Context: an optimization exercise on an open-source flow, tuned for small area. The choices shown serve that exercise and are no tape-out recipe. Function was checked by simulation only, so behaviour that the tests miss may differ from the original. Some runs may be left out. An edit can pass the tests and still lose a function that they never use. Power and IR drop assume default switching activity.

### Wire density map, run 1

Drawn at 1 px/um. The die is cut into 39 by 39 equal tiles; dark blue is low, red is high, scaled to the fullest tile. Values are wire area over tile area, all layers added.
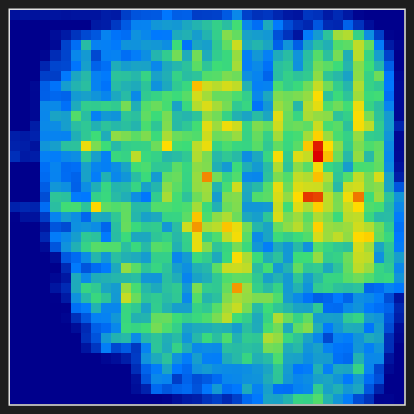
### Signal wires on met1, run 1

Drawn at 1 px/um.
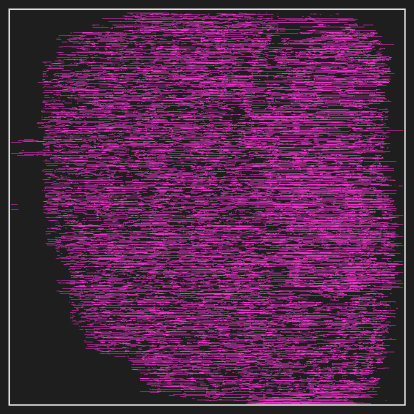
### Clock wires, drivers and flops, run 1

Drawn at 1.5 px/um.
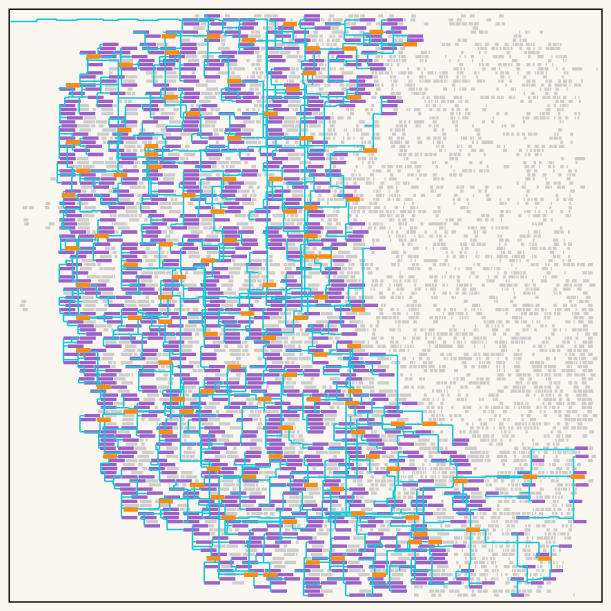
### Critical path on the layout, run 1

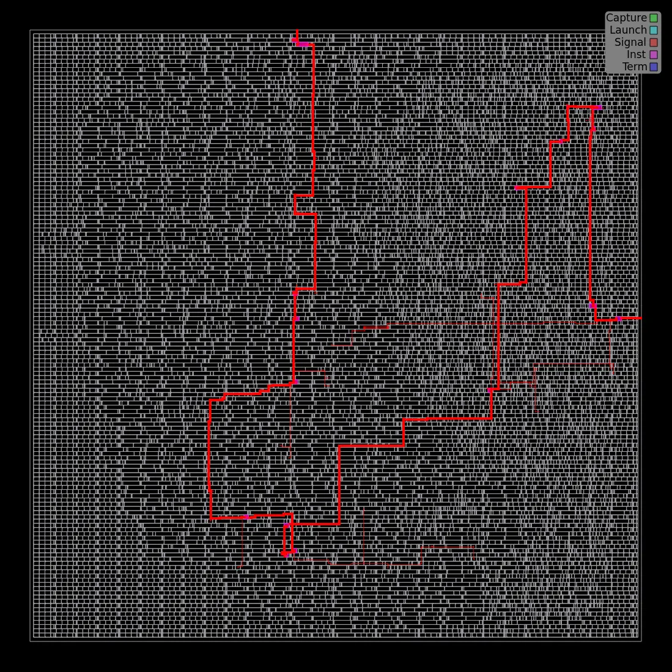
===== flow/run.sh =====
#!/bin/bash
# synth_recipe.tcl (not shown) runs the flow's synth.tcl, then flattens the netlist and writes it again
# the make line also repeats each setting of config.mk as NAME=value (left out here)
make -C /OpenROAD-flow-scripts/flow DESIGN_CONFIG=/design/flow/config.mk WORK_HOME=/design/flow/orfs CLKGATE_MAP_FILE= SYNTH_SCRIPT=/design/flow/synth_recipe.tcl finish

===== flow/config.mk =====
export PLATFORM = sky130hd
export DESIGN_NAME = mips
export DESIGN_NICKNAME = mips
export VERILOG_FILES = /design/flow/design.v
export SDC_FILE = /design/flow/constraint.sdc
export NUM_CORES = 4
export LEC_CHECK = 0
export CAP_MARGIN = 20
export CORE_MARGIN = 2
export CORE_UTILIZATION = 40
export SETUP_SLACK_MARGIN = 0.2
export SLEW_MARGIN = 20

===== flow/constraint.sdc =====
create_clock -name core_clock -period 10.5 [get_ports {clk}]
set_input_delay 2.1000 -clock core_clock [delete_from_list [all_inputs] [get_ports {clk}]]
set_output_delay 2.1000 -clock core_clock [all_outputs]
set_load 0.01 [all_outputs]

===== flow/design.v =====
`timescale 1ns / 1ps
module shifter(shifted_out, shift_amount_in, b_in, shift_operation_in);
input [31:0] b_in;
input [4:0] shift_amount_in;
input [1:0] shift_operation_in;
output [31:0] shifted_out;
wire [62:0] extended_out;
wire [46:0] mx_out1;
wire [38:0] mx_out2;
wire [34:0] mx_out3;
wire [32:0] mx_out4;
genvar i;
extender extender(.extended_out(extended_out),
						.b_in(b_in), 
						.shift_operation_in(shift_operation_in));
assign mx_out1 = (shift_amount_in[4]^(~(shift_operation_in[1] | shift_operation_in[0])))?  extended_out[62:16]:extended_out[46:0];
assign mx_out2 = (shift_amount_in[3]^(~(shift_operation_in[1] | shift_operation_in[0])))?  mx_out1[46:8]:mx_out1[38:0];
assign mx_out3 = (shift_amount_in[2]^(~(shift_operation_in[1] | shift_operation_in[0])))?  mx_out2[38:4]:mx_out2[34:0];
assign mx_out4 = (shift_amount_in[1]^(~(shift_operation_in[1] | shift_operation_in[0])))?  mx_out3[34:2]:mx_out3[32:0];
assign shifted_out = (shift_amount_in[0]^(~(shift_operation_in[1] | shift_operation_in[0])))?  mx_out4[32:1]:mx_out4[31:0];
endmodule
module extender(extended_out, b_in, shift_operation_in);
input [31:0] b_in;
input [1:0] shift_operation_in;
output reg [62:0] extended_out;
always @*
case(shift_operation_in)
	2'b00: extended_out = {b_in,{31{1'b0}}}; 
	2'b01: extended_out = {{31{1'b0}},b_in}; 
	2'b10: extended_out = {{31{b_in[31]}},b_in}; 
	2'b11: extended_out = {b_in[30:0],b_in}; 
endcase
endmodule
`timescale 1ns / 1ps
module alu(
	a_in,
	b_in,
	signed_operation_in,
	type_of_operation_in,
	shift_operation_in,
	arithmetic_operation_in,
	logical_operation_in,
	alu_result_out, 
	zero_out,
	overflow_out);
parameter SHIFT = 2'b00;
parameter SLT = 2'b01;
parameter ARITH = 2'b10;
parameter LOGIC = 2'b11;
parameter SLL = 2'b00;
parameter SRL = 2'b01;
parameter SRA = 2'b10;
parameter ROR = 2'b11;
parameter AND = 2'b00;
parameter OR = 2'b01;
parameter XOR = 2'b10;
parameter NOR = 2'b11;
input [31:0] a_in, b_in;
reg [32:0] b_for_operation;
input [1:0] type_of_operation_in, shift_operation_in, logical_operation_in;
input arithmetic_operation_in, signed_operation_in;
wire substract;
assign substract = arithmetic_operation_in|type_of_operation_in[0];
output reg [31:0]alu_result_out;
output zero_out, overflow_out;
reg [31:0] logical_out, arith_out;
wire [31:0] shifted_out; 
reg sign_ext;
reg signed [32:0] arith_out_ext, a_ext, b_ext;
wire [4:0] shift_amount_in;
assign shift_amount_in = a_in[4:0];
reg overflow;
assign zero_out = alu_result_out?0:1;
assign overflow_out = overflow;
shifter shifter(.shifted_out(shifted_out),
					.shift_amount_in(shift_amount_in), 
					.b_in(b_in), 
					.shift_operation_in(shift_operation_in));
always @(*) begin
	case(type_of_operation_in)
		SHIFT	: alu_result_out = shifted_out;
		SLT	: alu_result_out = arith_out_ext[32];
		ARITH	: alu_result_out = arith_out;
		LOGIC	: alu_result_out = logical_out;
	endcase
end
always @ (*) begin
  a_ext = {{signed_operation_in & a_in[31]}, a_in};  
  sign_ext = signed_operation_in & b_in[31];
  b_ext = {sign_ext, b_in};  
  b_for_operation = (substract)?(~b_ext):b_ext;
  arith_out_ext = b_for_operation + a_ext + substract;
  arith_out = arith_out_ext[31:0];
  overflow = signed_operation_in&(arith_out_ext[32]^arith_out_ext[31]);
end
always @(logical_operation_in or a_in or b_in) begin
	case(logical_operation_in)
				AND: logical_out = a_in & b_in;
				OR	: logical_out = a_in | b_in;
				NOR: logical_out = ~(a_in | b_in);
				XOR: logical_out = a_in ^ b_in;
	endcase
end
endmodule
module register_file (
	clk, 
	ra_in, 
	rb_in, 
	rw_in, 
	write_en_in, 
	bus_w_in, 
	bus_a_out, 
	bus_b_out
	);
input clk, write_en_in;
input [4:0] ra_in, rb_in, rw_in;
input [31:0] bus_w_in;
output reg [31:0] bus_a_out, bus_b_out;
reg [31:0] reg_file [31:0];
always @ (*) 
begin
	bus_a_out = (ra_in) ? reg_file[ra_in] : 0;
	bus_b_out = (rb_in) ? reg_file[rb_in] : 0;
end
always @ (posedge clk) 
begin
	if (write_en_in)
			reg_file[rw_in] <= bus_w_in;	
end
endmodule
`timescale 1ns / 1ps
module mips(
	clk, 
	n_rst,
	imem_addr,
	imem_data,
	dmem_addr,
	dmem_wdata,
	dmem_we,
	dmem_rdata
	);
input clk, n_rst;
output [31:0] imem_addr;
input [31:0] imem_data;
output [31:0] dmem_addr;
output [31:0] dmem_wdata;
output dmem_we;
input [31:0] dmem_rdata;
wire [31:0] instruction;
wire [6:0] special;
wire [4:0] rs, rt, rd, sa;
wire [5:0] func;
wire rotr_srl_switch;
wire [5:0] shift_amount;
wire [15:0] immediate;
	assign special = instruction[31:26];
	assign rs = instruction[25:21];
	assign rt = instruction [20:16];
	assign rd = instruction[15:11];
	assign sa = instruction[10:6];
	assign func = instruction[5:0];
	assign rotr_srl_switch = func[3]?sa[0]:rs[0];
	assign immediate = instruction[15:0];
reg [31:0] prog_counter;
reg [31:0] ext_pr_counter;
reg [15:0] next_instr;
reg [31:0] jump_address;
reg we_are_jumping;
assign imem_addr = prog_counter;
assign instruction = imem_data;
reg [4:0]  reg_a_addr, reg_b_addr, reg_write_addr;
reg [31:0] reg_write_data;
reg reg_we;
wire [31:0] reg_a, reg_b;
register_file reg_inst( 
					.clk(clk), 
					.ra_in(reg_a_addr), 
					.rb_in(reg_b_addr), 
					.rw_in(reg_write_addr), 
					.write_en_in(reg_we), 
					.bus_w_in(reg_write_data), 
					.bus_a_out(reg_a), 
					.bus_b_out(reg_b)
					);
reg [31:0] alu_a, alu_b;
wire [31:0] alu_out;
reg alu_signed_operation;
reg [1:0] alu_type_of_operation;
reg [1:0] alu_shift_operation;
reg alu_arith_operation;
reg [1:0] alu_logic_operation;
wire zero_out, overflow_out; 
assign shift_amount = func[3]?reg_a[4:0]:sa;
alu alu_inst( 
					.a_in(alu_a),
					.b_in(alu_b), 
					.signed_operation_in(alu_signed_operation),
					.type_of_operation_in(alu_type_of_operation),
					.shift_operation_in(alu_shift_operation),
					.arithmetic_operation_in(alu_arith_operation),
					.logical_operation_in(alu_logic_operation),
					.alu_result_out(alu_out), 
					.zero_out(zero_out),
					.overflow_out(overflow_out)
					);	
wire [31:0] mem_out; 
wire [31:0] ext_imm16; 
reg mem_we;
assign dmem_addr = alu_out;
assign dmem_wdata = reg_b;
assign dmem_we = mem_we;
assign mem_out = dmem_rdata;
always @(posedge clk or negedge n_rst)
begin
	if (!n_rst)
	prog_counter = 0;
	else if (we_are_jumping)
		prog_counter <=jump_address;
	else
		prog_counter[31:2]<= prog_counter[31:2]+1;
end
assign ext_imm16 = {{16{alu_signed_operation & immediate[15]}}, immediate[15:0]};
always @(*) begin
	reg_a_addr = rs;
	reg_b_addr = rt;
	reg_write_data = alu_out;
	reg_we = 1;
	mem_we = 0;
	reg_write_addr = rd;
	alu_logic_operation = special[1:0];
	alu_arith_operation = special[1];
	alu_signed_operation = special[0];
			case(func[1:0])
				2'b00: alu_shift_operation = 2'b00;
				2'b10: if(rotr_srl_switch)
							alu_shift_operation = 2'b11;
						 else
							alu_shift_operation = 2'b01;
				default: alu_shift_operation = 2'b10;
			endcase
	we_are_jumping = 0;
	jump_address = {prog_counter[31:28], instruction[25:0], 2'b00};
	next_instr = immediate[15:0]+1;
	ext_pr_counter = {{14{immediate[15]}}, next_instr, 2'b00};
	if(!special) begin  
		reg_write_addr = rd;
		alu_b = reg_b;
		alu_logic_operation = func[1:0];
		alu_arith_operation = func[1];
		if (!func[5:3]) begin  
			alu_type_of_operation = 2'b00;
			alu_signed_operation = 0;
			if (func[2]) 
				alu_a = reg_a;
			else 
				alu_a = shift_amount;
		end else begin  
			alu_a = reg_a;
			if(func[2]) 
			begin
				alu_type_of_operation = 2'b11;
				alu_signed_operation = 0;
			end
			else begin 
			alu_signed_operation = 1;
				if (func[5]^func[3]) begin  
					alu_type_of_operation = 2'b10;
					we_are_jumping = func[3];
				end else begin
					alu_type_of_operation = 2'b01;
					if (func[0]) alu_signed_operation = 0;
				end
			end
		end
	end else if (special[5:3]) begin  
		reg_write_addr = rt;
		alu_a = reg_a;
		alu_b = ext_imm16;
		alu_type_of_operation = 2'b10;
		if (special[5]) begin  
			reg_write_data = mem_out;
			mem_we = special[3];
			reg_we = ~special[3];
			alu_arith_operation = 0;
			alu_signed_operation = 0;
		end else if (&special[3:0]) begin  
			alu_b = {immediate, {16{1'b0}}};
			alu_arith_operation = 0;
			alu_signed_operation = 0;
		end else begin	 
			if(special[2]) 
			begin
				alu_type_of_operation = 2'b11;
				alu_signed_operation = 0;
			end
			else begin  
				alu_type_of_operation = 2'b10;
				alu_signed_operation = 1;
			end 
		end
	end else begin
		reg_we = 0;
		alu_a = reg_a;
		alu_b = reg_b;
		alu_type_of_operation = 2'b10;
		alu_arith_operation = 1;
		alu_signed_operation = 0;
		if (special[2]) begin	
			next_instr = immediate[15:0]+1;
			ext_pr_counter = {{14{immediate[15]}}, next_instr, 2'b00};
			jump_address = prog_counter + ext_pr_counter;
			we_are_jumping = zero_out^special[0];
		end else begin
			we_are_jumping = 1;
		end
	end
end
endmodule

==> reports/qor.txt, run 1 <==
Status: timing/DRC/antenna clean
Routed wl met2: 116000 um
Fin nets: 4951
Fin util: 0.475
Vias in the first global route: 44300
Pwr/cell area: 181 mW/mm^2
Placed cells: 6660
Worst Hold Endpoint: prog_counter[31]
DIE WIDTH: 394 um
Reg2reg start: reg_inst.reg_file[24][1]
Global-route met2 utilization: 0.500
Largest register FFs: 1024
Syn_area_per_cell: 14.2 um^2
Gate power share: 0.295
Reg2Reg Capture Point: prog_counter[9]
Postcts setup bufs: 5
Biggest consumer: registers
Worst Hold Class: reg2reg
Top cell category: registers
H-tree Lvls: 3
Synth top cells by count: 1024 x edfxtp_1, 466 x mux4_2, 276 x nand2_1
Vias per cell: 6.61
Clk root buf: clkbuf_16
Initial Util: 0.402
Setup crit end: dmem_addr[11]
Comb pwr: 3.83 mW
GR Overflow Total: 0
Sequential power share: 0.401
Yosys top cell by area: edfxtp_1
Flop2flop setup slack: 2.91 ns
Main combinational cell family by area after synthesis: multiplexers
Seq. cell area: 0.0315 mm^2
Met3 Use GR: 0.0688
Peak supply drop: 0.140 mV
# hold bufs at CTS: 0
1st-pass router iterations: 5
Top flop regs: reg_inst.reg_file (1024), prog_counter (30)
Die area: 0.155 mm^2
Non-clk invs: 95
Max-slew headroom: 0.286
Total power: 13.0 mW
Crit path from: imem_data[19]
CTS Buf Count: 110
Asr flop ratio synth: 0.0285
Sequential power: 5.20 mW
# port buffers: 160
Worst path max stage delay: 0.87 ns
CP Capture Type: output port
Clkbuf count: 139
Post-synthesis xor/xnor area fraction: 0.0193
Sw Share: 0.327
Max Fclk: 0.0975 GHz
Most common cell in the netlist: edfxtp_1
Fin crit period: 10.26 ns
RSZ-0062 raised after global routing: no
YS warnings: 4
Placed instance area: 0.0679 mm^2
Layout clock area frac: 0.0506
Clk pin slew, worst setup/hold paths: 0.06 ns
Row cnt: 143
Mux cell area share after synthesis: 0.225
I/O pin count: 163
Top sig layer: met5
Synth Area in Adders: 0.0276
Primary FF master, synth: edfxtp_1
Post-Synth Simple-Gate Area: 0.0740
## Picture notes: 'Wire density map'
densest ninth of the die = middle right
emptiest ninth of the die = lower left
tiles over half the peak = 24%
mean over tiles = 0.28
nearly empty tiles = 14%
final wirelength: 256000 um
WL/cell: 37.2 um
total track usage: 0.322

## Picture notes: 'Signal wires on met1'
share of all routed wire = 38%
main direction = horizontal
total number of vias: 45500
met1 usage: 0.428

## Picture notes: 'Clock wires, drivers and flops'
purple -> flip-flops  # count 1054
cyan -> clock wires  # length 12900 um
orange -> cells driving clock nets  # count 110
routed clock nets = 111
Clk Latency, worst-skew pair: 0.78 ns
Clk. pwr: 3.96 mW
Setup Skew: 0.0829 ns
Clk network pwr share: 0.305

## Picture notes: 'Critical path on the layout'
fin cells: 6878
total negative slack: 0 ns

### Metal 2, run 1

Drawn at 1 px/um.
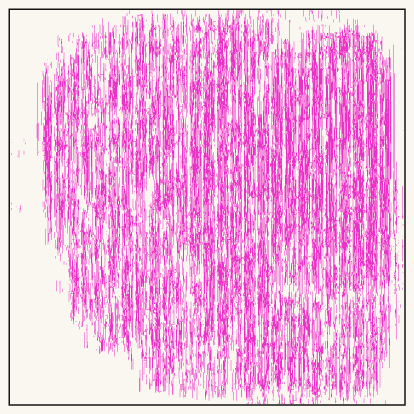

==> run 2: a larger rewrite; changed files in full <==
removed: flow/run.sh
==> flow/design.v <==
`timescale 1ns / 1ps
module shifter(shifted_out, shift_amount_in, b_in, sll_in, nsll_in, ror_in, sra_in);
input [31:0] b_in;
input [4:0] shift_amount_in;    
input sll_in, nsll_in, ror_in, sra_in;   
output [31:0] shifted_out;
wire [62:0] ext_n;
genvar j;
generate
	for (j = 32; j < 63; j = j + 1) begin : hi
		c_a222oi u(.a1(b_in[j-32]), .a2(ror_in), .b1(b_in[j-31]), .b2(sll_in),
			.c1(b_in[31]), .c2(sra_in), .y(ext_n[j]));
	end
	for (j = 0; j < 31; j = j + 1) begin : lo
		c_nand2 u(.a(b_in[j]), .b(nsll_in), .y(ext_n[j]));
	end
endgenerate
c_mux2i u31(.a0(b_in[31]), .a1(b_in[0]), .s(sll_in), .y(ext_n[31]));
wire [46:0] s1;
wire [38:0] s2;
wire [34:0] s3;
wire [32:0] s4;
generate
	for (j = 0; j < 47; j = j + 1) begin : st1
		c_mux2i u(.a0(ext_n[j]), .a1(ext_n[j+16]), .s(shift_amount_in[4]), .y(s1[j]));
	end
	for (j = 0; j < 39; j = j + 1) begin : st2
		c_mux2i u(.a0(s1[j]), .a1(s1[j+8]), .s(shift_amount_in[3]), .y(s2[j]));
	end
	for (j = 0; j < 35; j = j + 1) begin : st3
		c_mux2i u(.a0(s2[j]), .a1(s2[j+4]), .s(shift_amount_in[2]), .y(s3[j]));
	end
	for (j = 0; j < 33; j = j + 1) begin : st4
		c_mux2i u(.a0(s3[j]), .a1(s3[j+2]), .s(shift_amount_in[1]), .y(s4[j]));
	end
	for (j = 0; j < 32; j = j + 1) begin : st5
		c_mux2i u(.a0(s4[j]), .a1(s4[j+1]), .s(shift_amount_in[0]), .y(shifted_out[j]));
	end
endgenerate
endmodule
`timescale 1ns / 1ps
module alu(
	a_in, b_in, imm_in, rdata_in,
	reg_b_sel_in, imm_lo_sel_in, lui_in, sxe_in, sub_in,
	slt_signed_in, s_g_in, s_p_in, s_n_in, s_sum_in, s_sh_in, s_ld_in, s_lt_in,
	shamt_in, sll_in, nsll_in, ror_in, sra_in,
	sum_out, result_out, eq_out);
input [31:0] a_in, b_in, rdata_in;
input [15:0] imm_in;
input reg_b_sel_in;   
input imm_lo_sel_in;  
input lui_in;         
input sxe_in;         
input sub_in, slt_signed_in;
input s_g_in, s_p_in, s_n_in, s_sum_in, s_sh_in, s_ld_in, s_lt_in;
input [4:0] shamt_in;
input sll_in, nsll_in, ror_in, sra_in;
output [31:0] sum_out, result_out;
output eq_out;
wire [31:0] nb, bp, p, g, nr, n1, n2, sh;
wire [32:0] c;
wire nlt;
assign c[0] = sub_in;
shifter shifter(.shifted_out(sh), .shift_amount_in(shamt_in), .b_in(b_in),
	.sll_in(sll_in), .nsll_in(nsll_in), .ror_in(ror_in), .sra_in(sra_in));
alu_carry carry(.g_in(g), .p_in(p), .c_in(sub_in), .c_out(c[32:1]));
genvar i;
generate
	for (i = 0; i < 32; i = i + 1) begin : bits
		if (i < 16) begin : lo
			c_a22oi ub(.a1(b_in[i]), .a2(reg_b_sel_in), .b1(imm_in[i]), .b2(imm_lo_sel_in), .y(nb[i]));
		end else begin : hi
			c_a222oi ub(.a1(b_in[i]), .a2(reg_b_sel_in), .b1(imm_in[i-16]), .b2(lui_in),
				.c1(imm_in[15]), .c2(sxe_in), .y(nb[i]));
		end
		c_xnor2 ux(.a(nb[i]), .b(sub_in), .y(bp[i]));
		c_ha uh(.a(a_in[i]), .b(bp[i]), .s(p[i]), .co(g[i]));
		c_xor2 us(.a(p[i]), .b(c[i]), .y(sum_out[i]));
		c_nor2 un(.a(p[i]), .b(g[i]), .y(nr[i]));
		c_a222oi ul(.a1(g[i]), .a2(s_g_in), .b1(p[i]), .b2(s_p_in), .c1(nr[i]), .c2(s_n_in), .y(n1[i]));
		c_a222oi ur(.a1(sum_out[i]), .a2(s_sum_in), .b1(sh[i]), .b2(s_sh_in), .c1(rdata_in[i]), .c2(s_ld_in), .y(n2[i]));
		if (i == 0) begin : b0
			c_nand3 uo(.a(n1[i]), .b(n2[i]), .c(nlt), .y(result_out[i]));
		end else begin : bn
			c_nand2 uo(.a(n1[i]), .b(n2[i]), .y(result_out[i]));
		end
	end
endgenerate
assign nlt = ~(s_lt_in & (~c[32] ^ (slt_signed_in & ~p[31])));
assign eq_out = &p;
endmodule
module alu_carry(g_in, p_in, c_in, c_out);
input [31:0] g_in, p_in;
input c_in;
output [31:0] c_out;   
reg [31:0] G, P;
integer l, i;
always @* begin
	G = g_in;
	P = p_in;
	G[0] = g_in[0] | (p_in[0] & c_in);
	for (l = 1; l <= 5; l = l + 1) begin
		for (i = (1 << l) - 1; i < 32; i = i + (1 << l)) begin
			G[i] = G[i] | (P[i] & G[i - (1 << (l-1))]);
			P[i] = P[i] & P[i - (1 << (l-1))];
		end
	end
	for (l = 4; l >= 1; l = l - 1) begin
		for (i = (1 << l) + (1 << (l-1)) - 1; i < 32; i = i + (1 << l)) begin
			G[i] = G[i] | (P[i] & G[i - (1 << (l-1))]);
		end
	end
end
assign c_out = G;
endmodule
`timescale 1ns / 1ps
module c_a222oi(a1, a2, b1, b2, c1, c2, y);
input a1, a2, b1, b2, c1, c2;
output y;
assign y = ~((a1 & a2) | (b1 & b2) | (c1 & c2));
endmodule
module c_a22oi(a1, a2, b1, b2, y);
input a1, a2, b1, b2;
output y;
assign y = ~((a1 & a2) | (b1 & b2));
endmodule
module c_a22o(a1, a2, b1, b2, y);
input a1, a2, b1, b2;
output y;
assign y = (a1 & a2) | (b1 & b2);
endmodule
module c_inv(a, y);
input a;
output y;
assign y = ~a;
endmodule
module c_and2(a, b, y);
input a, b;
output y;
assign y = a & b;
endmodule
module c_nand2(a, b, y);
input a, b;
output y;
assign y = ~(a & b);
endmodule
module c_nand3(a, b, c, y);
input a, b, c;
output y;
assign y = ~(a & b & c);
endmodule
module c_nor2(a, b, y);
input a, b;
output y;
assign y = ~(a | b);
endmodule
module c_xor2(a, b, y);
input a, b;
output y;
assign y = a ^ b;
endmodule
module c_xnor2(a, b, y);
input a, b;
output y;
assign y = ~(a ^ b);
endmodule
module c_mux2i(a0, a1, s, y);
input a0, a1, s;
output y;
assign y = ~(s ? a1 : a0);
endmodule
module c_ha(a, b, s, co);
input a, b;
output s, co;
assign s = a ^ b;
assign co = a & b;
endmodule
module c_fa(a, b, ci, s, co);
input a, b, ci;
output s, co;
assign s = a ^ b ^ ci;
assign co = (a & b) | (ci & (a ^ b));
endmodule
module register_file_hold(we_in, nwe_in, w_in, q_in, d_out);
input we_in, nwe_in;
input [31:0] w_in, q_in;
output [31:0] d_out;
genvar b;
generate
	for (b = 0; b < 32; b = b + 1) begin : bits
		c_a22o u(.a1(we_in), .a2(w_in[b]), .b1(nwe_in), .b2(q_in[b]), .y(d_out[b]));
	end
endgenerate
endmodule
module rf_read_bit(sel_in, d_in, q_out);
input [30:0] sel_in, d_in;
output q_out;
wire [10:0] n;
genvar k;
generate
	for (k = 0; k < 10; k = k + 1) begin : g
		c_a222oi u(.a1(sel_in[3*k]), .a2(d_in[3*k]), .b1(sel_in[3*k+1]),
			.b2(d_in[3*k+1]), .c1(sel_in[3*k+2]), .c2(d_in[3*k+2]), .y(n[k]));
	end
endgenerate
assign n[10] = ~(sel_in[30] & d_in[30]);
assign q_out = ~&n;
endmodule
module register_file_read(addr_in, d_in, q_out);
input [4:0] addr_in;
input [991:0] d_in;
output [31:0] q_out;
wire [30:0] sel;
genvar i, b;
generate
	for (i = 1; i < 32; i = i + 1) begin : dec
		assign sel[i-1] = (addr_in == i);
	end
	for (b = 0; b < 32; b = b + 1) begin : bits
		wire [30:0] db;
		for (i = 0; i < 31; i = i + 1) begin : c
			assign db[i] = d_in[32*i + b];
		end
		rf_read_bit u(.sel_in(sel), .d_in(db), .q_out(q_out[b]));
	end
endgenerate
endmodule
`timescale 1ns / 1ps
module mips(
	clk,
	n_rst,
	imem_addr,
	imem_data,
	dmem_addr,
	dmem_wdata,
	dmem_we,
	dmem_rdata
	);
input clk, n_rst;
output [31:0] imem_addr;
input [31:0] imem_data;
output [31:0] dmem_addr;
output [31:0] dmem_wdata;
output dmem_we;
input [31:0] dmem_rdata;
wire [5:0] op = imem_data[31:26];
wire [4:0] rs = imem_data[25:21];
wire [4:0] rt = imem_data[20:16];
wire [4:0] rd = imem_data[15:11];
wire [4:0] sa = imem_data[10:6];
wire [5:0] fn = imem_data[5:0];
wire [15:0] imm = imem_data[15:0];
wire rtype = ~|op;
wire itype = |op[5:3];                      
wire load = op[5] & ~op[3];
wire store = op[5] & op[3];
wire lui = ~op[5] & (&op[3:0]) & itype;     
wire imm_op = itype & ~op[5] & ~lui;
wire imm_logic = imm_op & op[2];
wire imm_arith = imm_op & ~op[2];           
wire brj = ~rtype & ~itype;                 
wire branch = brj & op[2];
wire r_shift = rtype & ~|fn[5:3];
wire r_other = rtype & |fn[5:3];
wire r_logic = r_other & fn[2];
wire r_arith = r_other & ~fn[2] & (fn[5] ^ fn[3]);
wire r_slt = r_other & ~fn[2] & ~(fn[5] ^ fn[3]);
wire jr = r_arith & fn[3];
wire jump = jr | (brj & ~op[2]);
wire logic_op = r_logic | imm_logic;
wire [1:0] lop = rtype ? fn[1:0] : op[1:0];
wire [31:0] reg_a, reg_b, reg_wdata;
wire reg_we = rtype | imm_op | lui | load;
wire [4:0] reg_w = rtype ? rd : rt;
wire [991:0] rf_bits;
wire [3:0] pre_lo = reg_we ? (4'b0001 << reg_w[1:0]) : 4'b0000;
wire [7:0] pre_hi = 8'b00000001 << reg_w[4:2];
genvar gi;
generate
	for (gi = 1; gi < 32; gi = gi + 1) begin : rf
		reg [31:0] r;
		wire [31:0] d;
		wire we, nwe;
		c_nor2 u_we(.a(~pre_lo[gi % 4]), .b(~pre_hi[gi / 4]), .y(we));
		c_nand2 u_nwe(.a(pre_lo[gi % 4]), .b(pre_hi[gi / 4]), .y(nwe));
		register_file_hold hold(.we_in(we), .nwe_in(nwe), .w_in(reg_wdata), .q_in(r), .d_out(d));
		always @(posedge clk)
			r <= d;
		assign rf_bits[32*gi-1 -: 32] = r;
	end
endgenerate
register_file_read read_a(.addr_in(rs), .d_in(rf_bits), .q_out(reg_a));
register_file_read read_b(.addr_in(rt), .d_in(rf_bits), .q_out(reg_b));
wire sll = r_shift & (fn[1:0] == 2'b00);
wire ror = r_shift & (fn[1:0] == 2'b10) & rs[0];
wire sra = r_shift & fn[0];
wire [4:0] shamt = (fn[2] ? reg_a[4:0] : sa) ^ {5{fn[1:0] == 2'b00}};
wire sub = (r_arith & fn[1]) | r_slt | (imm_arith & op[1]) | brj;
wire [31:0] sum;
wire eq;
alu alu_inst(
	.a_in(reg_a), .b_in(reg_b), .imm_in(imm), .rdata_in(dmem_rdata),
	.reg_b_sel_in(rtype | brj), .imm_lo_sel_in(itype & ~lui), .lui_in(lui),
	.sxe_in(imm_arith & imm[15]), .sub_in(sub), .slt_signed_in(~fn[0]),
	.s_g_in(logic_op & ~lop[1]), .s_p_in(logic_op & (lop[1] ^ lop[0])),
	.s_n_in(logic_op & (&lop)),
	.s_sum_in(r_arith | imm_arith | lui | store), .s_sh_in(r_shift),
	.s_ld_in(load), .s_lt_in(r_slt),
	.shamt_in(shamt), .sll_in(sll), .nsll_in(~sll), .ror_in(ror), .sra_in(sra),
	.sum_out(sum), .result_out(reg_wdata), .eq_out(eq));
assign dmem_addr = sum;
assign dmem_wdata = reg_b;
assign dmem_we = store;
reg [31:2] pc;
assign imem_addr = {pc, 2'b00};
wire taken = branch & (eq ^ op[0]);
wire [31:2] pc_next;
pc_logic pc_logic(.pc_in(pc), .instr_in(imem_data[25:0]), .taken_in(taken),
	.jump_in(jump), .pc_next_out(pc_next));
always @(posedge clk or negedge n_rst)
	if (!n_rst)
		pc <= 30'd0;
	else
		pc <= pc_next;
endmodule
module pc_logic(pc_in, instr_in, taken_in, jump_in, pc_next_out);
input [29:0] pc_in;
input [25:0] instr_in;
input taken_in, jump_in;
output [29:0] pc_next_out;
wire [15:0] imm = instr_in[15:0];
wire s = imm[15];
wire jsel = jump_in & ~taken_in;
wire seq = ~taken_in & ~jump_in;
wire [15:0] bt_lo;
wire [16:0] bc;
assign bt_lo[0] = ~(pc_in[0] ^ imm[0]);
assign bc[1] = pc_in[0] | imm[0];
wire [15:0] inc_lo;
wire [16:1] ti;
assign inc_lo[0] = ~pc_in[0];
assign ti[1] = pc_in[0];
genvar j;
generate
	for (j = 1; j < 16; j = j + 1) begin : lo_add
		c_fa u(.a(pc_in[j]), .b(imm[j]), .ci(bc[j]), .s(bt_lo[j]), .co(bc[j+1]));
		c_ha h(.a(pc_in[j]), .b(ti[j]), .s(inc_lo[j]), .co(ti[j+1]));
	end
	for (j = 0; j < 16; j = j + 1) begin : lo
		wire n;
		c_a222oi u(.a1(bt_lo[j]), .a2(taken_in), .b1(instr_in[j]), .b2(jsel),
			.c1(inc_lo[j]), .c2(seq), .y(n));
		c_inv i(.a(n), .y(pc_next_out[j]));
	end
endgenerate
wire c16 = bc[16] & ~&imm;
wire up = (taken_in & c16 & ~s) | (seq & ti[16]);
wire down = taken_in & ~c16 & s;
wire [29:16] t_inc, t_dec;
assign t_inc[16] = 1'b1;
assign t_dec[16] = 1'b1;
generate
	for (j = 17; j < 30; j = j + 1) begin : chain
		assign t_inc[j] = t_inc[j-1] & pc_in[j-1];
		assign t_dec[j] = t_dec[j-1] & ~pc_in[j-1];
	end
	for (j = 16; j < 30; j = j + 1) begin : hi
		wire nt, x;
		c_a22oi u(.a1(t_inc[j]), .a2(up), .b1(t_dec[j]), .b2(down), .y(nt));
		c_xnor2 v(.a(pc_in[j]), .b(nt), .y(x));
		if (j < 26) begin : jt
			assign pc_next_out[j] = jsel ? instr_in[j] : x;
		end else begin : keep
			assign pc_next_out[j] = x;
		end
	end
endgenerate
endmodule
==> flow/flow/run.sh <==
#!/bin/bash
# Own flow: the standard layout (standard.sh, unchanged synthesis) with
# two knobs the flow settings do not reach: the smallest buffer on each port,
# and clock tree synthesis without dummy loads and with set sink clusters.
# Each tool's full output stays in orfs/logs; the make output goes to
# standard.log.
set -euo pipefail
export BUFFER_PORTS_ARGS="-buffer_cell sky130_fd_sc_hd__buf_1"
export CTS_ARGS="-sink_clustering_enable -repair_clock_nets -dont_use_dummy_load -sink_clustering_size 16 -sink_clustering_max_diameter 50 -buf_list sky130_fd_sc_hd__clkbuf_8"
bash standard.sh > standard.log 2>&1
==> flow/standard.sh <==
#!/bin/bash
# synth_recipe.tcl (not shown) runs the flow's synth.tcl, then flattens the netlist and writes it again
# the make line also repeats each setting of config.mk as NAME=value (left out here)
make -C /OpenROAD-flow-scripts/flow DESIGN_CONFIG=/design/flow/config.mk WORK_HOME=/design/flow/orfs CLKGATE_MAP_FILE= SYNTH_SCRIPT=/design/flow/synth_recipe.tcl "${@:-finish}"
==> flow/config.mk <==
export PLATFORM = sky130hd
export DESIGN_NAME = mips
export DESIGN_NICKNAME = mips
export VERILOG_FILES = /design/flow/design.v
export SDC_FILE = /design/flow/constraint.sdc
export NUM_CORES = 4
export LEC_CHECK = 0
export CAP_MARGIN = 20
export CELL_PAD_IN_SITES_DETAIL_PLACEMENT = 1
export CELL_PAD_IN_SITES_GLOBAL_PLACEMENT = 1
export CORE_MARGIN = 2
export CORE_UTILIZATION = 45
export SETUP_SLACK_MARGIN = 0.25
export SLEW_MARGIN = 20
export SYNTH_HIERARCHICAL = 1
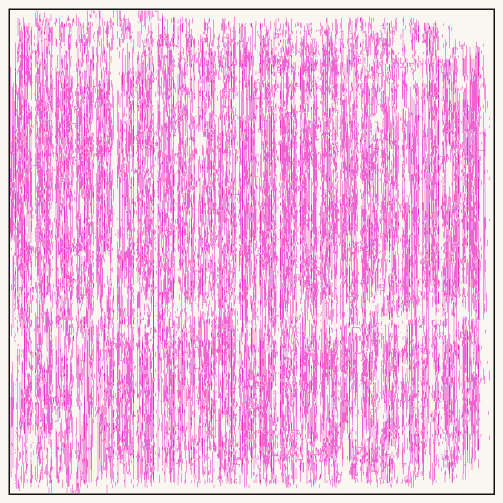
*Metal 2, run 2*
Drawn at 1.5 px/um.
longest straight run = 213 um
nets with wire on the layer = 4243
main direction = vertical
final wirelength: 247000 um
total number of vias: 47600
global-route met2 utilization: 0.657

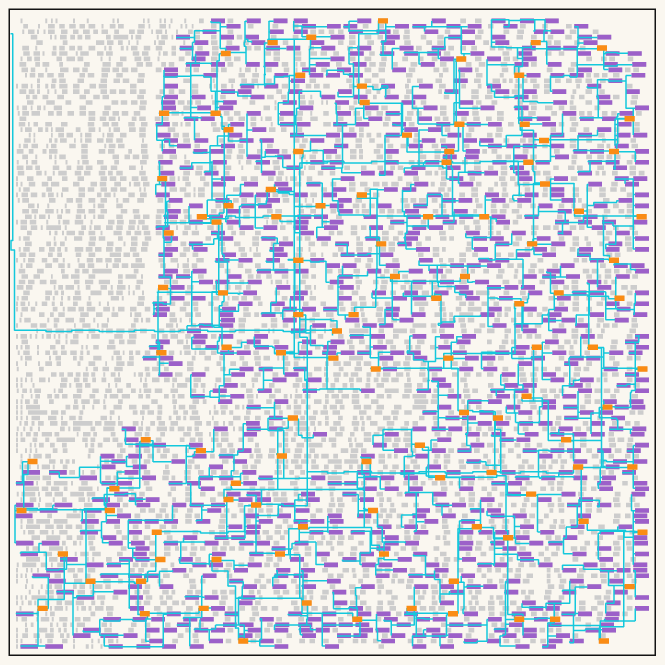
*Clock wires, drivers and flops, run 2*
Drawn at 2 px/um.
purple -> flip-flops  # count 1022
cyan -> clock wires  # length 12700 um
orange -> cells driving clock nets  # count 112
flops lie = spread over the die
routed clock nets = 113
Clk. pwr: 2.34 mW
Setup Skew: 0.141 ns
Clk Latency, worst-skew pair: 0.86 ns

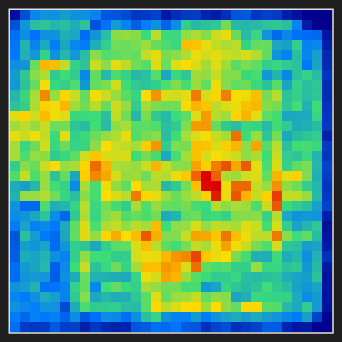
*Wire density map, run 2*
Drawn at 1 px/um. The die is cut into 32 by 32 equal tiles; dark blue is low, red is high, scaled to the fullest tile. Values are wire area over tile area, all layers added.
fullest tile = 0.86
tiles over half the peak = 51%
mean over tiles = 0.43
total track usage: 0.453
WL/cell: 42.5 um

==> run 2 against run 1 <==
Global-route usage rose by 13 points; combinational power about the same; sequential power up 18%; clock-buffer cell count shrank 27; total power shrank 5.1%; hold slack got worse by 0.043 ns; area after synthesis decreased by 25%; fmax is 0.24% lower; highest routed layer unchanged.
==> reports/qor.txt, run 2 <==
Status: timing/DRC/antenna clean
Clk pin slew, worst setup/hold paths: 0.05 ns (about the same)
Yosys top cell by area: dfxtp_1
Sequential power share: 0.499 (+0.098)
Clkbuf count: 112 (-19%)
Peak supply drop: 0.131 mV (-5.9%)
Total negative slack: 0 ns (unchanged)
Placed cells: 5672 (-15%)
Fin crit period: 10.29 ns (+0.0251 ns)
Met3 Use GR: 0.149 (+0.0804)
Primary FF master, synth: dfxtp_1
Antenna-violating nets left: 0
Period utilisation layout: 0.980
Total power: 12.3 mW (-5.1%)
Vias per cell: 8.21 (+24%)
Synth Area in Adders: 0.0200 (-0.00754)
Worst Hold Class: reg2reg
Initial Util: 0.455 (+0.0528)
Postcts setup bufs: 0 (-5)
Netlist cell types: 72
Multi-input gates: 2862
Gpl congestion: 0.984
Syn_area_per_cell: 11.6 um^2 (-18%)
Met1 usage: 0.582 (+0.155)
Max cap viols: 0
Clk root buf: clkbuf_8
Comb pwr: 3.84 mW (about the same)
Non-clk invs: 37 (-61%)
Setup crit end: dmem_addr[31]
Post-synthesis sequential area ratio: 0.452
Die area: 0.104 mm^2 (-33%)
Top cell category: multi-input gates
TritonCTS clock tree: done
Worst path max stage delay: 0.63 ns (-0.24 ns)
Seq. cell area: 0.0206 mm^2 (-35%)
Top flop regs: rf.r (992), pc (30)
Layout clock area frac: 0.0294 (-0.0212)
CP Capture Type: output port
Final worst slack: 0.214 ns
Mux cell area share after synthesis: 0.0486 (-0.176)
Hold path cells: 1
Routed wl met2: 102000 um (-12%)
Asr flop ratio synth: 0.0294 (+0.000891)
I/O pin count: 163 (unchanged)
Placed instance area: 0.0506 mm^2 (-25%)
Synth top cells by count: 992 x a22o_1, 992 x dfxtp_1, 767 x a222oi_1
Final hold slack: 0.487 ns
Share of post-route cells with drive strength above 1: 0.130
Post-synthesis xor/xnor area fraction: 0.0165 (-0.00275)
1st-pass router iterations: 17 (+12)
Row cnt: 116 (-19%)
Internal: 7.51 mW
CTS Buf Count: 112 (+1.8%)
Commonest cells after routing, fill and taps aside: 992 x a22o_1, 992 x dfxtp_1, 767 x a222oi_1, 225 x buf_4, 200 x mux2i_1
Reg2reg start: pc[2]
YS warnings: 8 (+4)
Fin nets: 4572 (-7.7%)
DP Wirelength: 157000 um
Fin util: 0.522 (+0.0475)
Largest net degree at the start of global routing: 40
Flop2flop setup slack: 2.38 ns (-0.53 ns)
Fraction of area in multi-input gates: 0.489
Sw Share: 0.391 (+0.0638)
Critical path cell sequence: buf_1 -> or3_1 -> nor2_4 -> buf_4 -> a222oi_1 -> nand4_1 -> a2111o_1 -> a222oi_1 -> xnor2_1 -> ha_1 -> nand2_1 -> nor2_1 -> nand4_2 -> a21oi_2 -> a221o_1 -> a31oi_4 -> o21bai_1 -> xor2_1 -> buf_1
Net Switching: 4.82 mW
Crit path from: imem_data[18]
Max Fclk: 0.0972 GHz (-0.24%)
Main combinational cell family by area after synthesis: compound AO/OA/AOI/OAI gates
Gate power share: 0.311 (+0.016)
Delay-heaviest family, CP: compound AO/OA/AOI/OAI gates
Pwr/cell area: 236 mW/mm^2 (+30%)
H-tree Lvls: 3 (unchanged)
GR Overflow Total: 0 (unchanged)
RSZ-0062 raised after global routing: no
Post-Synth Simple-Gate Area: 0.0610 (-0.0130)
# port buffers: 160 (unchanged)
# hold bufs at CTS: 0 (unchanged)
Top sig layer: met5
Worst Hold Endpoint: pc[31]
DIE WIDTH: 322 um (-18%)
Biggest consumer: registers
EDFF count, synth: 0
Max-slew headroom: 0.132 (-0.154)
Largest register FFs: 992 (-3.1%)
Worst-path maximum fanout: 23
Clk network pwr share: 0.190 (-0.115)
Fin cells: 5802 (-16%)
Vias in the first global route: 45700 (+3.1%)
Sequential power: 6.15 mW (+18%)
Cells after synthesis: 3938
Reg2Reg Capture Point: pc[20]
### Critical path on the layout, run 2

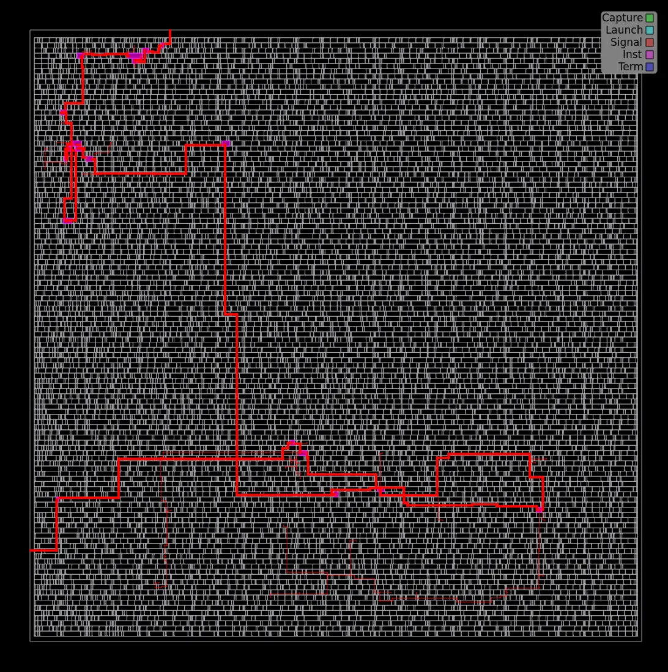

--- run 3 (diff from run 2) ---
==> flow/run.sh (new file) <==
#!/bin/bash
# synth_recipe.tcl (not shown) runs the flow's synth.tcl, then flattens the netlist and writes it again
# the make line also repeats each setting of config.mk as NAME=value (left out here)
make -C /OpenROAD-flow-scripts/flow DESIGN_CONFIG=/design/flow/config.mk WORK_HOME=/design/flow/orfs CLKGATE_MAP_FILE= SYNTH_SCRIPT=/design/flow/synth_recipe.tcl finish
--- a/flow/config.mk
+++ b/flow/config.mk
@@ -10,6 +10,9 @@
 export CELL_PAD_IN_SITES_GLOBAL_PLACEMENT = 1
 export CORE_MARGIN = 2
 export CORE_UTILIZATION = 45
+export CTS_BUF_LIST = sky130_fd_sc_hd__clkbuf_8
+export CTS_CLUSTER_DIAMETER = 50
+export CTS_CLUSTER_SIZE = 16
 export SETUP_SLACK_MARGIN = 0.25
 export SLEW_MARGIN = 20
 export SYNTH_HIERARCHICAL = 1
removed: flow/flow/run.sh
removed: flow/standard.sh
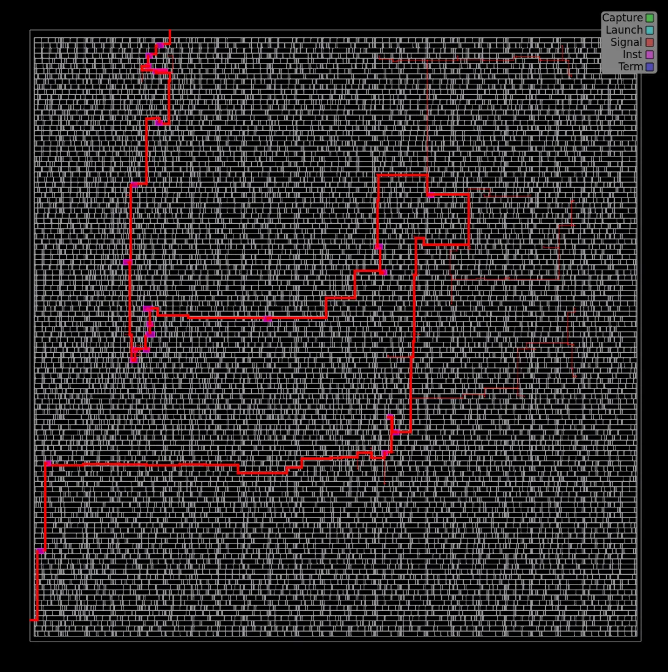
*Critical path on the layout, run 3*
fin cells: 5955
fin util: 0.549

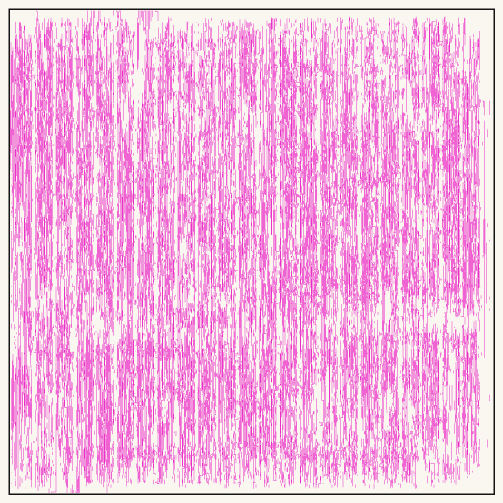
*Metal 2, run 3*
Drawn at 1.5 px/um.
share of all routed wire = 41%
wire length on this layer = 101 mm
longest straight run = 237 um
nets with wire on the layer = 4319
global-route met2 utilization: 0.648
final wirelength: 245000 um
total number of vias: 48100

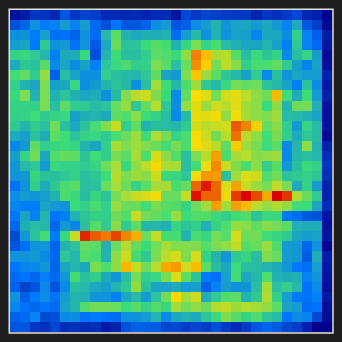
*Wire density map, run 3*
Drawn at 1 px/um. The die is cut into 32 by 32 equal tiles; dark blue is low, red is high, scaled to the fullest tile. Values are wire area over tile area, all layers added.
fullest tile = 0.98
densest ninth of the die = centre
nearly empty tiles = 0.50%
tiles over half the peak = 36%
WL/cell: 41.2 um
total track usage: 0.450

==> run 3 against run 2 <==
Die area unchanged; global-route usage down 0.24 points; flip-flop and latch count unchanged; hold slack about the same; fmax down 0.21%; combinational power up 8.1%; area after synthesis unchanged; routed wire length down 0.55%; still clean; clock skew down 0.058 ns; non-clock buffer count up 55.
==> reports/qor.txt, run 3 <==
Total power: 13.6 mW (+10%)
Sequential power share: 0.453 (-0.046)
Crit path from: imem_data[17]
Post-Synth Simple-Gate Area: 0.0610 (unchanged)
Layout clock area frac: 0.0508 (+0.0213)
DP Wirelength: 154000 um (-1.8%)
Worst-path maximum fanout: 20 (-13%)
GR Overflow Total: 0 (unchanged)
Max Fclk: 0.0970 GHz (-0.21%)
Clk Latency, worst-skew pair: 0.85 ns (about the same)
Placed cells: 5710 (+0.67%)
Fin nets: 4626 (+1.2%)
Main combinational cell family by area after synthesis: compound AO/OA/AOI/OAI gates
Reg2reg start: pc[2]
Delay-heaviest family, CP: buffers and inverters
Clk root buf: clkbuf_8
YS warnings: 8 (unchanged)
Netlist cell types: 72 (unchanged)
Vias per cell: 8.08 (-1.5%)
Clkbuf count: 118 (+5.4%)
Hold path cells: 1 (unchanged)
Fraction of area in multi-input gates: 0.466 (-0.0235)
Reg2Reg Capture Point: pc[19]
Status: timing/DRC/antenna clean
Primary FF master, synth: dfxtp_1
Cells after synthesis: 3938 (unchanged)
Commonest cells after routing, fill and taps aside: 992 x a22o_1, 992 x dfxtp_1, 767 x a222oi_1, 283 x buf_4, 200 x mux2i_1
Gpl congestion: 0.990 (+0.62%)
Sw Share: 0.380 (-0.0106)
Row cnt: 116 (unchanged)
Mux cell area share after synthesis: 0.0486 (unchanged)
1st-pass router iterations: 11 (-6)
# hold bufs at CTS: 0 (unchanged)
TritonCTS clock tree: done
DIE WIDTH: 322 um (unchanged)
Die area: 0.104 mm^2 (unchanged)
Flop2flop setup slack: 2.35 ns (-0.03 ns)
Net Switching: 5.16 mW (+7.0%)
CTS Buf Count: 111 (-0.89%)
Seq. cell area: 0.0206 mm^2 (unchanged)
### Signal wires on met1, run 3

Drawn at 1.5 px/um.
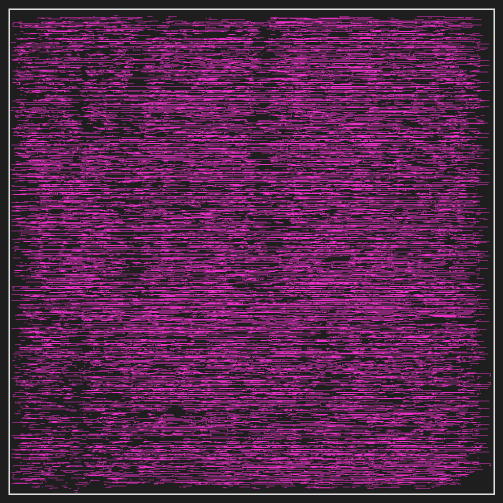

--- run 4 (diff from run 3) ---
--- a/flow/design.v
+++ b/flow/design.v
@@ -210,11 +210,15 @@
 input [4:0] addr_in;
 input [991:0] d_in;
 output [31:0] q_out;
+wire [3:0] pre_lo = 4'b0001 << addr_in[1:0];
+wire [7:0] pre_hi = 8'b00000001 << addr_in[4:2];
 wire [30:0] sel;
 genvar i, b;
 generate
 	for (i = 1; i < 32; i = i + 1) begin : dec
-		assign sel[i-1] = (addr_in == i);
+		wire nsel;
+		c_nand2 n(.a(pre_lo[i % 4]), .b(pre_hi[i / 4]), .y(nsel));
+		c_inv d(.a(nsel), .y(sel[i-1]));
 	end
 	for (b = 0; b < 32; b = b + 1) begin : bits
 		wire [30:0] db;
@@ -280,9 +284,10 @@
 	for (gi = 1; gi < 32; gi = gi + 1) begin : rf
 		reg [31:0] r;
 		wire [31:0] d;
-		wire we, nwe;
-		c_nor2 u_we(.a(~pre_lo[gi % 4]), .b(~pre_hi[gi / 4]), .y(we));
-		c_nand2 u_nwe(.a(pre_lo[gi % 4]), .b(pre_hi[gi / 4]), .y(nwe));
+		wire t, we, nwe;
+		c_nand2 u_t(.a(pre_lo[gi % 4]), .b(pre_hi[gi / 4]), .y(t));
+		c_inv u_we(.a(t), .y(we));
+		c_inv u_nwe(.a(we), .y(nwe));
 		register_file_hold hold(.we_in(we), .nwe_in(nwe), .w_in(reg_wdata), .q_in(r), .d_out(d));
 		always @(posedge clk)
 			r <= d;
@@ -294,19 +299,45 @@
 wire sll = r_shift & (fn[1:0] == 2'b00);
 wire ror = r_shift & (fn[1:0] == 2'b10) & rs[0];
 wire sra = r_shift & fn[0];
-wire [4:0] shamt = (fn[2] ? reg_a[4:0] : sa) ^ {5{fn[1:0] == 2'b00}};
+wire [4:0] shamt_n = ~((fn[2] ? reg_a[4:0] : sa) ^ {5{fn[1:0] == 2'b00}});
 wire sub = (r_arith & fn[1]) | r_slt | (imm_arith & op[1]) | brj;
+wire [13:0] ctl_n = ~{
+	rtype | brj,                           
+	itype & ~lui,                          
+	lui,                                   
+	imm_arith & imm[15],                   
+	sub,                                   
+	logic_op & ~lop[1],                    
+	logic_op & (lop[1] ^ lop[0]),          
+	logic_op & (&lop),                     
+	r_arith | imm_arith | lui | store,     
+	r_shift,                               
+	load,                                  
+	sll,                                   
+	ror,                                   
+	sra};                                  
+wire [13:0] ctl;
+wire [4:0] shamt;
+wire nsll;
+genvar ci;
+generate
+	for (ci = 0; ci < 14; ci = ci + 1) begin : ctl_drv
+		c_inv u(.a(ctl_n[ci]), .y(ctl[ci]));
+	end
+	for (ci = 0; ci < 5; ci = ci + 1) begin : shamt_drv
+		c_inv u(.a(shamt_n[ci]), .y(shamt[ci]));
+	end
+endgenerate
+c_inv u_nsll(.a(ctl[2]), .y(nsll));
 wire [31:0] sum;
 wire eq;
 alu alu_inst(
 	.a_in(reg_a), .b_in(reg_b), .imm_in(imm), .rdata_in(dmem_rdata),
-	.reg_b_sel_in(rtype | brj), .imm_lo_sel_in(itype & ~lui), .lui_in(lui),
-	.sxe_in(imm_arith & imm[15]), .sub_in(sub), .slt_signed_in(~fn[0]),
-	.s_g_in(logic_op & ~lop[1]), .s_p_in(logic_op & (lop[1] ^ lop[0])),
-	.s_n_in(logic_op & (&lop)),
-	.s_sum_in(r_arith | imm_arith | lui | store), .s_sh_in(r_shift),
-	.s_ld_in(load), .s_lt_in(r_slt),
-	.shamt_in(shamt), .sll_in(sll), .nsll_in(~sll), .ror_in(ror), .sra_in(sra),
+	.reg_b_sel_in(ctl[13]), .imm_lo_sel_in(ctl[12]), .lui_in(ctl[11]),
+	.sxe_in(ctl[10]), .sub_in(ctl[9]), .slt_signed_in(~fn[0]),
+	.s_g_in(ctl[8]), .s_p_in(ctl[7]), .s_n_in(ctl[6]),
+	.s_sum_in(ctl[5]), .s_sh_in(ctl[4]), .s_ld_in(ctl[3]), .s_lt_in(r_slt),
+	.shamt_in(shamt), .sll_in(ctl[2]), .nsll_in(nsll), .ror_in(ctl[1]), .sra_in(ctl[0]),
 	.sum_out(sum), .result_out(reg_wdata), .eq_out(eq));
 assign dmem_addr = sum;
 assign dmem_wdata = reg_b;
==> flow/flow/run.sh (new file) <==
#!/bin/bash
# Own flow: the standard layout (standard.sh, unchanged synthesis) with
# two knobs the flow settings do not reach: the smallest buffer on each port,
# and clock tree synthesis without dummy loads and with set sink clusters.
# Each tool's full output stays in orfs/logs; the make output goes to
# standard.log.
set -euo pipefail
export BUFFER_PORTS_ARGS="-buffer_cell sky130_fd_sc_hd__buf_1"
export CTS_ARGS="-sink_clustering_enable -repair_clock_nets -dont_use_dummy_load -sink_clustering_size 24 -sink_clustering_max_diameter 80 -buf_list sky130_fd_sc_hd__clkbuf_16"
bash standard.sh > standard.log 2>&1
==> flow/standard.sh (new file) <==
#!/bin/bash
# synth_recipe.tcl (not shown) runs the flow's synth.tcl, then flattens the netlist and writes it again
# the make line also repeats each setting of config.mk as NAME=value (left out here)
make -C /OpenROAD-flow-scripts/flow DESIGN_CONFIG=/design/flow/config.mk WORK_HOME=/design/flow/orfs CLKGATE_MAP_FILE= SYNTH_SCRIPT=/design/flow/synth_recipe.tcl "${@:-finish}"
--- a/flow/config.mk
+++ b/flow/config.mk
@@ -10,9 +10,6 @@
 export CELL_PAD_IN_SITES_GLOBAL_PLACEMENT = 1
 export CORE_MARGIN = 2
 export CORE_UTILIZATION = 45
-export CTS_BUF_LIST = sky130_fd_sc_hd__clkbuf_8
-export CTS_CLUSTER_DIAMETER = 50
-export CTS_CLUSTER_SIZE = 16
 export SETUP_SLACK_MARGIN = 0.25
 export SLEW_MARGIN = 20
 export SYNTH_HIERARCHICAL = 1
removed: flow/run.sh
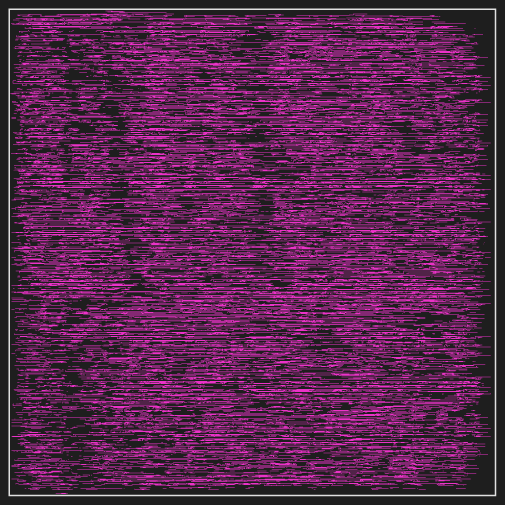
*Signal wires on met1, run 4*
Drawn at 1.5 px/um.
final wirelength: 242000 um
total number of vias: 47300
met1 usage: 0.580

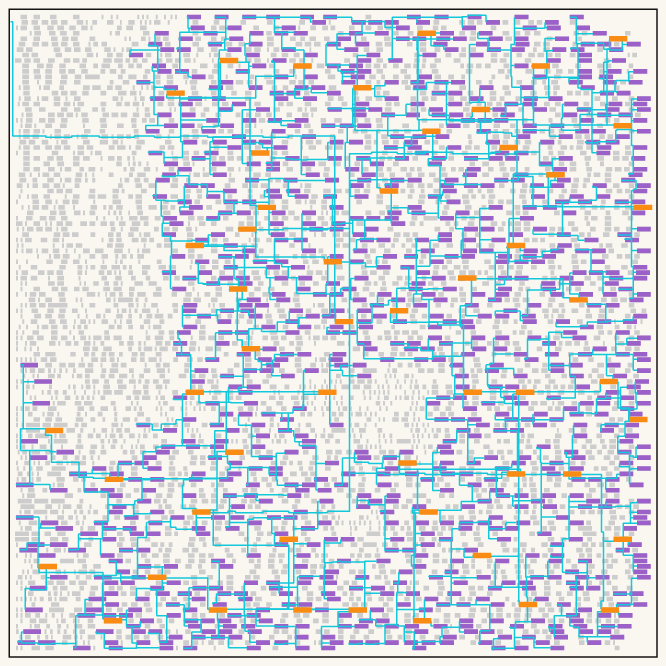
*Clock wires, drivers and flops, run 4*
Drawn at 2 px/um.
orange -> cells driving clock nets  # count 52
purple -> flip-flops  # count 1022
cyan -> clock wires  # length 11800 um
routed clock nets = 53
flops lie = spread over the die
Clk Latency, worst-skew pair: 0.73 ns
Clk network pwr share: 0.173
Clk. pwr: 2.21 mW
Setup Skew: 0.111 ns

==> run 4 against run 3 <==
Still clean; non-clock buffer count rose by 20; flip-flop and latch count unchanged; combinational power rose by 1%; first-iteration DRC count rose by 2.2%; die area up 0.48%; clock power decreased by 33%; fmax grew 2.1%; largest cell class unchanged.
==> reports/qor.txt, run 4 <==
Status: timing/DRC/antenna clean
Die area: 0.104 mm^2 (+0.48%)
Fin cells: 5927 (-0.47%)
Non-clock buffer share of cell area: 0.0612
Fin util: 0.512 (-0.0365)
Worst reg2reg path depth: 23
Delay-heaviest family, CP: compound AO/OA/AOI/OAI gates
Top flop regs: rf.r (992), pc (30)
Cells after synthesis: 4032 (+2.4%)
Synthesized area: 0.0458 mm^2
Postcts setup bufs: 0
Core area: 0.101 mm^2
Seq. cell area: 0.0206 mm^2 (unchanged)
Total power: 12.8 mW (-5.7%)
Layout clock area frac: 0.0250 (-0.0257)
Actual slew at the worst max-slew pin: 1.22 ns
Primary FF master, synth: dfxtp_1
Mux cell area share after synthesis: 0.0446 (-0.00398)
Max-slew headroom: 0.184
DP Wirelength: 160000 um (+4.1%)
Comb pwr: 4.19 mW
Flop2flop setup slack: 2.43 ns (+0.08 ns)
EDFF count, synth: 0
Gpl congestion: 0.996 (+0.54%)
Hold path cells: 1 (unchanged)
Final hold slack: 0.473 ns
Sw Share: 0.397 (+0.0168)
Largest Register: rf.r
DIE WIDTH: 323 um (+0.24%)
Biggest consumer: registers
Total track usage: 0.444 (-0.00655)
Critical path cell sequence: clkbuf_2 -> and2_1 -> nand2_1 -> inv_1 -> buf_4 -> a222oi_1 -> nand4_1 -> a2111o_1 -> a22oi_2 -> xnor2_1 -> ha_1 -> and2_1 -> a211o_2 -> nand4_2 -> a21oi_2 -> a221o_1 -> a31oi_4 -> o21bai_1 -> xor2_1 -> buf_1
Final worst slack: 0.407 ns
Clkbuf count: 52 (-56%)
Seq Cell Count: 1022
Reg2reg start: pc[2]
Non-clock buffers: 482
RSZ-0062 raised after global routing: no
Multi-input gates: 2815
Total negative slack: 0 ns
TritonCTS clock tree: done
Net Switching: 5.08 mW (-1.6%)
Top cell category: multi-input gates
Netlist cell types: 73 (+1.4%)
# hold bufs at CTS: 0 (unchanged)
Placed cells: 5868 (+2.8%)
Post-synthesis xor/xnor area fraction: 0.0164
Routed wl met2: 102000 um
Max Fclk: 0.0991 GHz (+2.1%)
Gate power share: 0.327
Commonest cells after routing, fill and taps aside: 992 x a22o_1, 992 x dfxtp_1, 767 x a222oi_1, 310 x buf_4, 240 x nand2_1
Row cnt: 117 (+0.86%)
H-tree Lvls: 2
1st-pass router iterations: 14 (+3)
Fin nets: 4688 (+1.3%)
Pwr/cell area: 246 mW/mm^2
Worst-path maximum fanout: 14 (-30%)
CTS Buf Count: 52 (-53%)
First-pass GRT wire length: 338000 um
Startpoint class of the critical path: input pin
WP data required: 8.40 ns
Post-Synth Simple-Gate Area: 0.0576 (-0.00335)
Crit-path most repeated cell: and2_1
Post-synthesis sequential area ratio: 0.450
Final number of setup-violating endpoints: 0
Worst Hold Endpoint: pc[31]
Critical path's slowest cell: a2111o_1
GR Overflow Total: 0 (unchanged)
DRC viols: 0
Compound-Gate Fraction of Synth Area: 0.395
#FFs+latches synth: 1022
Post-route cell area: 0.0520 mm^2
Sequential power share: 0.500 (+0.047)
Main combinational cell family by area after synthesis: compound AO/OA/AOI/OAI gates
WL/cell: 40.8 um (-0.97%)
CTS max path bufs: 3
Initial drt markers: 11100
Area occupied by multi-input gates: 0.0244 mm^2
Period utilisation layout: 0.961
YS warnings: 8 (unchanged)
Leading post-synthesis cells by cell area: dfxtp_1 43%, a22o_1 19%, a222oi_1 17%, mux2i_1 4.2%, nand4_1 2.0%
Crit path from: imem_data[16]
Tapcell count: 1368
Vias per cell: 7.98 (-1.3%)
Fraction of area in multi-input gates: 0.471 (+0.00493)
Clk root buf: clkbuf_16
Reg2Reg Capture Point: pc[25]
Grt peak-use layer: met2
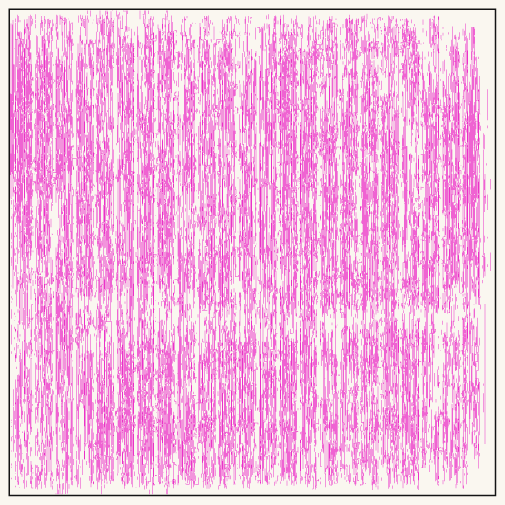
*Metal 2, run 4*
Drawn at 1.5 px/um.
longest straight run = 181 um
share of all routed wire = 42%
main direction = vertical
wire length on this layer = 102 mm
nets with wire on the layer = 4292
global-route met2 utilization: 0.656

### Critical path on the layout, run 4

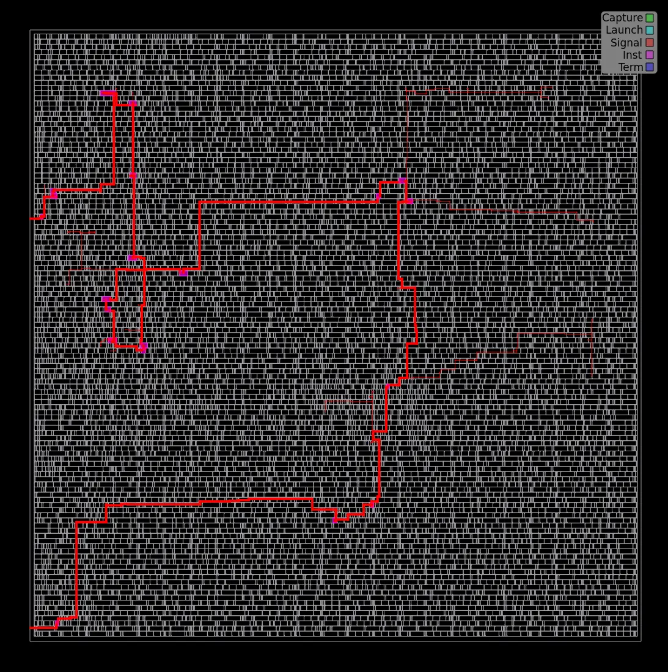

--- run 5 (diff from run 4) ---
--- a/flow/config.mk
+++ b/flow/config.mk
@@ -9,7 +9,7 @@
 export CELL_PAD_IN_SITES_DETAIL_PLACEMENT = 1
 export CELL_PAD_IN_SITES_GLOBAL_PLACEMENT = 1
 export CORE_MARGIN = 2
-export CORE_UTILIZATION = 45
+export CORE_UTILIZATION = 53
 export SETUP_SLACK_MARGIN = 0.25
 export SLEW_MARGIN = 20
 export SYNTH_HIERARCHICAL = 1
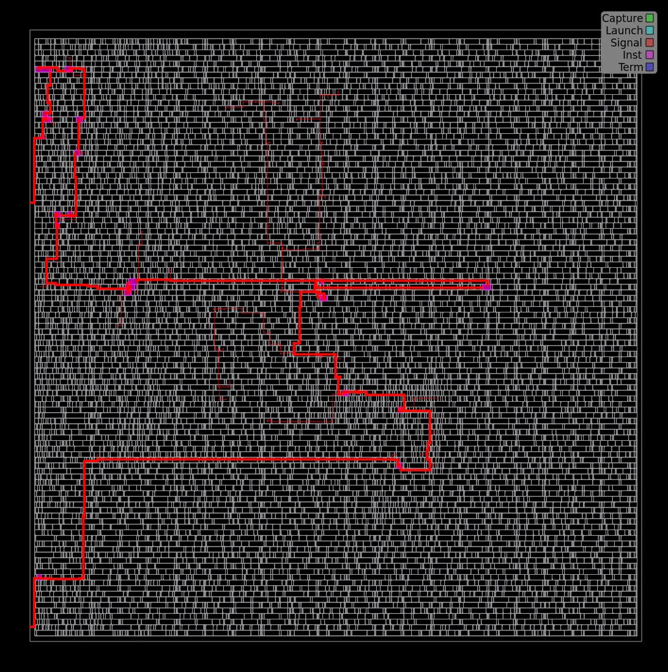
*Critical path on the layout, run 5*
fin crit period: 10.19 ns
final worst slack: 0.311 ns

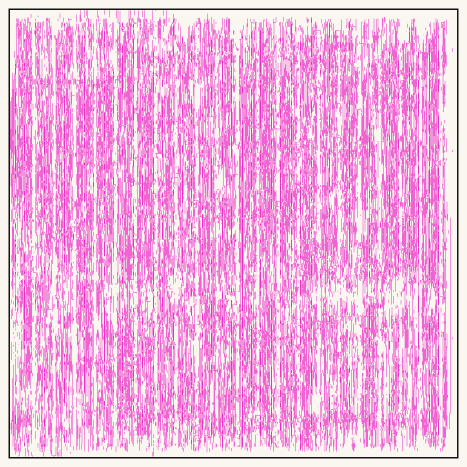
*Metal 2, run 5*
Drawn at 1.5 px/um.
main direction = vertical
longest straight run = 165 um
wire length on this layer = 93.9 mm
total number of vias: 48200
final wirelength: 231000 um
global-route met2 utilization: 0.697

==> run 5 against run 4 <==
Still clean; setup slack worse by 0.096 ns; clock skew rose by 0.011 ns; non-clock buffer count decreased by 76; flip-flop and latch count unchanged; critical path type unchanged; largest cell class unchanged; largest power group unchanged.
==> reports/qor.txt, run 5 <==
Grt peak-use layer: met2
Final number of setup-violating endpoints: 0 (unchanged)
Cells after synthesis: 4032 (unchanged)
WP data required: 8.40 ns (about the same)
Row cnt: 107 (-8.5%)
H-tree Lvls: 2 (unchanged)
#FFs+latches synth: 1022 (unchanged)
Final hold slack: 0.479 ns (+0.00658 ns)
Post-synthesis sequential area ratio: 0.450 (unchanged)
Fin util: 0.598 (+0.0854)
Status: timing/DRC/antenna clean
DP Wirelength: 152000 um (-5.1%)
Max Fclk: 0.0981 GHz (-0.94%)
Leading post-synthesis cells by cell area: dfxtp_1 43%, a22o_1 19%, a222oi_1 17%, mux2i_1 4.2%, nand4_1 2.0%
Compound-Gate Fraction of Synth Area: 0.395 (unchanged)
Layout clock area frac: 0.0250 (-0.0000398)
Gate power share: 0.326 (about the same)
Tapcell count: 1144 (-16%)
Non-clock buffers: 406 (-16%)
Routed wl met2: 93900 um (-8.0%)
Primary FF master, synth: dfxtp_1
Critical path cell sequence: clkbuf_2 -> nor2b_1 -> nand2_1 -> clkinvlp_4 -> a222oi_1 -> nand2_1 -> a2111o_1 -> a22oi_2 -> xnor2_1 -> ha_1 -> a21oi_1 -> o21a_1 -> o21ai_0 -> a211oi_1 -> a21oi_2 -> a221o_1 -> a31oi_4 -> o21bai_1 -> xor2_1 -> buf_1
TritonCTS clock tree: done
Crit path from: imem_data[16]
WL/cell: 41.0 um (+0.60%)
Sequential power share: 0.503 (+0.003)
Total power: 12.7 mW (-0.62%)
Total negative slack: 0 ns (unchanged)
Clkbuf count: 51 (-1.9%)
Die area: 0.0888 mm^2 (-15%)
Worst-path maximum fanout: 24 (+10)
Mux cell area share after synthesis: 0.0446 (unchanged)
Crit-path most repeated cell: nand2_1
Commonest cells after routing, fill and taps aside: 992 x a22o_1, 992 x dfxtp_1, 767 x a222oi_1, 240 x nand2_1, 239 x buf_4
Critical path's slowest cell: a2111o_1
Seq. cell area: 0.0206 mm^2 (unchanged)
Fraction of area in multi-input gates: 0.479 (+0.00856)
Biggest consumer: registers
Fin cells: 5627 (-5.1%)
Hold path cells: 1 (unchanged)
Worst reg2reg path depth: 23 (unchanged)
Initial drt markers: 11900 (+6.6%)
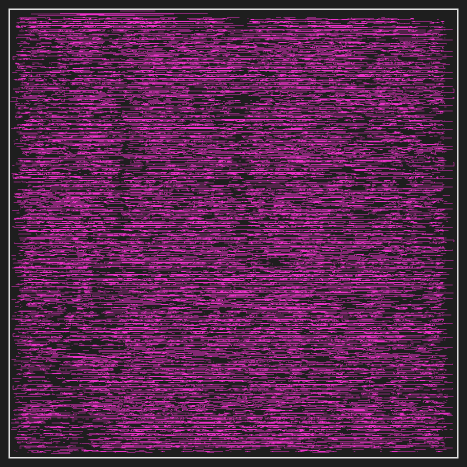
*Signal wires on met1, run 5*
Drawn at 1.5 px/um.
main direction = horizontal
wire length on this layer = 82.5 mm
longest straight run = 101 um
nets with wire on the layer = 4427
share of all routed wire = 36%
met1 usage: 0.623

### Clock wires, drivers and flops, run 5

Drawn at 2 px/um.
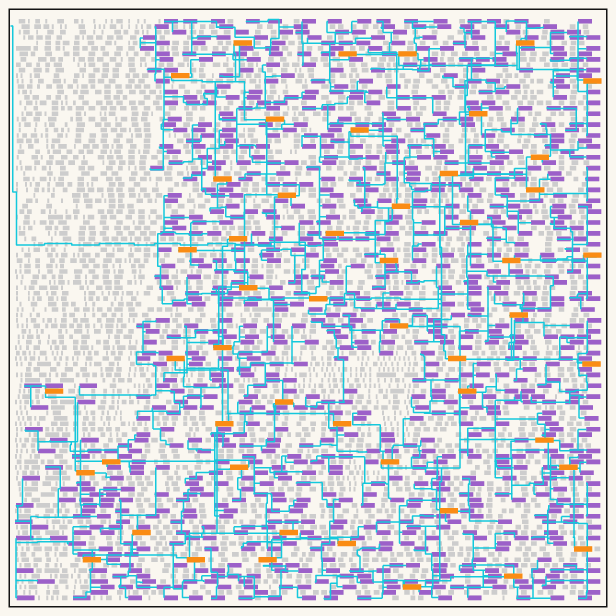

--- run 6 (changed files replaced; the others as in run 5) ---
==> flow/design.v <==
`timescale 1ns / 1ps
module shifter(shifted_out, shift_amount_in, shift_amount2_in, b_in, sll_in, nsll_in, ror_in, sra_in);
input [31:0] b_in;
input [4:0] shift_amount_in;    
input [4:0] shift_amount2_in;   
input [1:0] sll_in, ror_in, sra_in;   
input nsll_in;                   
output [31:0] shifted_out;
wire [62:0] ext_n;
genvar j;
generate
	for (j = 32; j < 63; j = j + 1) begin : hi
		c_a222oi u(.a1(b_in[j-32]), .a2(ror_in[j / 48]), .b1(b_in[j-31]), .b2(sll_in[j / 48]),
			.c1(b_in[31]), .c2(sra_in[j / 48]), .y(ext_n[j]));
	end
	for (j = 0; j < 31; j = j + 1) begin : lo
		c_nand2 u(.a(b_in[j]), .b(nsll_in), .y(ext_n[j]));
	end
endgenerate
c_mux2i u31(.a0(b_in[31]), .a1(b_in[0]), .s(sll_in[0]), .y(ext_n[31]));
wire [46:0] s1;
wire [38:0] s2;
wire [34:0] s3;
wire [32:0] s4;
generate
	for (j = 0; j < 47; j = j + 1) begin : st1
		c_mux2i u(.a0(ext_n[j]), .a1(ext_n[j+16]), .s(j < 24 ? shift_amount_in[4] : shift_amount2_in[4]), .y(s1[j]));
	end
	for (j = 0; j < 39; j = j + 1) begin : st2
		c_mux2i u(.a0(s1[j]), .a1(s1[j+8]), .s(j < 20 ? shift_amount_in[3] : shift_amount2_in[3]), .y(s2[j]));
	end
	for (j = 0; j < 35; j = j + 1) begin : st3
		c_mux2i u(.a0(s2[j]), .a1(s2[j+4]), .s(j < 18 ? shift_amount_in[2] : shift_amount2_in[2]), .y(s3[j]));
	end
	for (j = 0; j < 33; j = j + 1) begin : st4
		c_mux2i u(.a0(s3[j]), .a1(s3[j+2]), .s(j < 17 ? shift_amount_in[1] : shift_amount2_in[1]), .y(s4[j]));
	end
	for (j = 0; j < 32; j = j + 1) begin : st5
		c_mux2i u(.a0(s4[j]), .a1(s4[j+1]), .s(j < 16 ? shift_amount_in[0] : shift_amount2_in[0]), .y(shifted_out[j]));
	end
endgenerate
endmodule
`timescale 1ns / 1ps
module alu(
	a_in, b_in, imm_in, rdata_in,
	reg_b_sel_in, imm_lo_sel_in, lui_in, sxe_in, sub_in,
	slt_signed_in, s_g_in, s_p_in, s_n_in, s_sum_in, s_sh_in, s_ld_in, s_lt_in,
	shamt_in, shamt2_in, sll_in, nsll_in, ror_in, sra_in,
	sum_out, result_out, result2_out, eq_out);
input [31:0] a_in, b_in, rdata_in;
input [15:0] imm_in;
input [1:0] reg_b_sel_in;   
input imm_lo_sel_in;  
input lui_in;         
input sxe_in;         
input [1:0] sub_in;
input slt_signed_in;
input [1:0] s_g_in, s_p_in, s_n_in, s_sum_in, s_sh_in, s_ld_in;
input s_lt_in;
input [4:0] shamt_in, shamt2_in;   
input [1:0] sll_in, ror_in, sra_in;
input nsll_in;
output [31:0] sum_out, result_out, result2_out;   
output eq_out;
wire [31:0] nb, bp, p, g, nr, n1, n2, sh;
wire [32:0] c;
wire nlt;
assign c[0] = sub_in[0];
shifter shifter(.shifted_out(sh), .shift_amount_in(shamt_in), .shift_amount2_in(shamt2_in), .b_in(b_in),
	.sll_in(sll_in), .nsll_in(nsll_in), .ror_in(ror_in), .sra_in(sra_in));
alu_carry carry(.g_in(g), .p_in(p), .c_in(sub_in[0]), .c_out(c[32:1]));
genvar i;
generate
	for (i = 0; i < 32; i = i + 1) begin : bits
		if (i < 16) begin : lo
			c_a22oi ub(.a1(b_in[i]), .a2(reg_b_sel_in[0]), .b1(imm_in[i]), .b2(imm_lo_sel_in), .y(nb[i]));
		end else begin : hi
			c_a222oi ub(.a1(b_in[i]), .a2(reg_b_sel_in[1]), .b1(imm_in[i-16]), .b2(lui_in),
				.c1(imm_in[15]), .c2(sxe_in), .y(nb[i]));
		end
		c_xnor2 ux(.a(nb[i]), .b(sub_in[i / 16]), .y(bp[i]));
		c_ha uh(.a(a_in[i]), .b(bp[i]), .s(p[i]), .co(g[i]));
		c_xor2 us(.a(p[i]), .b(c[i]), .y(sum_out[i]));
		c_nor2 un(.a(p[i]), .b(g[i]), .y(nr[i]));
		c_a222oi ul(.a1(g[i]), .a2(s_g_in[i / 16]), .b1(p[i]), .b2(s_p_in[i / 16]), .c1(nr[i]), .c2(s_n_in[i / 16]), .y(n1[i]));
		c_a222oi ur(.a1(sum_out[i]), .a2(s_sum_in[i / 16]), .b1(sh[i]), .b2(s_sh_in[i / 16]), .c1(rdata_in[i]), .c2(s_ld_in[i / 16]), .y(n2[i]));
		if (i == 0) begin : b0
			c_nand3 uo(.a(n1[i]), .b(n2[i]), .c(nlt), .y(result_out[i]));
			c_nand3 uo2(.a(n1[i]), .b(n2[i]), .c(nlt), .y(result2_out[i]));
		end else begin : bn
			c_nand2 uo(.a(n1[i]), .b(n2[i]), .y(result_out[i]));
			c_nand2 uo2(.a(n1[i]), .b(n2[i]), .y(result2_out[i]));
		end
	end
endgenerate
assign nlt = ~(s_lt_in & (~c[32] ^ (slt_signed_in & ~p[31])));
assign eq_out = &p;
endmodule
module alu_carry(g_in, p_in, c_in, c_out);
input [31:0] g_in, p_in;
input c_in;
output [31:0] c_out;   
reg [31:0] G, P;
integer l, i;
always @* begin
	G = g_in;
	P = p_in;
	G[0] = g_in[0] | (p_in[0] & c_in);
	for (l = 1; l <= 5; l = l + 1) begin
		for (i = (1 << l) - 1; i < 32; i = i + (1 << l)) begin
			G[i] = G[i] | (P[i] & G[i - (1 << (l-1))]);
			P[i] = P[i] & P[i - (1 << (l-1))];
		end
	end
	for (l = 4; l >= 1; l = l - 1) begin
		for (i = (1 << l) + (1 << (l-1)) - 1; i < 32; i = i + (1 << l)) begin
			G[i] = G[i] | (P[i] & G[i - (1 << (l-1))]);
		end
	end
end
assign c_out = G;
endmodule
`timescale 1ns / 1ps
module c_a222oi(a1, a2, b1, b2, c1, c2, y);
input a1, a2, b1, b2, c1, c2;
output y;
assign y = ~((a1 & a2) | (b1 & b2) | (c1 & c2));
endmodule
module c_a22oi(a1, a2, b1, b2, y);
input a1, a2, b1, b2;
output y;
assign y = ~((a1 & a2) | (b1 & b2));
endmodule
module c_a22o(a1, a2, b1, b2, y);
input a1, a2, b1, b2;
output y;
assign y = (a1 & a2) | (b1 & b2);
endmodule
module c_inv(a, y);
input a;
output y;
assign y = ~a;
endmodule
module c_and2(a, b, y);
input a, b;
output y;
assign y = a & b;
endmodule
module c_nand2(a, b, y);
input a, b;
output y;
assign y = ~(a & b);
endmodule
module c_nand3(a, b, c, y);
input a, b, c;
output y;
assign y = ~(a & b & c);
endmodule
module c_nor2(a, b, y);
input a, b;
output y;
assign y = ~(a | b);
endmodule
module c_xor2(a, b, y);
input a, b;
output y;
assign y = a ^ b;
endmodule
module c_xnor2(a, b, y);
input a, b;
output y;
assign y = ~(a ^ b);
endmodule
module c_mux2i(a0, a1, s, y);
input a0, a1, s;
output y;
assign y = ~(s ? a1 : a0);
endmodule
module c_ha(a, b, s, co);
input a, b;
output s, co;
assign s = a ^ b;
assign co = a & b;
endmodule
module c_fa(a, b, ci, s, co);
input a, b, ci;
output s, co;
assign s = a ^ b ^ ci;
assign co = (a & b) | (ci & (a ^ b));
endmodule
module register_file_hold(we_in, nwe_in, w_in, q_in, d_out);
input [1:0] we_in, nwe_in;
input [31:0] w_in, q_in;
output [31:0] d_out;
genvar b;
generate
	for (b = 0; b < 32; b = b + 1) begin : bits
		c_a22o u(.a1(we_in[b / 16]), .a2(w_in[b]), .b1(nwe_in[b / 16]), .b2(q_in[b]), .y(d_out[b]));
	end
endgenerate
endmodule
module rf_read_bit(sel_in, d_in, q_out);
input [30:0] sel_in, d_in;
output q_out;
wire [10:0] n;
genvar k;
generate
	for (k = 0; k < 10; k = k + 1) begin : g
		c_a222oi u(.a1(sel_in[3*k]), .a2(d_in[3*k]), .b1(sel_in[3*k+1]),
			.b2(d_in[3*k+1]), .c1(sel_in[3*k+2]), .c2(d_in[3*k+2]), .y(n[k]));
	end
endgenerate
assign n[10] = ~(sel_in[30] & d_in[30]);
assign q_out = ~&n;
endmodule
module register_file_read(addr_in, d_in, q_out);
input [4:0] addr_in;
input [991:0] d_in;
output [31:0] q_out;
wire [3:0] pre_lo = 4'b0001 << addr_in[1:0];
wire [7:0] pre_hi = 8'b00000001 << addr_in[4:2];
wire [30:0] sel, sel2;   
genvar i, b;
generate
	for (i = 1; i < 32; i = i + 1) begin : dec
		wire nsel;
		c_nand2 n(.a(pre_lo[i % 4]), .b(pre_hi[i / 4]), .y(nsel));
		c_inv d(.a(nsel), .y(sel[i-1]));
		c_inv e(.a(nsel), .y(sel2[i-1]));
	end
	for (b = 0; b < 32; b = b + 1) begin : bits
		wire [30:0] db;
		for (i = 0; i < 31; i = i + 1) begin : c
			assign db[i] = d_in[32*i + b];
		end
		rf_read_bit u(.sel_in(b < 16 ? sel : sel2), .d_in(db), .q_out(q_out[b]));
	end
endgenerate
endmodule
`timescale 1ns / 1ps
module mips(
	clk,
	n_rst,
	imem_addr,
	imem_data,
	dmem_addr,
	dmem_wdata,
	dmem_we,
	dmem_rdata
	);
input clk, n_rst;
output [31:0] imem_addr;
input [31:0] imem_data;
output [31:0] dmem_addr;
output [31:0] dmem_wdata;
output dmem_we;
input [31:0] dmem_rdata;
wire [5:0] op = imem_data[31:26];
wire [4:0] rs = imem_data[25:21];
wire [4:0] rt = imem_data[20:16];
wire [4:0] rd = imem_data[15:11];
wire [4:0] sa = imem_data[10:6];
wire [5:0] fn = imem_data[5:0];
wire [15:0] imm = imem_data[15:0];
wire rtype = ~|op;
wire itype = |op[5:3];                      
wire load = op[5] & ~op[3];
wire store = op[5] & op[3];
wire lui = ~op[5] & (&op[3:0]) & itype;     
wire imm_op = itype & ~op[5] & ~lui;
wire imm_logic = imm_op & op[2];
wire imm_arith = imm_op & ~op[2];           
wire brj = ~rtype & ~itype;                 
wire branch = brj & op[2];
wire r_shift = rtype & ~|fn[5:3];
wire r_other = rtype & |fn[5:3];
wire r_logic = r_other & fn[2];
wire r_arith = r_other & ~fn[2] & (fn[5] ^ fn[3]);
wire r_slt = r_other & ~fn[2] & ~(fn[5] ^ fn[3]);
wire jr = r_arith & fn[3];
wire jump = jr | (brj & ~op[2]);
wire logic_op = r_logic | imm_logic;
wire [1:0] lop = rtype ? fn[1:0] : op[1:0];
wire [31:0] reg_a, reg_b, reg_wdata, reg_wdata2;   
wire reg_we = rtype | imm_op | lui | load;
wire [4:0] reg_w = rtype ? rd : rt;
wire [991:0] rf_bits;
wire [3:0] pre_lo = reg_we ? (4'b0001 << reg_w[1:0]) : 4'b0000;
wire [7:0] pre_hi = 8'b00000001 << reg_w[4:2];
genvar gi;
generate
	for (gi = 1; gi < 32; gi = gi + 1) begin : rf
		reg [31:0] r;
		wire [31:0] d;
		wire t;
		wire [1:0] we, nwe;
		c_nand2 u_t(.a(pre_lo[gi % 4]), .b(pre_hi[gi / 4]), .y(t));
		c_inv u_we0(.a(t), .y(we[0]));
		c_inv u_we1(.a(t), .y(we[1]));
		c_inv u_nwe0(.a(we[0]), .y(nwe[0]));
		c_inv u_nwe1(.a(we[1]), .y(nwe[1]));
		register_file_hold hold(.we_in(we), .nwe_in(nwe), .w_in(gi < 16 ? reg_wdata : reg_wdata2), .q_in(r), .d_out(d));
		always @(posedge clk)
			r <= d;
		assign rf_bits[32*gi-1 -: 32] = r;
	end
endgenerate
register_file_read read_a(.addr_in(rs), .d_in(rf_bits), .q_out(reg_a));
register_file_read read_b(.addr_in(rt), .d_in(rf_bits), .q_out(reg_b));
wire sll = r_shift & (fn[1:0] == 2'b00);
wire ror = r_shift & (fn[1:0] == 2'b10) & rs[0];
wire sra = r_shift & fn[0];
wire [4:0] shamt_n = ~((fn[2] ? reg_a[4:0] : sa) ^ {5{fn[1:0] == 2'b00}});
wire sub = (r_arith & fn[1]) | r_slt | (imm_arith & op[1]) | brj;
wire [13:0] ctl_n = ~{
	rtype | brj,                           
	itype & ~lui,                          
	lui,                                   
	imm_arith & imm[15],                   
	sub,                                   
	logic_op & ~lop[1],                    
	logic_op & (lop[1] ^ lop[0]),          
	logic_op & (&lop),                     
	r_arith | imm_arith | lui | store,     
	r_shift,                               
	load,                                  
	sll,                                   
	ror,                                   
	sra};                                  
wire [13:0] ctl, ctl2;    
wire [4:0] shamt, shamt2;
wire nsll;
genvar ci;
generate
	for (ci = 0; ci < 14; ci = ci + 1) begin : ctl_drv
		c_inv u(.a(ctl_n[ci]), .y(ctl[ci]));
		c_inv v(.a(ctl_n[ci]), .y(ctl2[ci]));
	end
	for (ci = 0; ci < 5; ci = ci + 1) begin : shamt_drv
		c_inv u(.a(shamt_n[ci]), .y(shamt[ci]));
		c_inv v(.a(shamt_n[ci]), .y(shamt2[ci]));
	end
endgenerate
c_inv u_nsll(.a(ctl[2]), .y(nsll));
wire [31:0] sum;
wire eq;
alu alu_inst(
	.a_in(reg_a), .b_in(reg_b), .imm_in(imm), .rdata_in(dmem_rdata),
	.reg_b_sel_in({ctl2[13], ctl[13]}), .imm_lo_sel_in(ctl[12]), .lui_in(ctl2[11]),
	.sxe_in(ctl2[10]), .sub_in({ctl2[9], ctl[9]}), .slt_signed_in(~fn[0]),
	.s_g_in({ctl2[8], ctl[8]}), .s_p_in({ctl2[7], ctl[7]}), .s_n_in({ctl2[6], ctl[6]}),
	.s_sum_in({ctl2[5], ctl[5]}), .s_sh_in({ctl2[4], ctl[4]}), .s_ld_in({ctl2[3], ctl[3]}), .s_lt_in(r_slt),
	.shamt_in(shamt), .shamt2_in(shamt2), .sll_in({ctl2[2], ctl[2]}), .nsll_in(nsll),
	.ror_in({ctl2[1], ctl[1]}), .sra_in({ctl2[0], ctl[0]}),
	.sum_out(sum), .result_out(reg_wdata), .result2_out(reg_wdata2), .eq_out(eq));
assign dmem_addr = sum;
assign dmem_wdata = reg_b;
assign dmem_we = store;
reg [31:2] pc;
assign imem_addr = {pc, 2'b00};
wire taken = branch & (eq ^ op[0]);
wire [31:2] pc_next;
pc_logic pc_logic(.pc_in(pc), .instr_in(imem_data[25:0]), .taken_in(taken),
	.jump_in(jump), .pc_next_out(pc_next));
always @(posedge clk or negedge n_rst)
	if (!n_rst)
		pc <= 30'd0;
	else
		pc <= pc_next;
endmodule
module pc_logic(pc_in, instr_in, taken_in, jump_in, pc_next_out);
input [29:0] pc_in;
input [25:0] instr_in;
input taken_in, jump_in;
output [29:0] pc_next_out;
wire [15:0] imm = instr_in[15:0];
wire s = imm[15];
wire jsel = jump_in & ~taken_in;
wire seq = ~taken_in & ~jump_in;
wire [15:0] bt_lo;
wire [16:0] bc;
assign bt_lo[0] = ~(pc_in[0] ^ imm[0]);
assign bc[1] = pc_in[0] | imm[0];
wire [15:0] inc_lo;
wire [16:1] ti;
assign inc_lo[0] = ~pc_in[0];
assign ti[1] = pc_in[0];
genvar j;
generate
	for (j = 1; j < 16; j = j + 1) begin : lo_add
		c_fa u(.a(pc_in[j]), .b(imm[j]), .ci(bc[j]), .s(bt_lo[j]), .co(bc[j+1]));
		c_ha h(.a(pc_in[j]), .b(ti[j]), .s(inc_lo[j]), .co(ti[j+1]));
	end
	for (j = 0; j < 16; j = j + 1) begin : lo
		wire n;
		c_a222oi u(.a1(bt_lo[j]), .a2(taken_in), .b1(instr_in[j]), .b2(jsel),
			.c1(inc_lo[j]), .c2(seq), .y(n));
		c_inv i(.a(n), .y(pc_next_out[j]));
	end
endgenerate
wire c16 = bc[16] & ~&imm;
wire up = (taken_in & c16 & ~s) | (seq & ti[16]);
wire down = taken_in & ~c16 & s;
wire [29:16] t_inc, t_dec;
assign t_inc[16] = 1'b1;
assign t_dec[16] = 1'b1;
generate
	for (j = 17; j < 30; j = j + 1) begin : chain
		assign t_inc[j] = t_inc[j-1] & pc_in[j-1];
		assign t_dec[j] = t_dec[j-1] & ~pc_in[j-1];
	end
	for (j = 16; j < 30; j = j + 1) begin : hi
		wire nt, x;
		c_a22oi u(.a1(t_inc[j]), .a2(up), .b1(t_dec[j]), .b2(down), .y(nt));
		c_xnor2 v(.a(pc_in[j]), .b(nt), .y(x));
		if (j < 26) begin : jt
			assign pc_next_out[j] = jsel ? instr_in[j] : x;
		end else begin : keep
			assign pc_next_out[j] = x;
		end
	end
endgenerate
endmodule
==> flow/config.mk <==
export PLATFORM = sky130hd
export DESIGN_NAME = mips
export DESIGN_NICKNAME = mips
export VERILOG_FILES = /design/flow/design.v
export SDC_FILE = /design/flow/constraint.sdc
export NUM_CORES = 4
export LEC_CHECK = 0
export CAP_MARGIN = 20
export CELL_PAD_IN_SITES_DETAIL_PLACEMENT = 1
export CELL_PAD_IN_SITES_GLOBAL_PLACEMENT = 1
export CORE_MARGIN = 2
export CORE_UTILIZATION = 45
export SETUP_SLACK_MARGIN = 0.25
export SLEW_MARGIN = 20
export SYNTH_HIERARCHICAL = 1
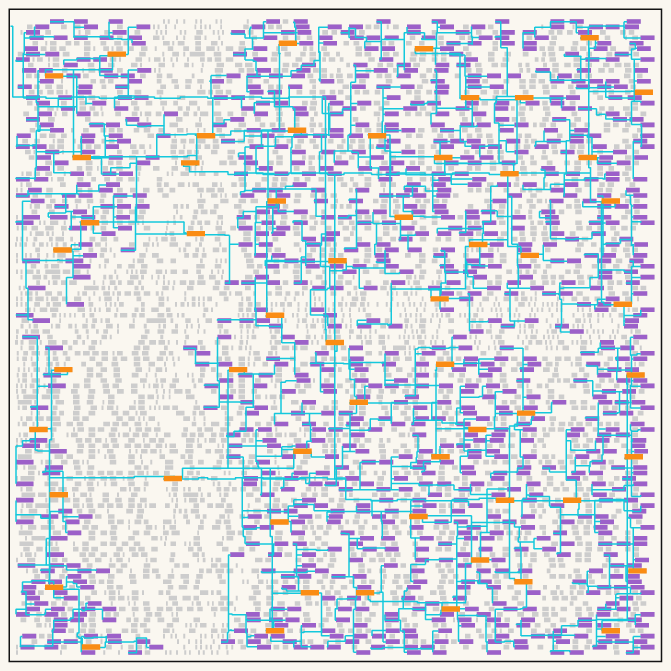
*Clock wires, drivers and flops, run 6*
Drawn at 2 px/um.
purple -> flip-flops  # count 1022
orange -> cells driving clock nets  # count 56
cyan -> clock wires  # length 11900 um
flops lie = spread over the die
routed clock nets = 57
Clk network pwr share: 0.178
Clk Latency, worst-skew pair: 0.72 ns

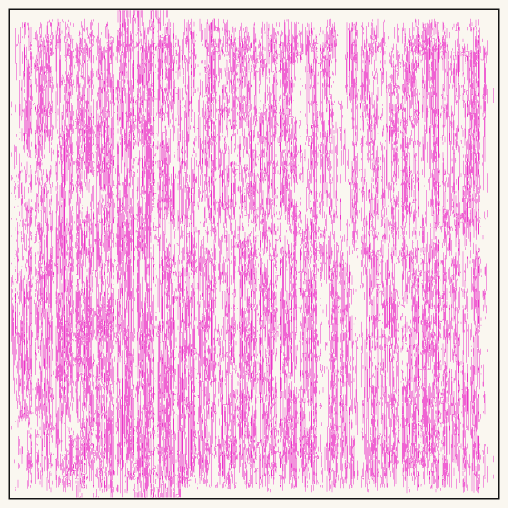
*Metal 2, run 6*
Drawn at 1.5 px/um.
global-route met2 utilization: 0.557
final wirelength: 213000 um
total number of vias: 45700

==> run 6 against run 5 <==
Fmax is 0.58% lower; highest routed layer unchanged; clock power is 5% higher; critical endpoint unchanged; largest cell class unchanged; clock-buffer cell count is 5 higher; synthesized cell count is 4.3% higher; critical path depth stayed put; hold slack worse by 0.014 ns; setup slack worse by 0.060 ns; die area is 19% higher; total power is 0.17% lower; final area hardly changed; clock skew is 0.0060 ns lower; sequential share of layout area hardly changed.
==> reports/qor.txt, run 6 <==
Setup Skew: 0.116 ns
Total power: 12.7 mW (-0.17%)
Clkbuf count: 56 (+9.8%)
Status: timing/DRC/antenna clean
Routed wl met2: 89500 um (-4.7%)
Non-clock buffers: 280 (-31%)
Crit path from: imem_data[18]
Final number of setup-violating endpoints: 0 (unchanged)
Initial drt markers: 8728 (-26%)
Multi-input gates: 2847
Commonest cells after routing, fill and taps aside: 992 x a22o_1, 992 x dfxtp_1, 767 x a222oi_1, 322 x inv_1, 272 x nand2_1
Gate power share: 0.320 (-0.006)
Place WS: 0.280 ns
Mux cell area share after synthesis: 0.0440 (-0.000621)
Fin cells: 5898 (+4.8%)
Total negative slack: 0 ns (unchanged)
#FFs+latches synth: 1022 (unchanged)
Fraction of area in multi-input gates: 0.482 (+0.00283)
Cells after synthesis: 4204 (+4.3%)
Non-clock buffer share of cell area: 0.0296
CP Capture Type: output port
GR Overflow Total: 0
Sequential power share: 0.502 (about the same)
WP data required: 8.40 ns (about the same)
Die area: 0.106 mm^2 (+19%)
Post-synthesis sequential area ratio: 0.444 (-0.00626)
Hold path cells: 1 (unchanged)
Worst-path maximum fanout: 16 (-33%)
Max Fclk: 0.0976 GHz (-0.58%)
Critical path cell sequence: clkbuf_2 -> buf_4 -> and3_2 -> nand2_1 -> inv_1 -> a222oi_1 -> nand4_1 -> a2111o_1 -> a222oi_1 -> xnor2_1 -> ha_1 -> nand2_1 -> nor2_2 -> nand4_2 -> a21oi_2 -> a221o_1 -> a31oi_4 -> o21bai_1 -> xor2_1 -> buf_1
TritonCTS clock tree: done
Critical path's slowest cell: a222oi_1
Leading post-synthesis cells by cell area: dfxtp_1 43%, a22o_1 19%, a222oi_1 17%, mux2i_1 4.2%, inv_1 2.6%
Row cnt: 117 (+9.3%)
Yosys top cell by area: dfxtp_1
H-tree Lvls: 2 (unchanged)
WP depth: 20
Primary FF master, synth: dfxtp_1
Layout clock area frac: 0.0274 (+0.00245)
WL/cell: 36.1 um (-12%)
Hold path start: pc[31]
DP Wirelength: 160000 um (+5.5%)
Worst Hold Class: reg2reg
Antenna-violating nets left: 0
Post-synthesis xor/xnor area fraction: 0.0162
Largest Register: rf.r
Seq. cell area: 0.0206 mm^2 (unchanged)
Met1 usage: 0.536 (-0.0867)
Final hold slack: 0.465 ns (-0.0139 ns)
Tapcell count: 1368 (+20%)
Internal: 7.70 mW
Compound-Gate Fraction of Synth Area: 0.389 (-0.00549)
EDFF count, synth: 0
Worst reg2reg path depth: 23 (unchanged)
Biggest consumer: registers
Grt peak-use layer: met2
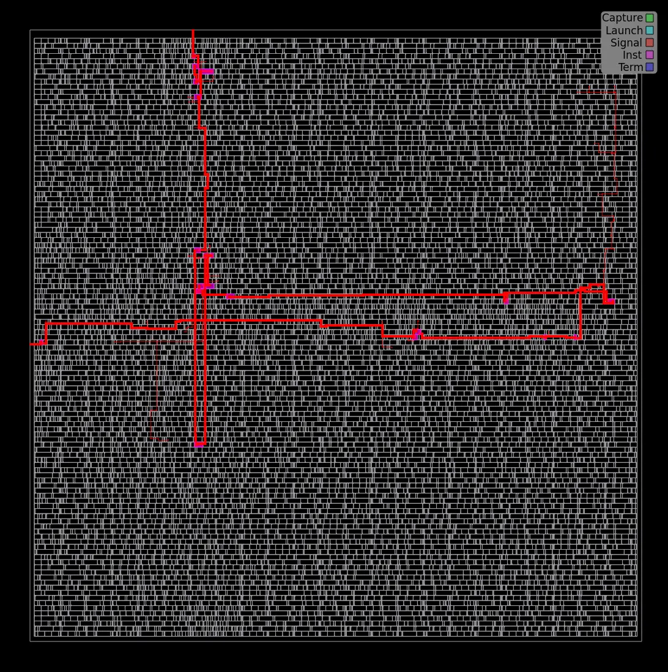
*Critical path on the layout, run 6*
final worst slack: 0.251 ns
fin util: 0.500
fin crit period: 10.25 ns

### Signal wires on met1, run 6

Drawn at 1.5 px/um.
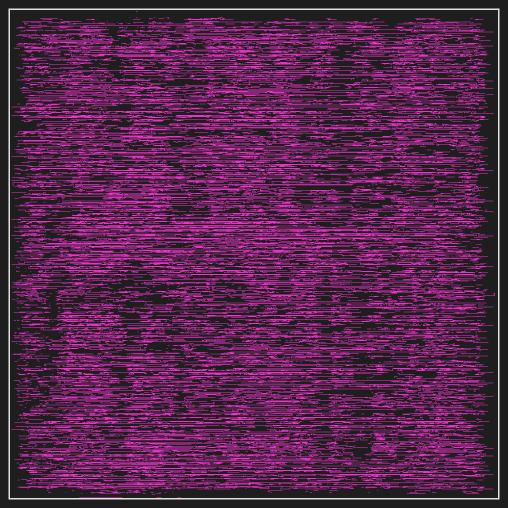

--- run 7 (diff from run 6) ---
--- a/flow/config.mk
+++ b/flow/config.mk
@@ -9,7 +9,7 @@
 export CELL_PAD_IN_SITES_DETAIL_PLACEMENT = 1
 export CELL_PAD_IN_SITES_GLOBAL_PLACEMENT = 1
 export CORE_MARGIN = 2
-export CORE_UTILIZATION = 45
+export CORE_UTILIZATION = 53
 export SETUP_SLACK_MARGIN = 0.25
 export SLEW_MARGIN = 20
 export SYNTH_HIERARCHICAL = 1
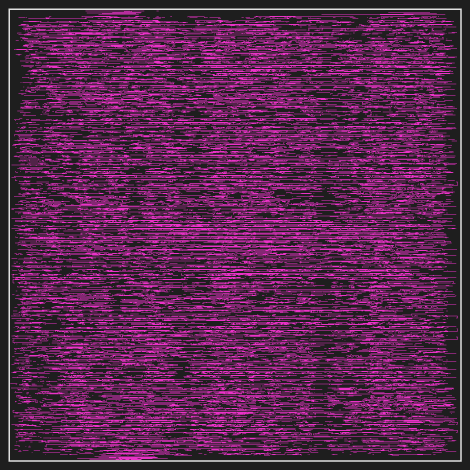
*Signal wires on met1, run 7*
Drawn at 1.5 px/um.
main direction = horizontal
share of all routed wire = 39%
longest straight run = 134 um
nets with wire on the layer = 4508
wire length on this layer = 80.9 mm
final wirelength: 209000 um
met1 usage: 0.589
total number of vias: 46600

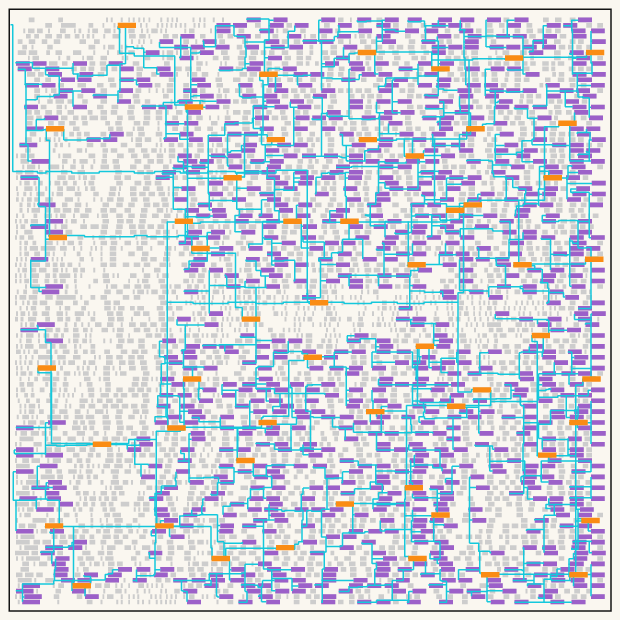
*Clock wires, drivers and flops, run 7*
Drawn at 2 px/um.
Clk Latency, worst-skew pair: 0.70 ns
Setup Skew: 0.0833 ns

==> run 7 against run 6 <==
Clock skew decreased by 0.033 ns; die area fell by 15%; routed wire length shrank 2.0%; critical path depth is 1 lower; final area decreased by 0.63%; area after synthesis unchanged; synthesized cell count is the same; hold slack better by 0.0097 ns; setup slack got worse by 0.061 ns; fmax fell by 0.60%; critical endpoint unchanged; largest power group unchanged.
==> reports/qor.txt, run 7 <==
Area Overhead vs Synth: 9.19%
Yosys top cell by area: dfxtp_1
WP data required: 8.40 ns (about the same)
Layout clock area frac: 0.0266 (-0.000813)
EDFF count, synth: 0 (unchanged)
Critical path's slowest cell: a2111o_1
GR Overflow Total: 0 (unchanged)
Total power: 12.8 mW (+0.78%)
Place WS: 0.00711 ns (-0.272 ns)
Gate power share: 0.326 (+0.006)
Post-synthesis sequential area ratio: 0.444 (unchanged)
Antenna-violating nets left: 0 (unchanged)
Critical path cell sequence: buf_1 -> and3b_2 -> nand2_1 -> inv_1 -> a222oi_1 -> nand4_1 -> a2111o_1 -> a222oi_1 -> xnor2_1 -> ha_1 -> nand2_1 -> nor2_4 -> nand4_2 -> a21oi_4 -> a221o_1 -> a31oi_4 -> o21bai_1 -> xor2_1 -> buf_1
Crit path from: imem_data[19]
Clk network pwr share: 0.173 (-0.005)
Max Fclk: 0.0970 GHz (-0.60%)
Status: timing/DRC/antenna clean
Non-clock buffers: 273 (-2.5%)
Worst reg2reg path depth: 23 (unchanged)
WL/cell: 36.7 um (+1.8%)
Post-synthesis xor/xnor area fraction: 0.0162 (unchanged)
H-tree Lvls: 2 (unchanged)
Compound-Gate Fraction of Synth Area: 0.389 (unchanged)
Worst-path maximum fanout: 16 (unchanged)
Grt peak-use layer: met2
Routed wl met2: 88300 um (-1.3%)
Largest Register: rf.r
Total negative slack: 0 ns (unchanged)
Tapcell count: 1155 (-16%)
Internal: 7.68 mW (-0.22%)
Global-route met2 utilization: 0.661 (+0.104)
Final number of setup-violating endpoints: 0 (unchanged)
CP Capture Type: output port
Final hold slack: 0.475 ns (+0.00974 ns)
Non-clock buffer share of cell area: 0.0289 (-0.000652)
Hold path start: pc[31]
Multi-input gates: 2847 (unchanged)
Leading post-synthesis cells by cell area: dfxtp_1 43%, a22o_1 19%, a222oi_1 17%, mux2i_1 4.2%, inv_1 2.6%
Seq. cell area: 0.0206 mm^2 (unchanged)
WP depth: 19 (-5.0%)
Hold path cells: 1 (unchanged)
Primary FF master, synth: dfxtp_1
Commonest cells after routing, fill and taps aside: 992 x a22o_1, 992 x dfxtp_1, 767 x a222oi_1, 316 x inv_1, 271 x nand2_1
Clkbuf count: 54 (-3.6%)
Mux cell area share after synthesis: 0.0440 (unchanged)
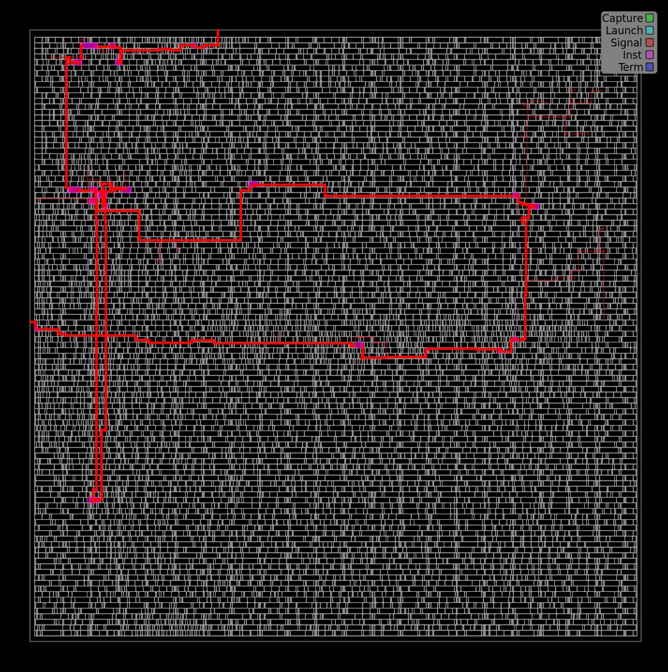
*Critical path on the layout, run 7*
fin util: 0.584
fin crit period: 10.31 ns
final worst slack: 0.190 ns
fin cells: 5676

### Metal 2, run 7

Drawn at 1.5 px/um.
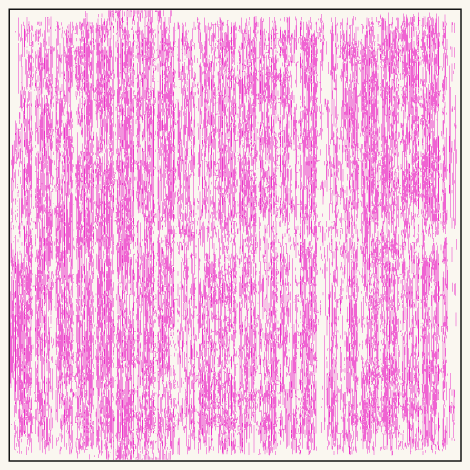

--- run 8 (diff from run 7) ---
--- a/flow/config.mk
+++ b/flow/config.mk
@@ -9,7 +9,7 @@
 export CELL_PAD_IN_SITES_DETAIL_PLACEMENT = 1
 export CELL_PAD_IN_SITES_GLOBAL_PLACEMENT = 1
 export CORE_MARGIN = 2
-export CORE_UTILIZATION = 53
-export SETUP_SLACK_MARGIN = 0.25
+export CORE_UTILIZATION = 49
+export SETUP_SLACK_MARGIN = 0.2
 export SLEW_MARGIN = 20
 export SYNTH_HIERARCHICAL = 1
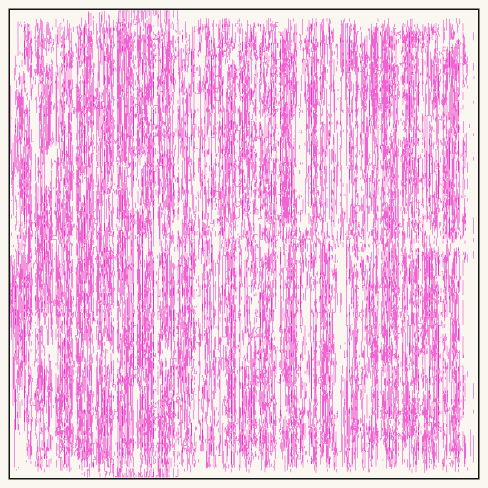
*Metal 2, run 8*
Drawn at 1.5 px/um.
total number of vias: 45800
final wirelength: 209000 um
global-route met2 utilization: 0.596

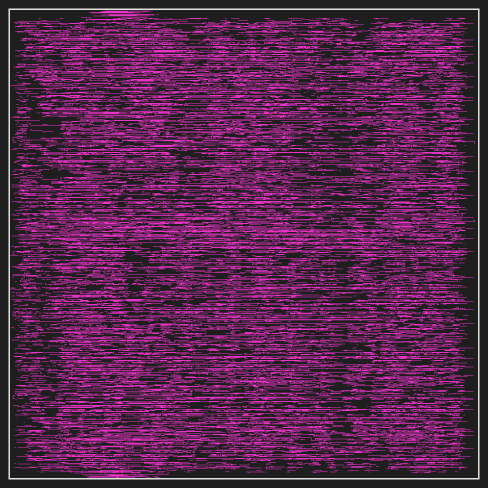
*Signal wires on met1, run 8*
Drawn at 1.5 px/um.
met1 usage: 0.569

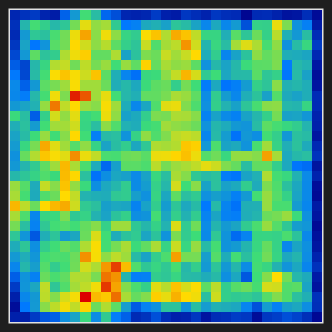
*Wire density map, run 8*
Drawn at 1 px/um. The die is cut into 31 by 31 equal tiles; dark blue is low, red is high, scaled to the fullest tile. Values are wire area over tile area, all layers added.
nearly empty tiles = 0.30%
mean over tiles = 0.37
fullest tile = 0.82
tiles over half the peak = 41%
total track usage: 0.407
WL/cell: 36.2 um

==> run 8 against run 7 <==
Register-to-register slack got worse by 0.25 ns; highest routed layer unchanged; total power fell by 0.98%; core utilization fell by 4.1 points; fmax rose by 1.8%; critical path type unchanged; sequential power fell by 0.8%; clock power barely moved; combinational power fell by 2%; still clean; sequential share of layout area barely moved.
==> reports/qor.txt, run 8 <==
Status: timing/DRC/antenna clean
Setup crit end: dmem_addr[31]
Hold path start: pc[31]
Synth top area share: 0.427
Routed wl met2: 87800 um (-0.58%)
Hold path cells: 1 (unchanged)
Grt peak-use layer: met2
Place WS: 0.109 ns (+0.101 ns)
Final number of setup-violating endpoints: 0 (unchanged)
EDFF count, synth: 0 (unchanged)
Final worst slack: 0.374 ns (+0.184 ns)
Clk network pwr share: 0.174 (about the same)
Seq. cell area: 0.0206 mm^2 (unchanged)
Top flop regs: rf.r (992), pc (30)
Commonest cells after routing, fill and taps aside: 992 x a22o_1, 992 x dfxtp_1, 767 x a222oi_1, 322 x inv_1, 272 x nand2_1
Multi-input gates: 2847 (unchanged)
Compound-Gate Fraction of Synth Area: 0.389 (unchanged)
Fin cells: 5776 (+1.8%)
Clkbuf count: 54 (unchanged)
Critical path's slowest cell: a222oi_1
Primary FF master, synth: dfxtp_1
Final hold slack: 0.472 ns (-0.00312 ns)
Crit path from: imem_data[19]
Clk Latency, worst-skew pair: 0.72 ns (+0.02 ns)
Tapcell count: 1254 (+8.6%)
Reg2Reg Capture Point: pc[20]
Delay-heaviest family, CP: compound AO/OA/AOI/OAI gates
Max Fclk: 0.0988 GHz (+1.8%)
WP data required: 8.40 ns (about the same)
Non-clk invs: 325
Setup Skew: 0.106 ns (+0.0223 ns)
Synthesized area: 0.0465 mm^2
Worst reg2reg path depth: 23 (unchanged)
Non-clock buffers: 271 (-0.73%)
Largest Register: rf.r
Vias per cell: 7.93
Yosys top cell by area: dfxtp_1
Antenna-violating nets left: 0 (unchanged)
Total negative slack: 0 ns (unchanged)
Fin util: 0.543 (-0.0413)
Total power: 12.7 mW (-0.98%)
Internal: 7.68 mW (about the same)
Mux cell area share after synthesis: 0.0440 (unchanged)
WP depth: 20 (+1)
H-tree Lvls: 2 (unchanged)
Diodes inserted: 3
Worst-path maximum fanout: 16 (unchanged)
Area Overhead vs Synth: 9.32%
Leading post-synthesis cells by cell area: dfxtp_1 43%, a22o_1 19%, a222oi_1 17%, mux2i_1 4.2%, inv_1 2.6%
GR Overflow Total: 0 (unchanged)
Critical path cell sequence: buf_1 -> and3_2 -> nand2_1 -> inv_1 -> a222oi_1 -> nand4_1 -> a2111o_1 -> buf_4 -> a222oi_1 -> xnor2_1 -> ha_1 -> nand2_1 -> nor2_4 -> nand4_2 -> a21oi_4 -> a221o_1 -> a31oi_4 -> o21bai_1 -> xor2_1 -> buf_1
Post-synthesis xor/xnor area fraction: 0.0162 (unchanged)
Non-clock buffer share of cell area: 0.0283 (-0.000575)
Fin crit period: 10.13 ns (-0.184 ns)
Die height: 312 um
Post-synthesis sequential area ratio: 0.444 (unchanged)
Gate power share: 0.324 (-0.002)
Initial antenna violation count: 8
Layout clock area frac: 0.0266 (-0.0000308)
Peak supply drop: 0.169 mV
### Clock wires, drivers and flops, run 8

Drawn at 2 px/um.
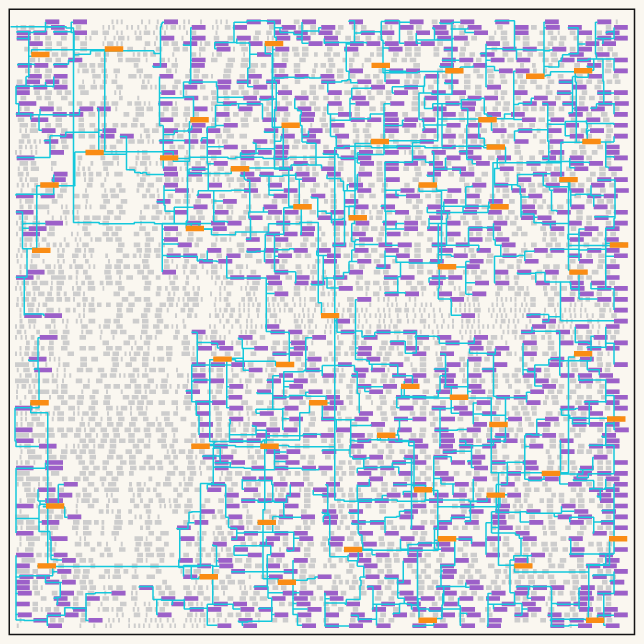

--- run 9 (diff from run 8) ---
--- a/flow/config.mk
+++ b/flow/config.mk
@@ -10,6 +10,6 @@
 export CELL_PAD_IN_SITES_GLOBAL_PLACEMENT = 1
 export CORE_MARGIN = 2
 export CORE_UTILIZATION = 49
-export SETUP_SLACK_MARGIN = 0.2
+export SETUP_SLACK_MARGIN = 0.15
 export SLEW_MARGIN = 20
 export SYNTH_HIERARCHICAL = 1
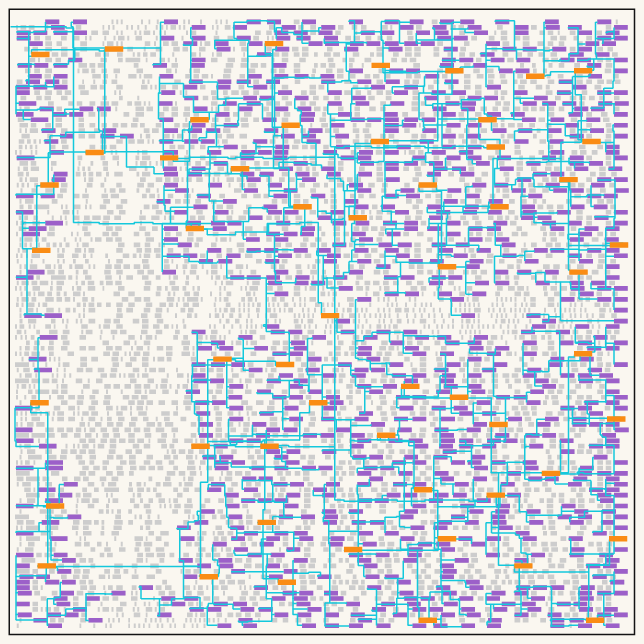
*Clock wires, drivers and flops, run 9*
Drawn at 2 px/um.
purple -> flip-flops  # count 1022
orange -> cells driving clock nets  # count 54
cyan -> clock wires  # length 11400 um
flops lie = spread over the die
routed clock nets = 55
Clk Latency, worst-skew pair: 0.72 ns
Setup Skew: 0.102 ns

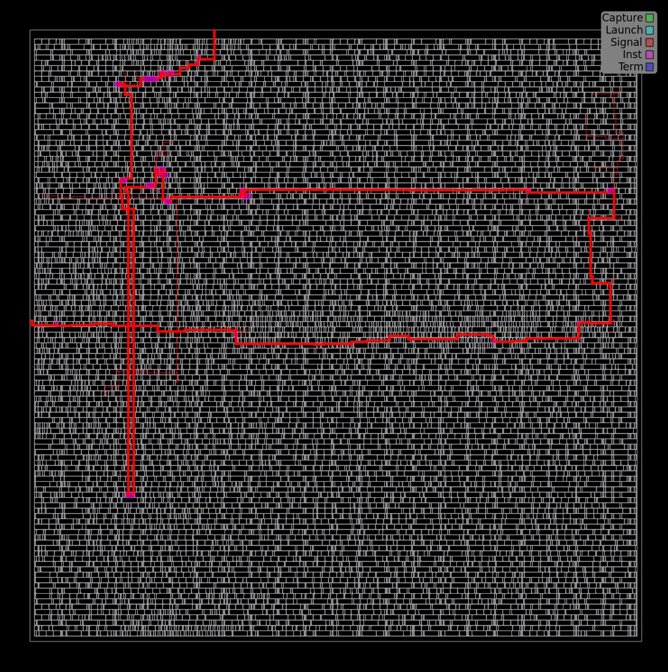
*Critical path on the layout, run 9*
fin crit period: 10.18 ns
fin util: 0.543
fin cells: 5776
final worst slack: 0.322 ns

==> run 9 against run 8 <==
Still clean on timing, DRC and antenna; cell count unchanged; via count is 0.11% lower; total power hardly changed; sequential power is essentially flat; synthesized cell count unchanged; hold slack better by 0.00081 ns; flip-flop and latch count unchanged.
==> reports/qor.txt, run 9 <==
Status: timing/DRC/antenna clean
Routed wl met2: 88000 um (+0.14%)
Post-synthesis sequential area ratio: 0.444 (unchanged)
Commonest cells after routing, fill and taps aside: 992 x a22o_1, 992 x dfxtp_1, 767 x a222oi_1, 322 x inv_1, 272 x nand2_1
WP depth: 20 (unchanged)
Critical path cell sequence: buf_1 -> nor2_1 -> nand2_1 -> inv_1 -> a222oi_1 -> nand4_1 -> a2111o_1 -> buf_4 -> a222oi_1 -> xnor2_1 -> ha_1 -> nand2_1 -> nor2_4 -> nand4_2 -> a21oi_2 -> a221o_1 -> a31oi_4 -> o21bai_1 -> xor2_1 -> buf_1
Crit path from: imem_data[16]
Setup crit end: dmem_addr[31]
Gate power share: 0.324 (about the same)
Core area: 0.0936 mm^2
Biggest consumer: registers
Total negative slack: 0 ns (unchanged)
Synth top cells by count: 992 x a22o_1, 992 x dfxtp_1, 767 x a222oi_1
Initial antenna violation count: 8 (unchanged)
Internal: 7.68 mW (about the same)
Diodes inserted: 3 (unchanged)
Top sig layer: met5
Total power: 12.7 mW (about the same)
Vias per cell: 7.93 (-0.11%)
Hold path start: pc[31]
Die area: 0.0973 mm^2
Top flop regs: rf.r (992), pc (30)
Mux cell area share after synthesis: 0.0440 (unchanged)
Die height: 312 um (unchanged)
Yosys top cell by area: dfxtp_1
Global-route met2 utilization: 0.596 (unchanged)
Non-clk invs: 325 (unchanged)
Place WS: 0.109 ns (unchanged)
Tapcell count: 1254 (unchanged)
Largest Register: rf.r
Hold path cells: 1 (unchanged)
Layout clock area frac: 0.0266 (about the same)
H-tree Lvls: 2 (unchanged)
Grt peak-use layer: met2
GR Overflow Total: 0 (unchanged)
Synth top area share: 0.427 (unchanged)
Seq. cell area: 0.0206 mm^2 (unchanged)
Clkbuf count: 54 (unchanged)
EDFF count, synth: 0 (unchanged)
Worst-path maximum fanout: 16 (unchanged)
Met1 usage: 0.569 (unchanged)
Total track usage: 0.407 (unchanged)
Clk network pwr share: 0.174 (about the same)
Max Fclk: 0.0983 GHz (-0.51%)
Final hold slack: 0.473 ns (+0.000811 ns)
Synth Area in Adders: 0.0197
Area Overhead vs Synth: 9.30% (about the same)
Primary FF master, synth: dfxtp_1
Post-synthesis xor/xnor area fraction: 0.0162 (unchanged)
Multi-input gates: 2847 (unchanged)
Non-clock buffers: 271 (unchanged)
1st-pass router iterations: 12
Leading post-synthesis cells by cell area: dfxtp_1 43%, a22o_1 19%, a222oi_1 17%, mux2i_1 4.2%, inv_1 2.6%
Compound-Gate Fraction of Synth Area: 0.389 (unchanged)
Synthesized area: 0.0465 mm^2 (unchanged)
Seq Cell Count: 1022
Worst reg2reg path depth: 23 (unchanged)
WL/cell: 36.1 um (-0.16%)
Peak supply drop: 0.168 mV (-0.15%)
Antenna-violating nets left: 0 (unchanged)
Delay-heaviest family, CP: compound AO/OA/AOI/OAI gates
Final number of setup-violating endpoints: 0 (unchanged)
Reg2Reg Capture Point: pc[20]
WP data required: 8.40 ns (about the same)
Critical path's slowest cell: a222oi_1
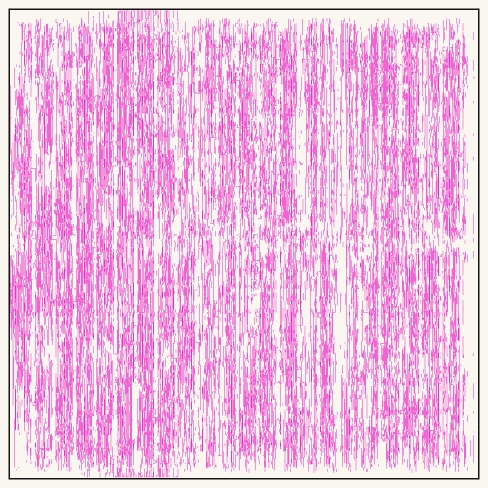
*Metal 2, run 9*
Drawn at 1.5 px/um.
nets with wire on the layer = 4334
share of all routed wire = 42%
final wirelength: 209000 um
total number of vias: 45800


## Gallery

Wire density map.
panel A
Drawn at 1 px/um. The die is cut into 32 by 32 equal tiles; dark blue is low, red is high, scaled to the fullest tile. Values are wire area over tile area, all layers added.
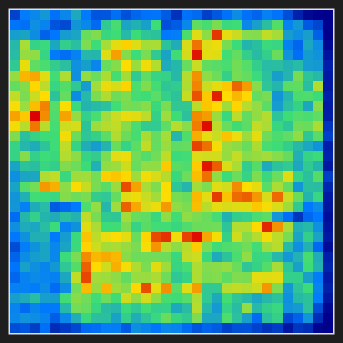
panel B
Drawn at 1 px/um. The die is cut into 30 by 30 equal tiles; dark blue is low, red is high, scaled to the fullest tile. Values are wire area over tile area, all layers added.
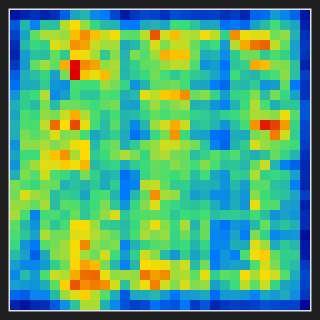
panel C
Drawn at 1 px/um. The die is cut into 31 by 31 equal tiles; dark blue is low, red is high, scaled to the fullest tile. Values are wire area over tile area, all layers added.
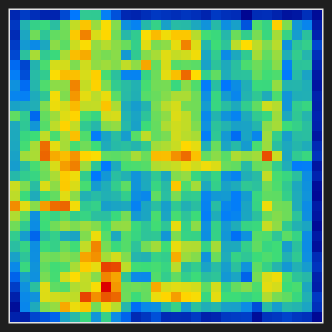
panel D
Drawn at 1 px/um. The die is cut into 33 by 33 equal tiles; dark blue is low, red is high, scaled to the fullest tile. Values are wire area over tile area, all layers added.
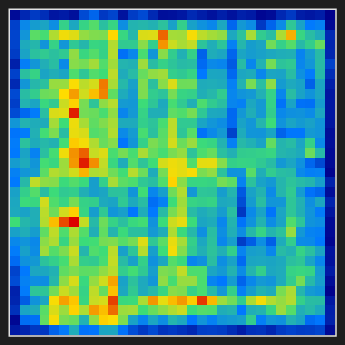
run 7 -> panel B
run 9 -> panel C
run 4 -> panel A
run 6 -> panel D

## separate check: timing with driven ports
No port has a modelled driver above. Below, the same layouts with a new extraction and two added sets of constraints. Step 1, drivers: a clkbuf_16 drives clk and a buf_2 each remaining input, both assumed. Step 2 adds t to the input delays and takes it off the output delays; t is the mean of the earliest and latest rising clock arrival at the registers after step 1. Input paths then give back, and output paths get back, about the clock's delay inside the block. Slacks: no drivers / after step 1 / after step 2; pairs: no drivers / after step 1.
run	t, ns	setup slack, ns	latest minus earliest clock arrival (ns)	worst data-port slew with drivers (ns)	pins driven straight from the clock port
run 1	0.830	0.239 / 0.216 / 0.216	0.083 / 0.083	0.08	1
run 2	0.871	0.214 / 0.158 / 0.158	0.141 / 0.141	0.09	1
run 3	0.883	0.193 / 0.143 / 0.143	0.082 / 0.083	0.08	1
run 4	0.754	0.407 / 0.378 / 0.378	0.111 / 0.111	0.10	1
run 5	0.721	0.311 / 0.270 / 0.270	0.122 / 0.122	0.09	1
run 6	0.743	0.251 / 0.229 / 0.229	0.116 / 0.116	0.08	1
run 7	0.728	0.190 / 0.165 / 0.165	0.083 / 0.083	0.06	1
run 8	0.750	0.374 / 0.320 / 0.266	0.105 / 0.106	0.11	1
run 9	0.750	0.322 / 0.277 / 0.246	0.103 / 0.102	0.12	1
After both steps every run listed still meets setup and hold. For run 8, which loses most, drivers alone change the setup slack by -0.054 ns; drivers and shift together by -0.108 ns.
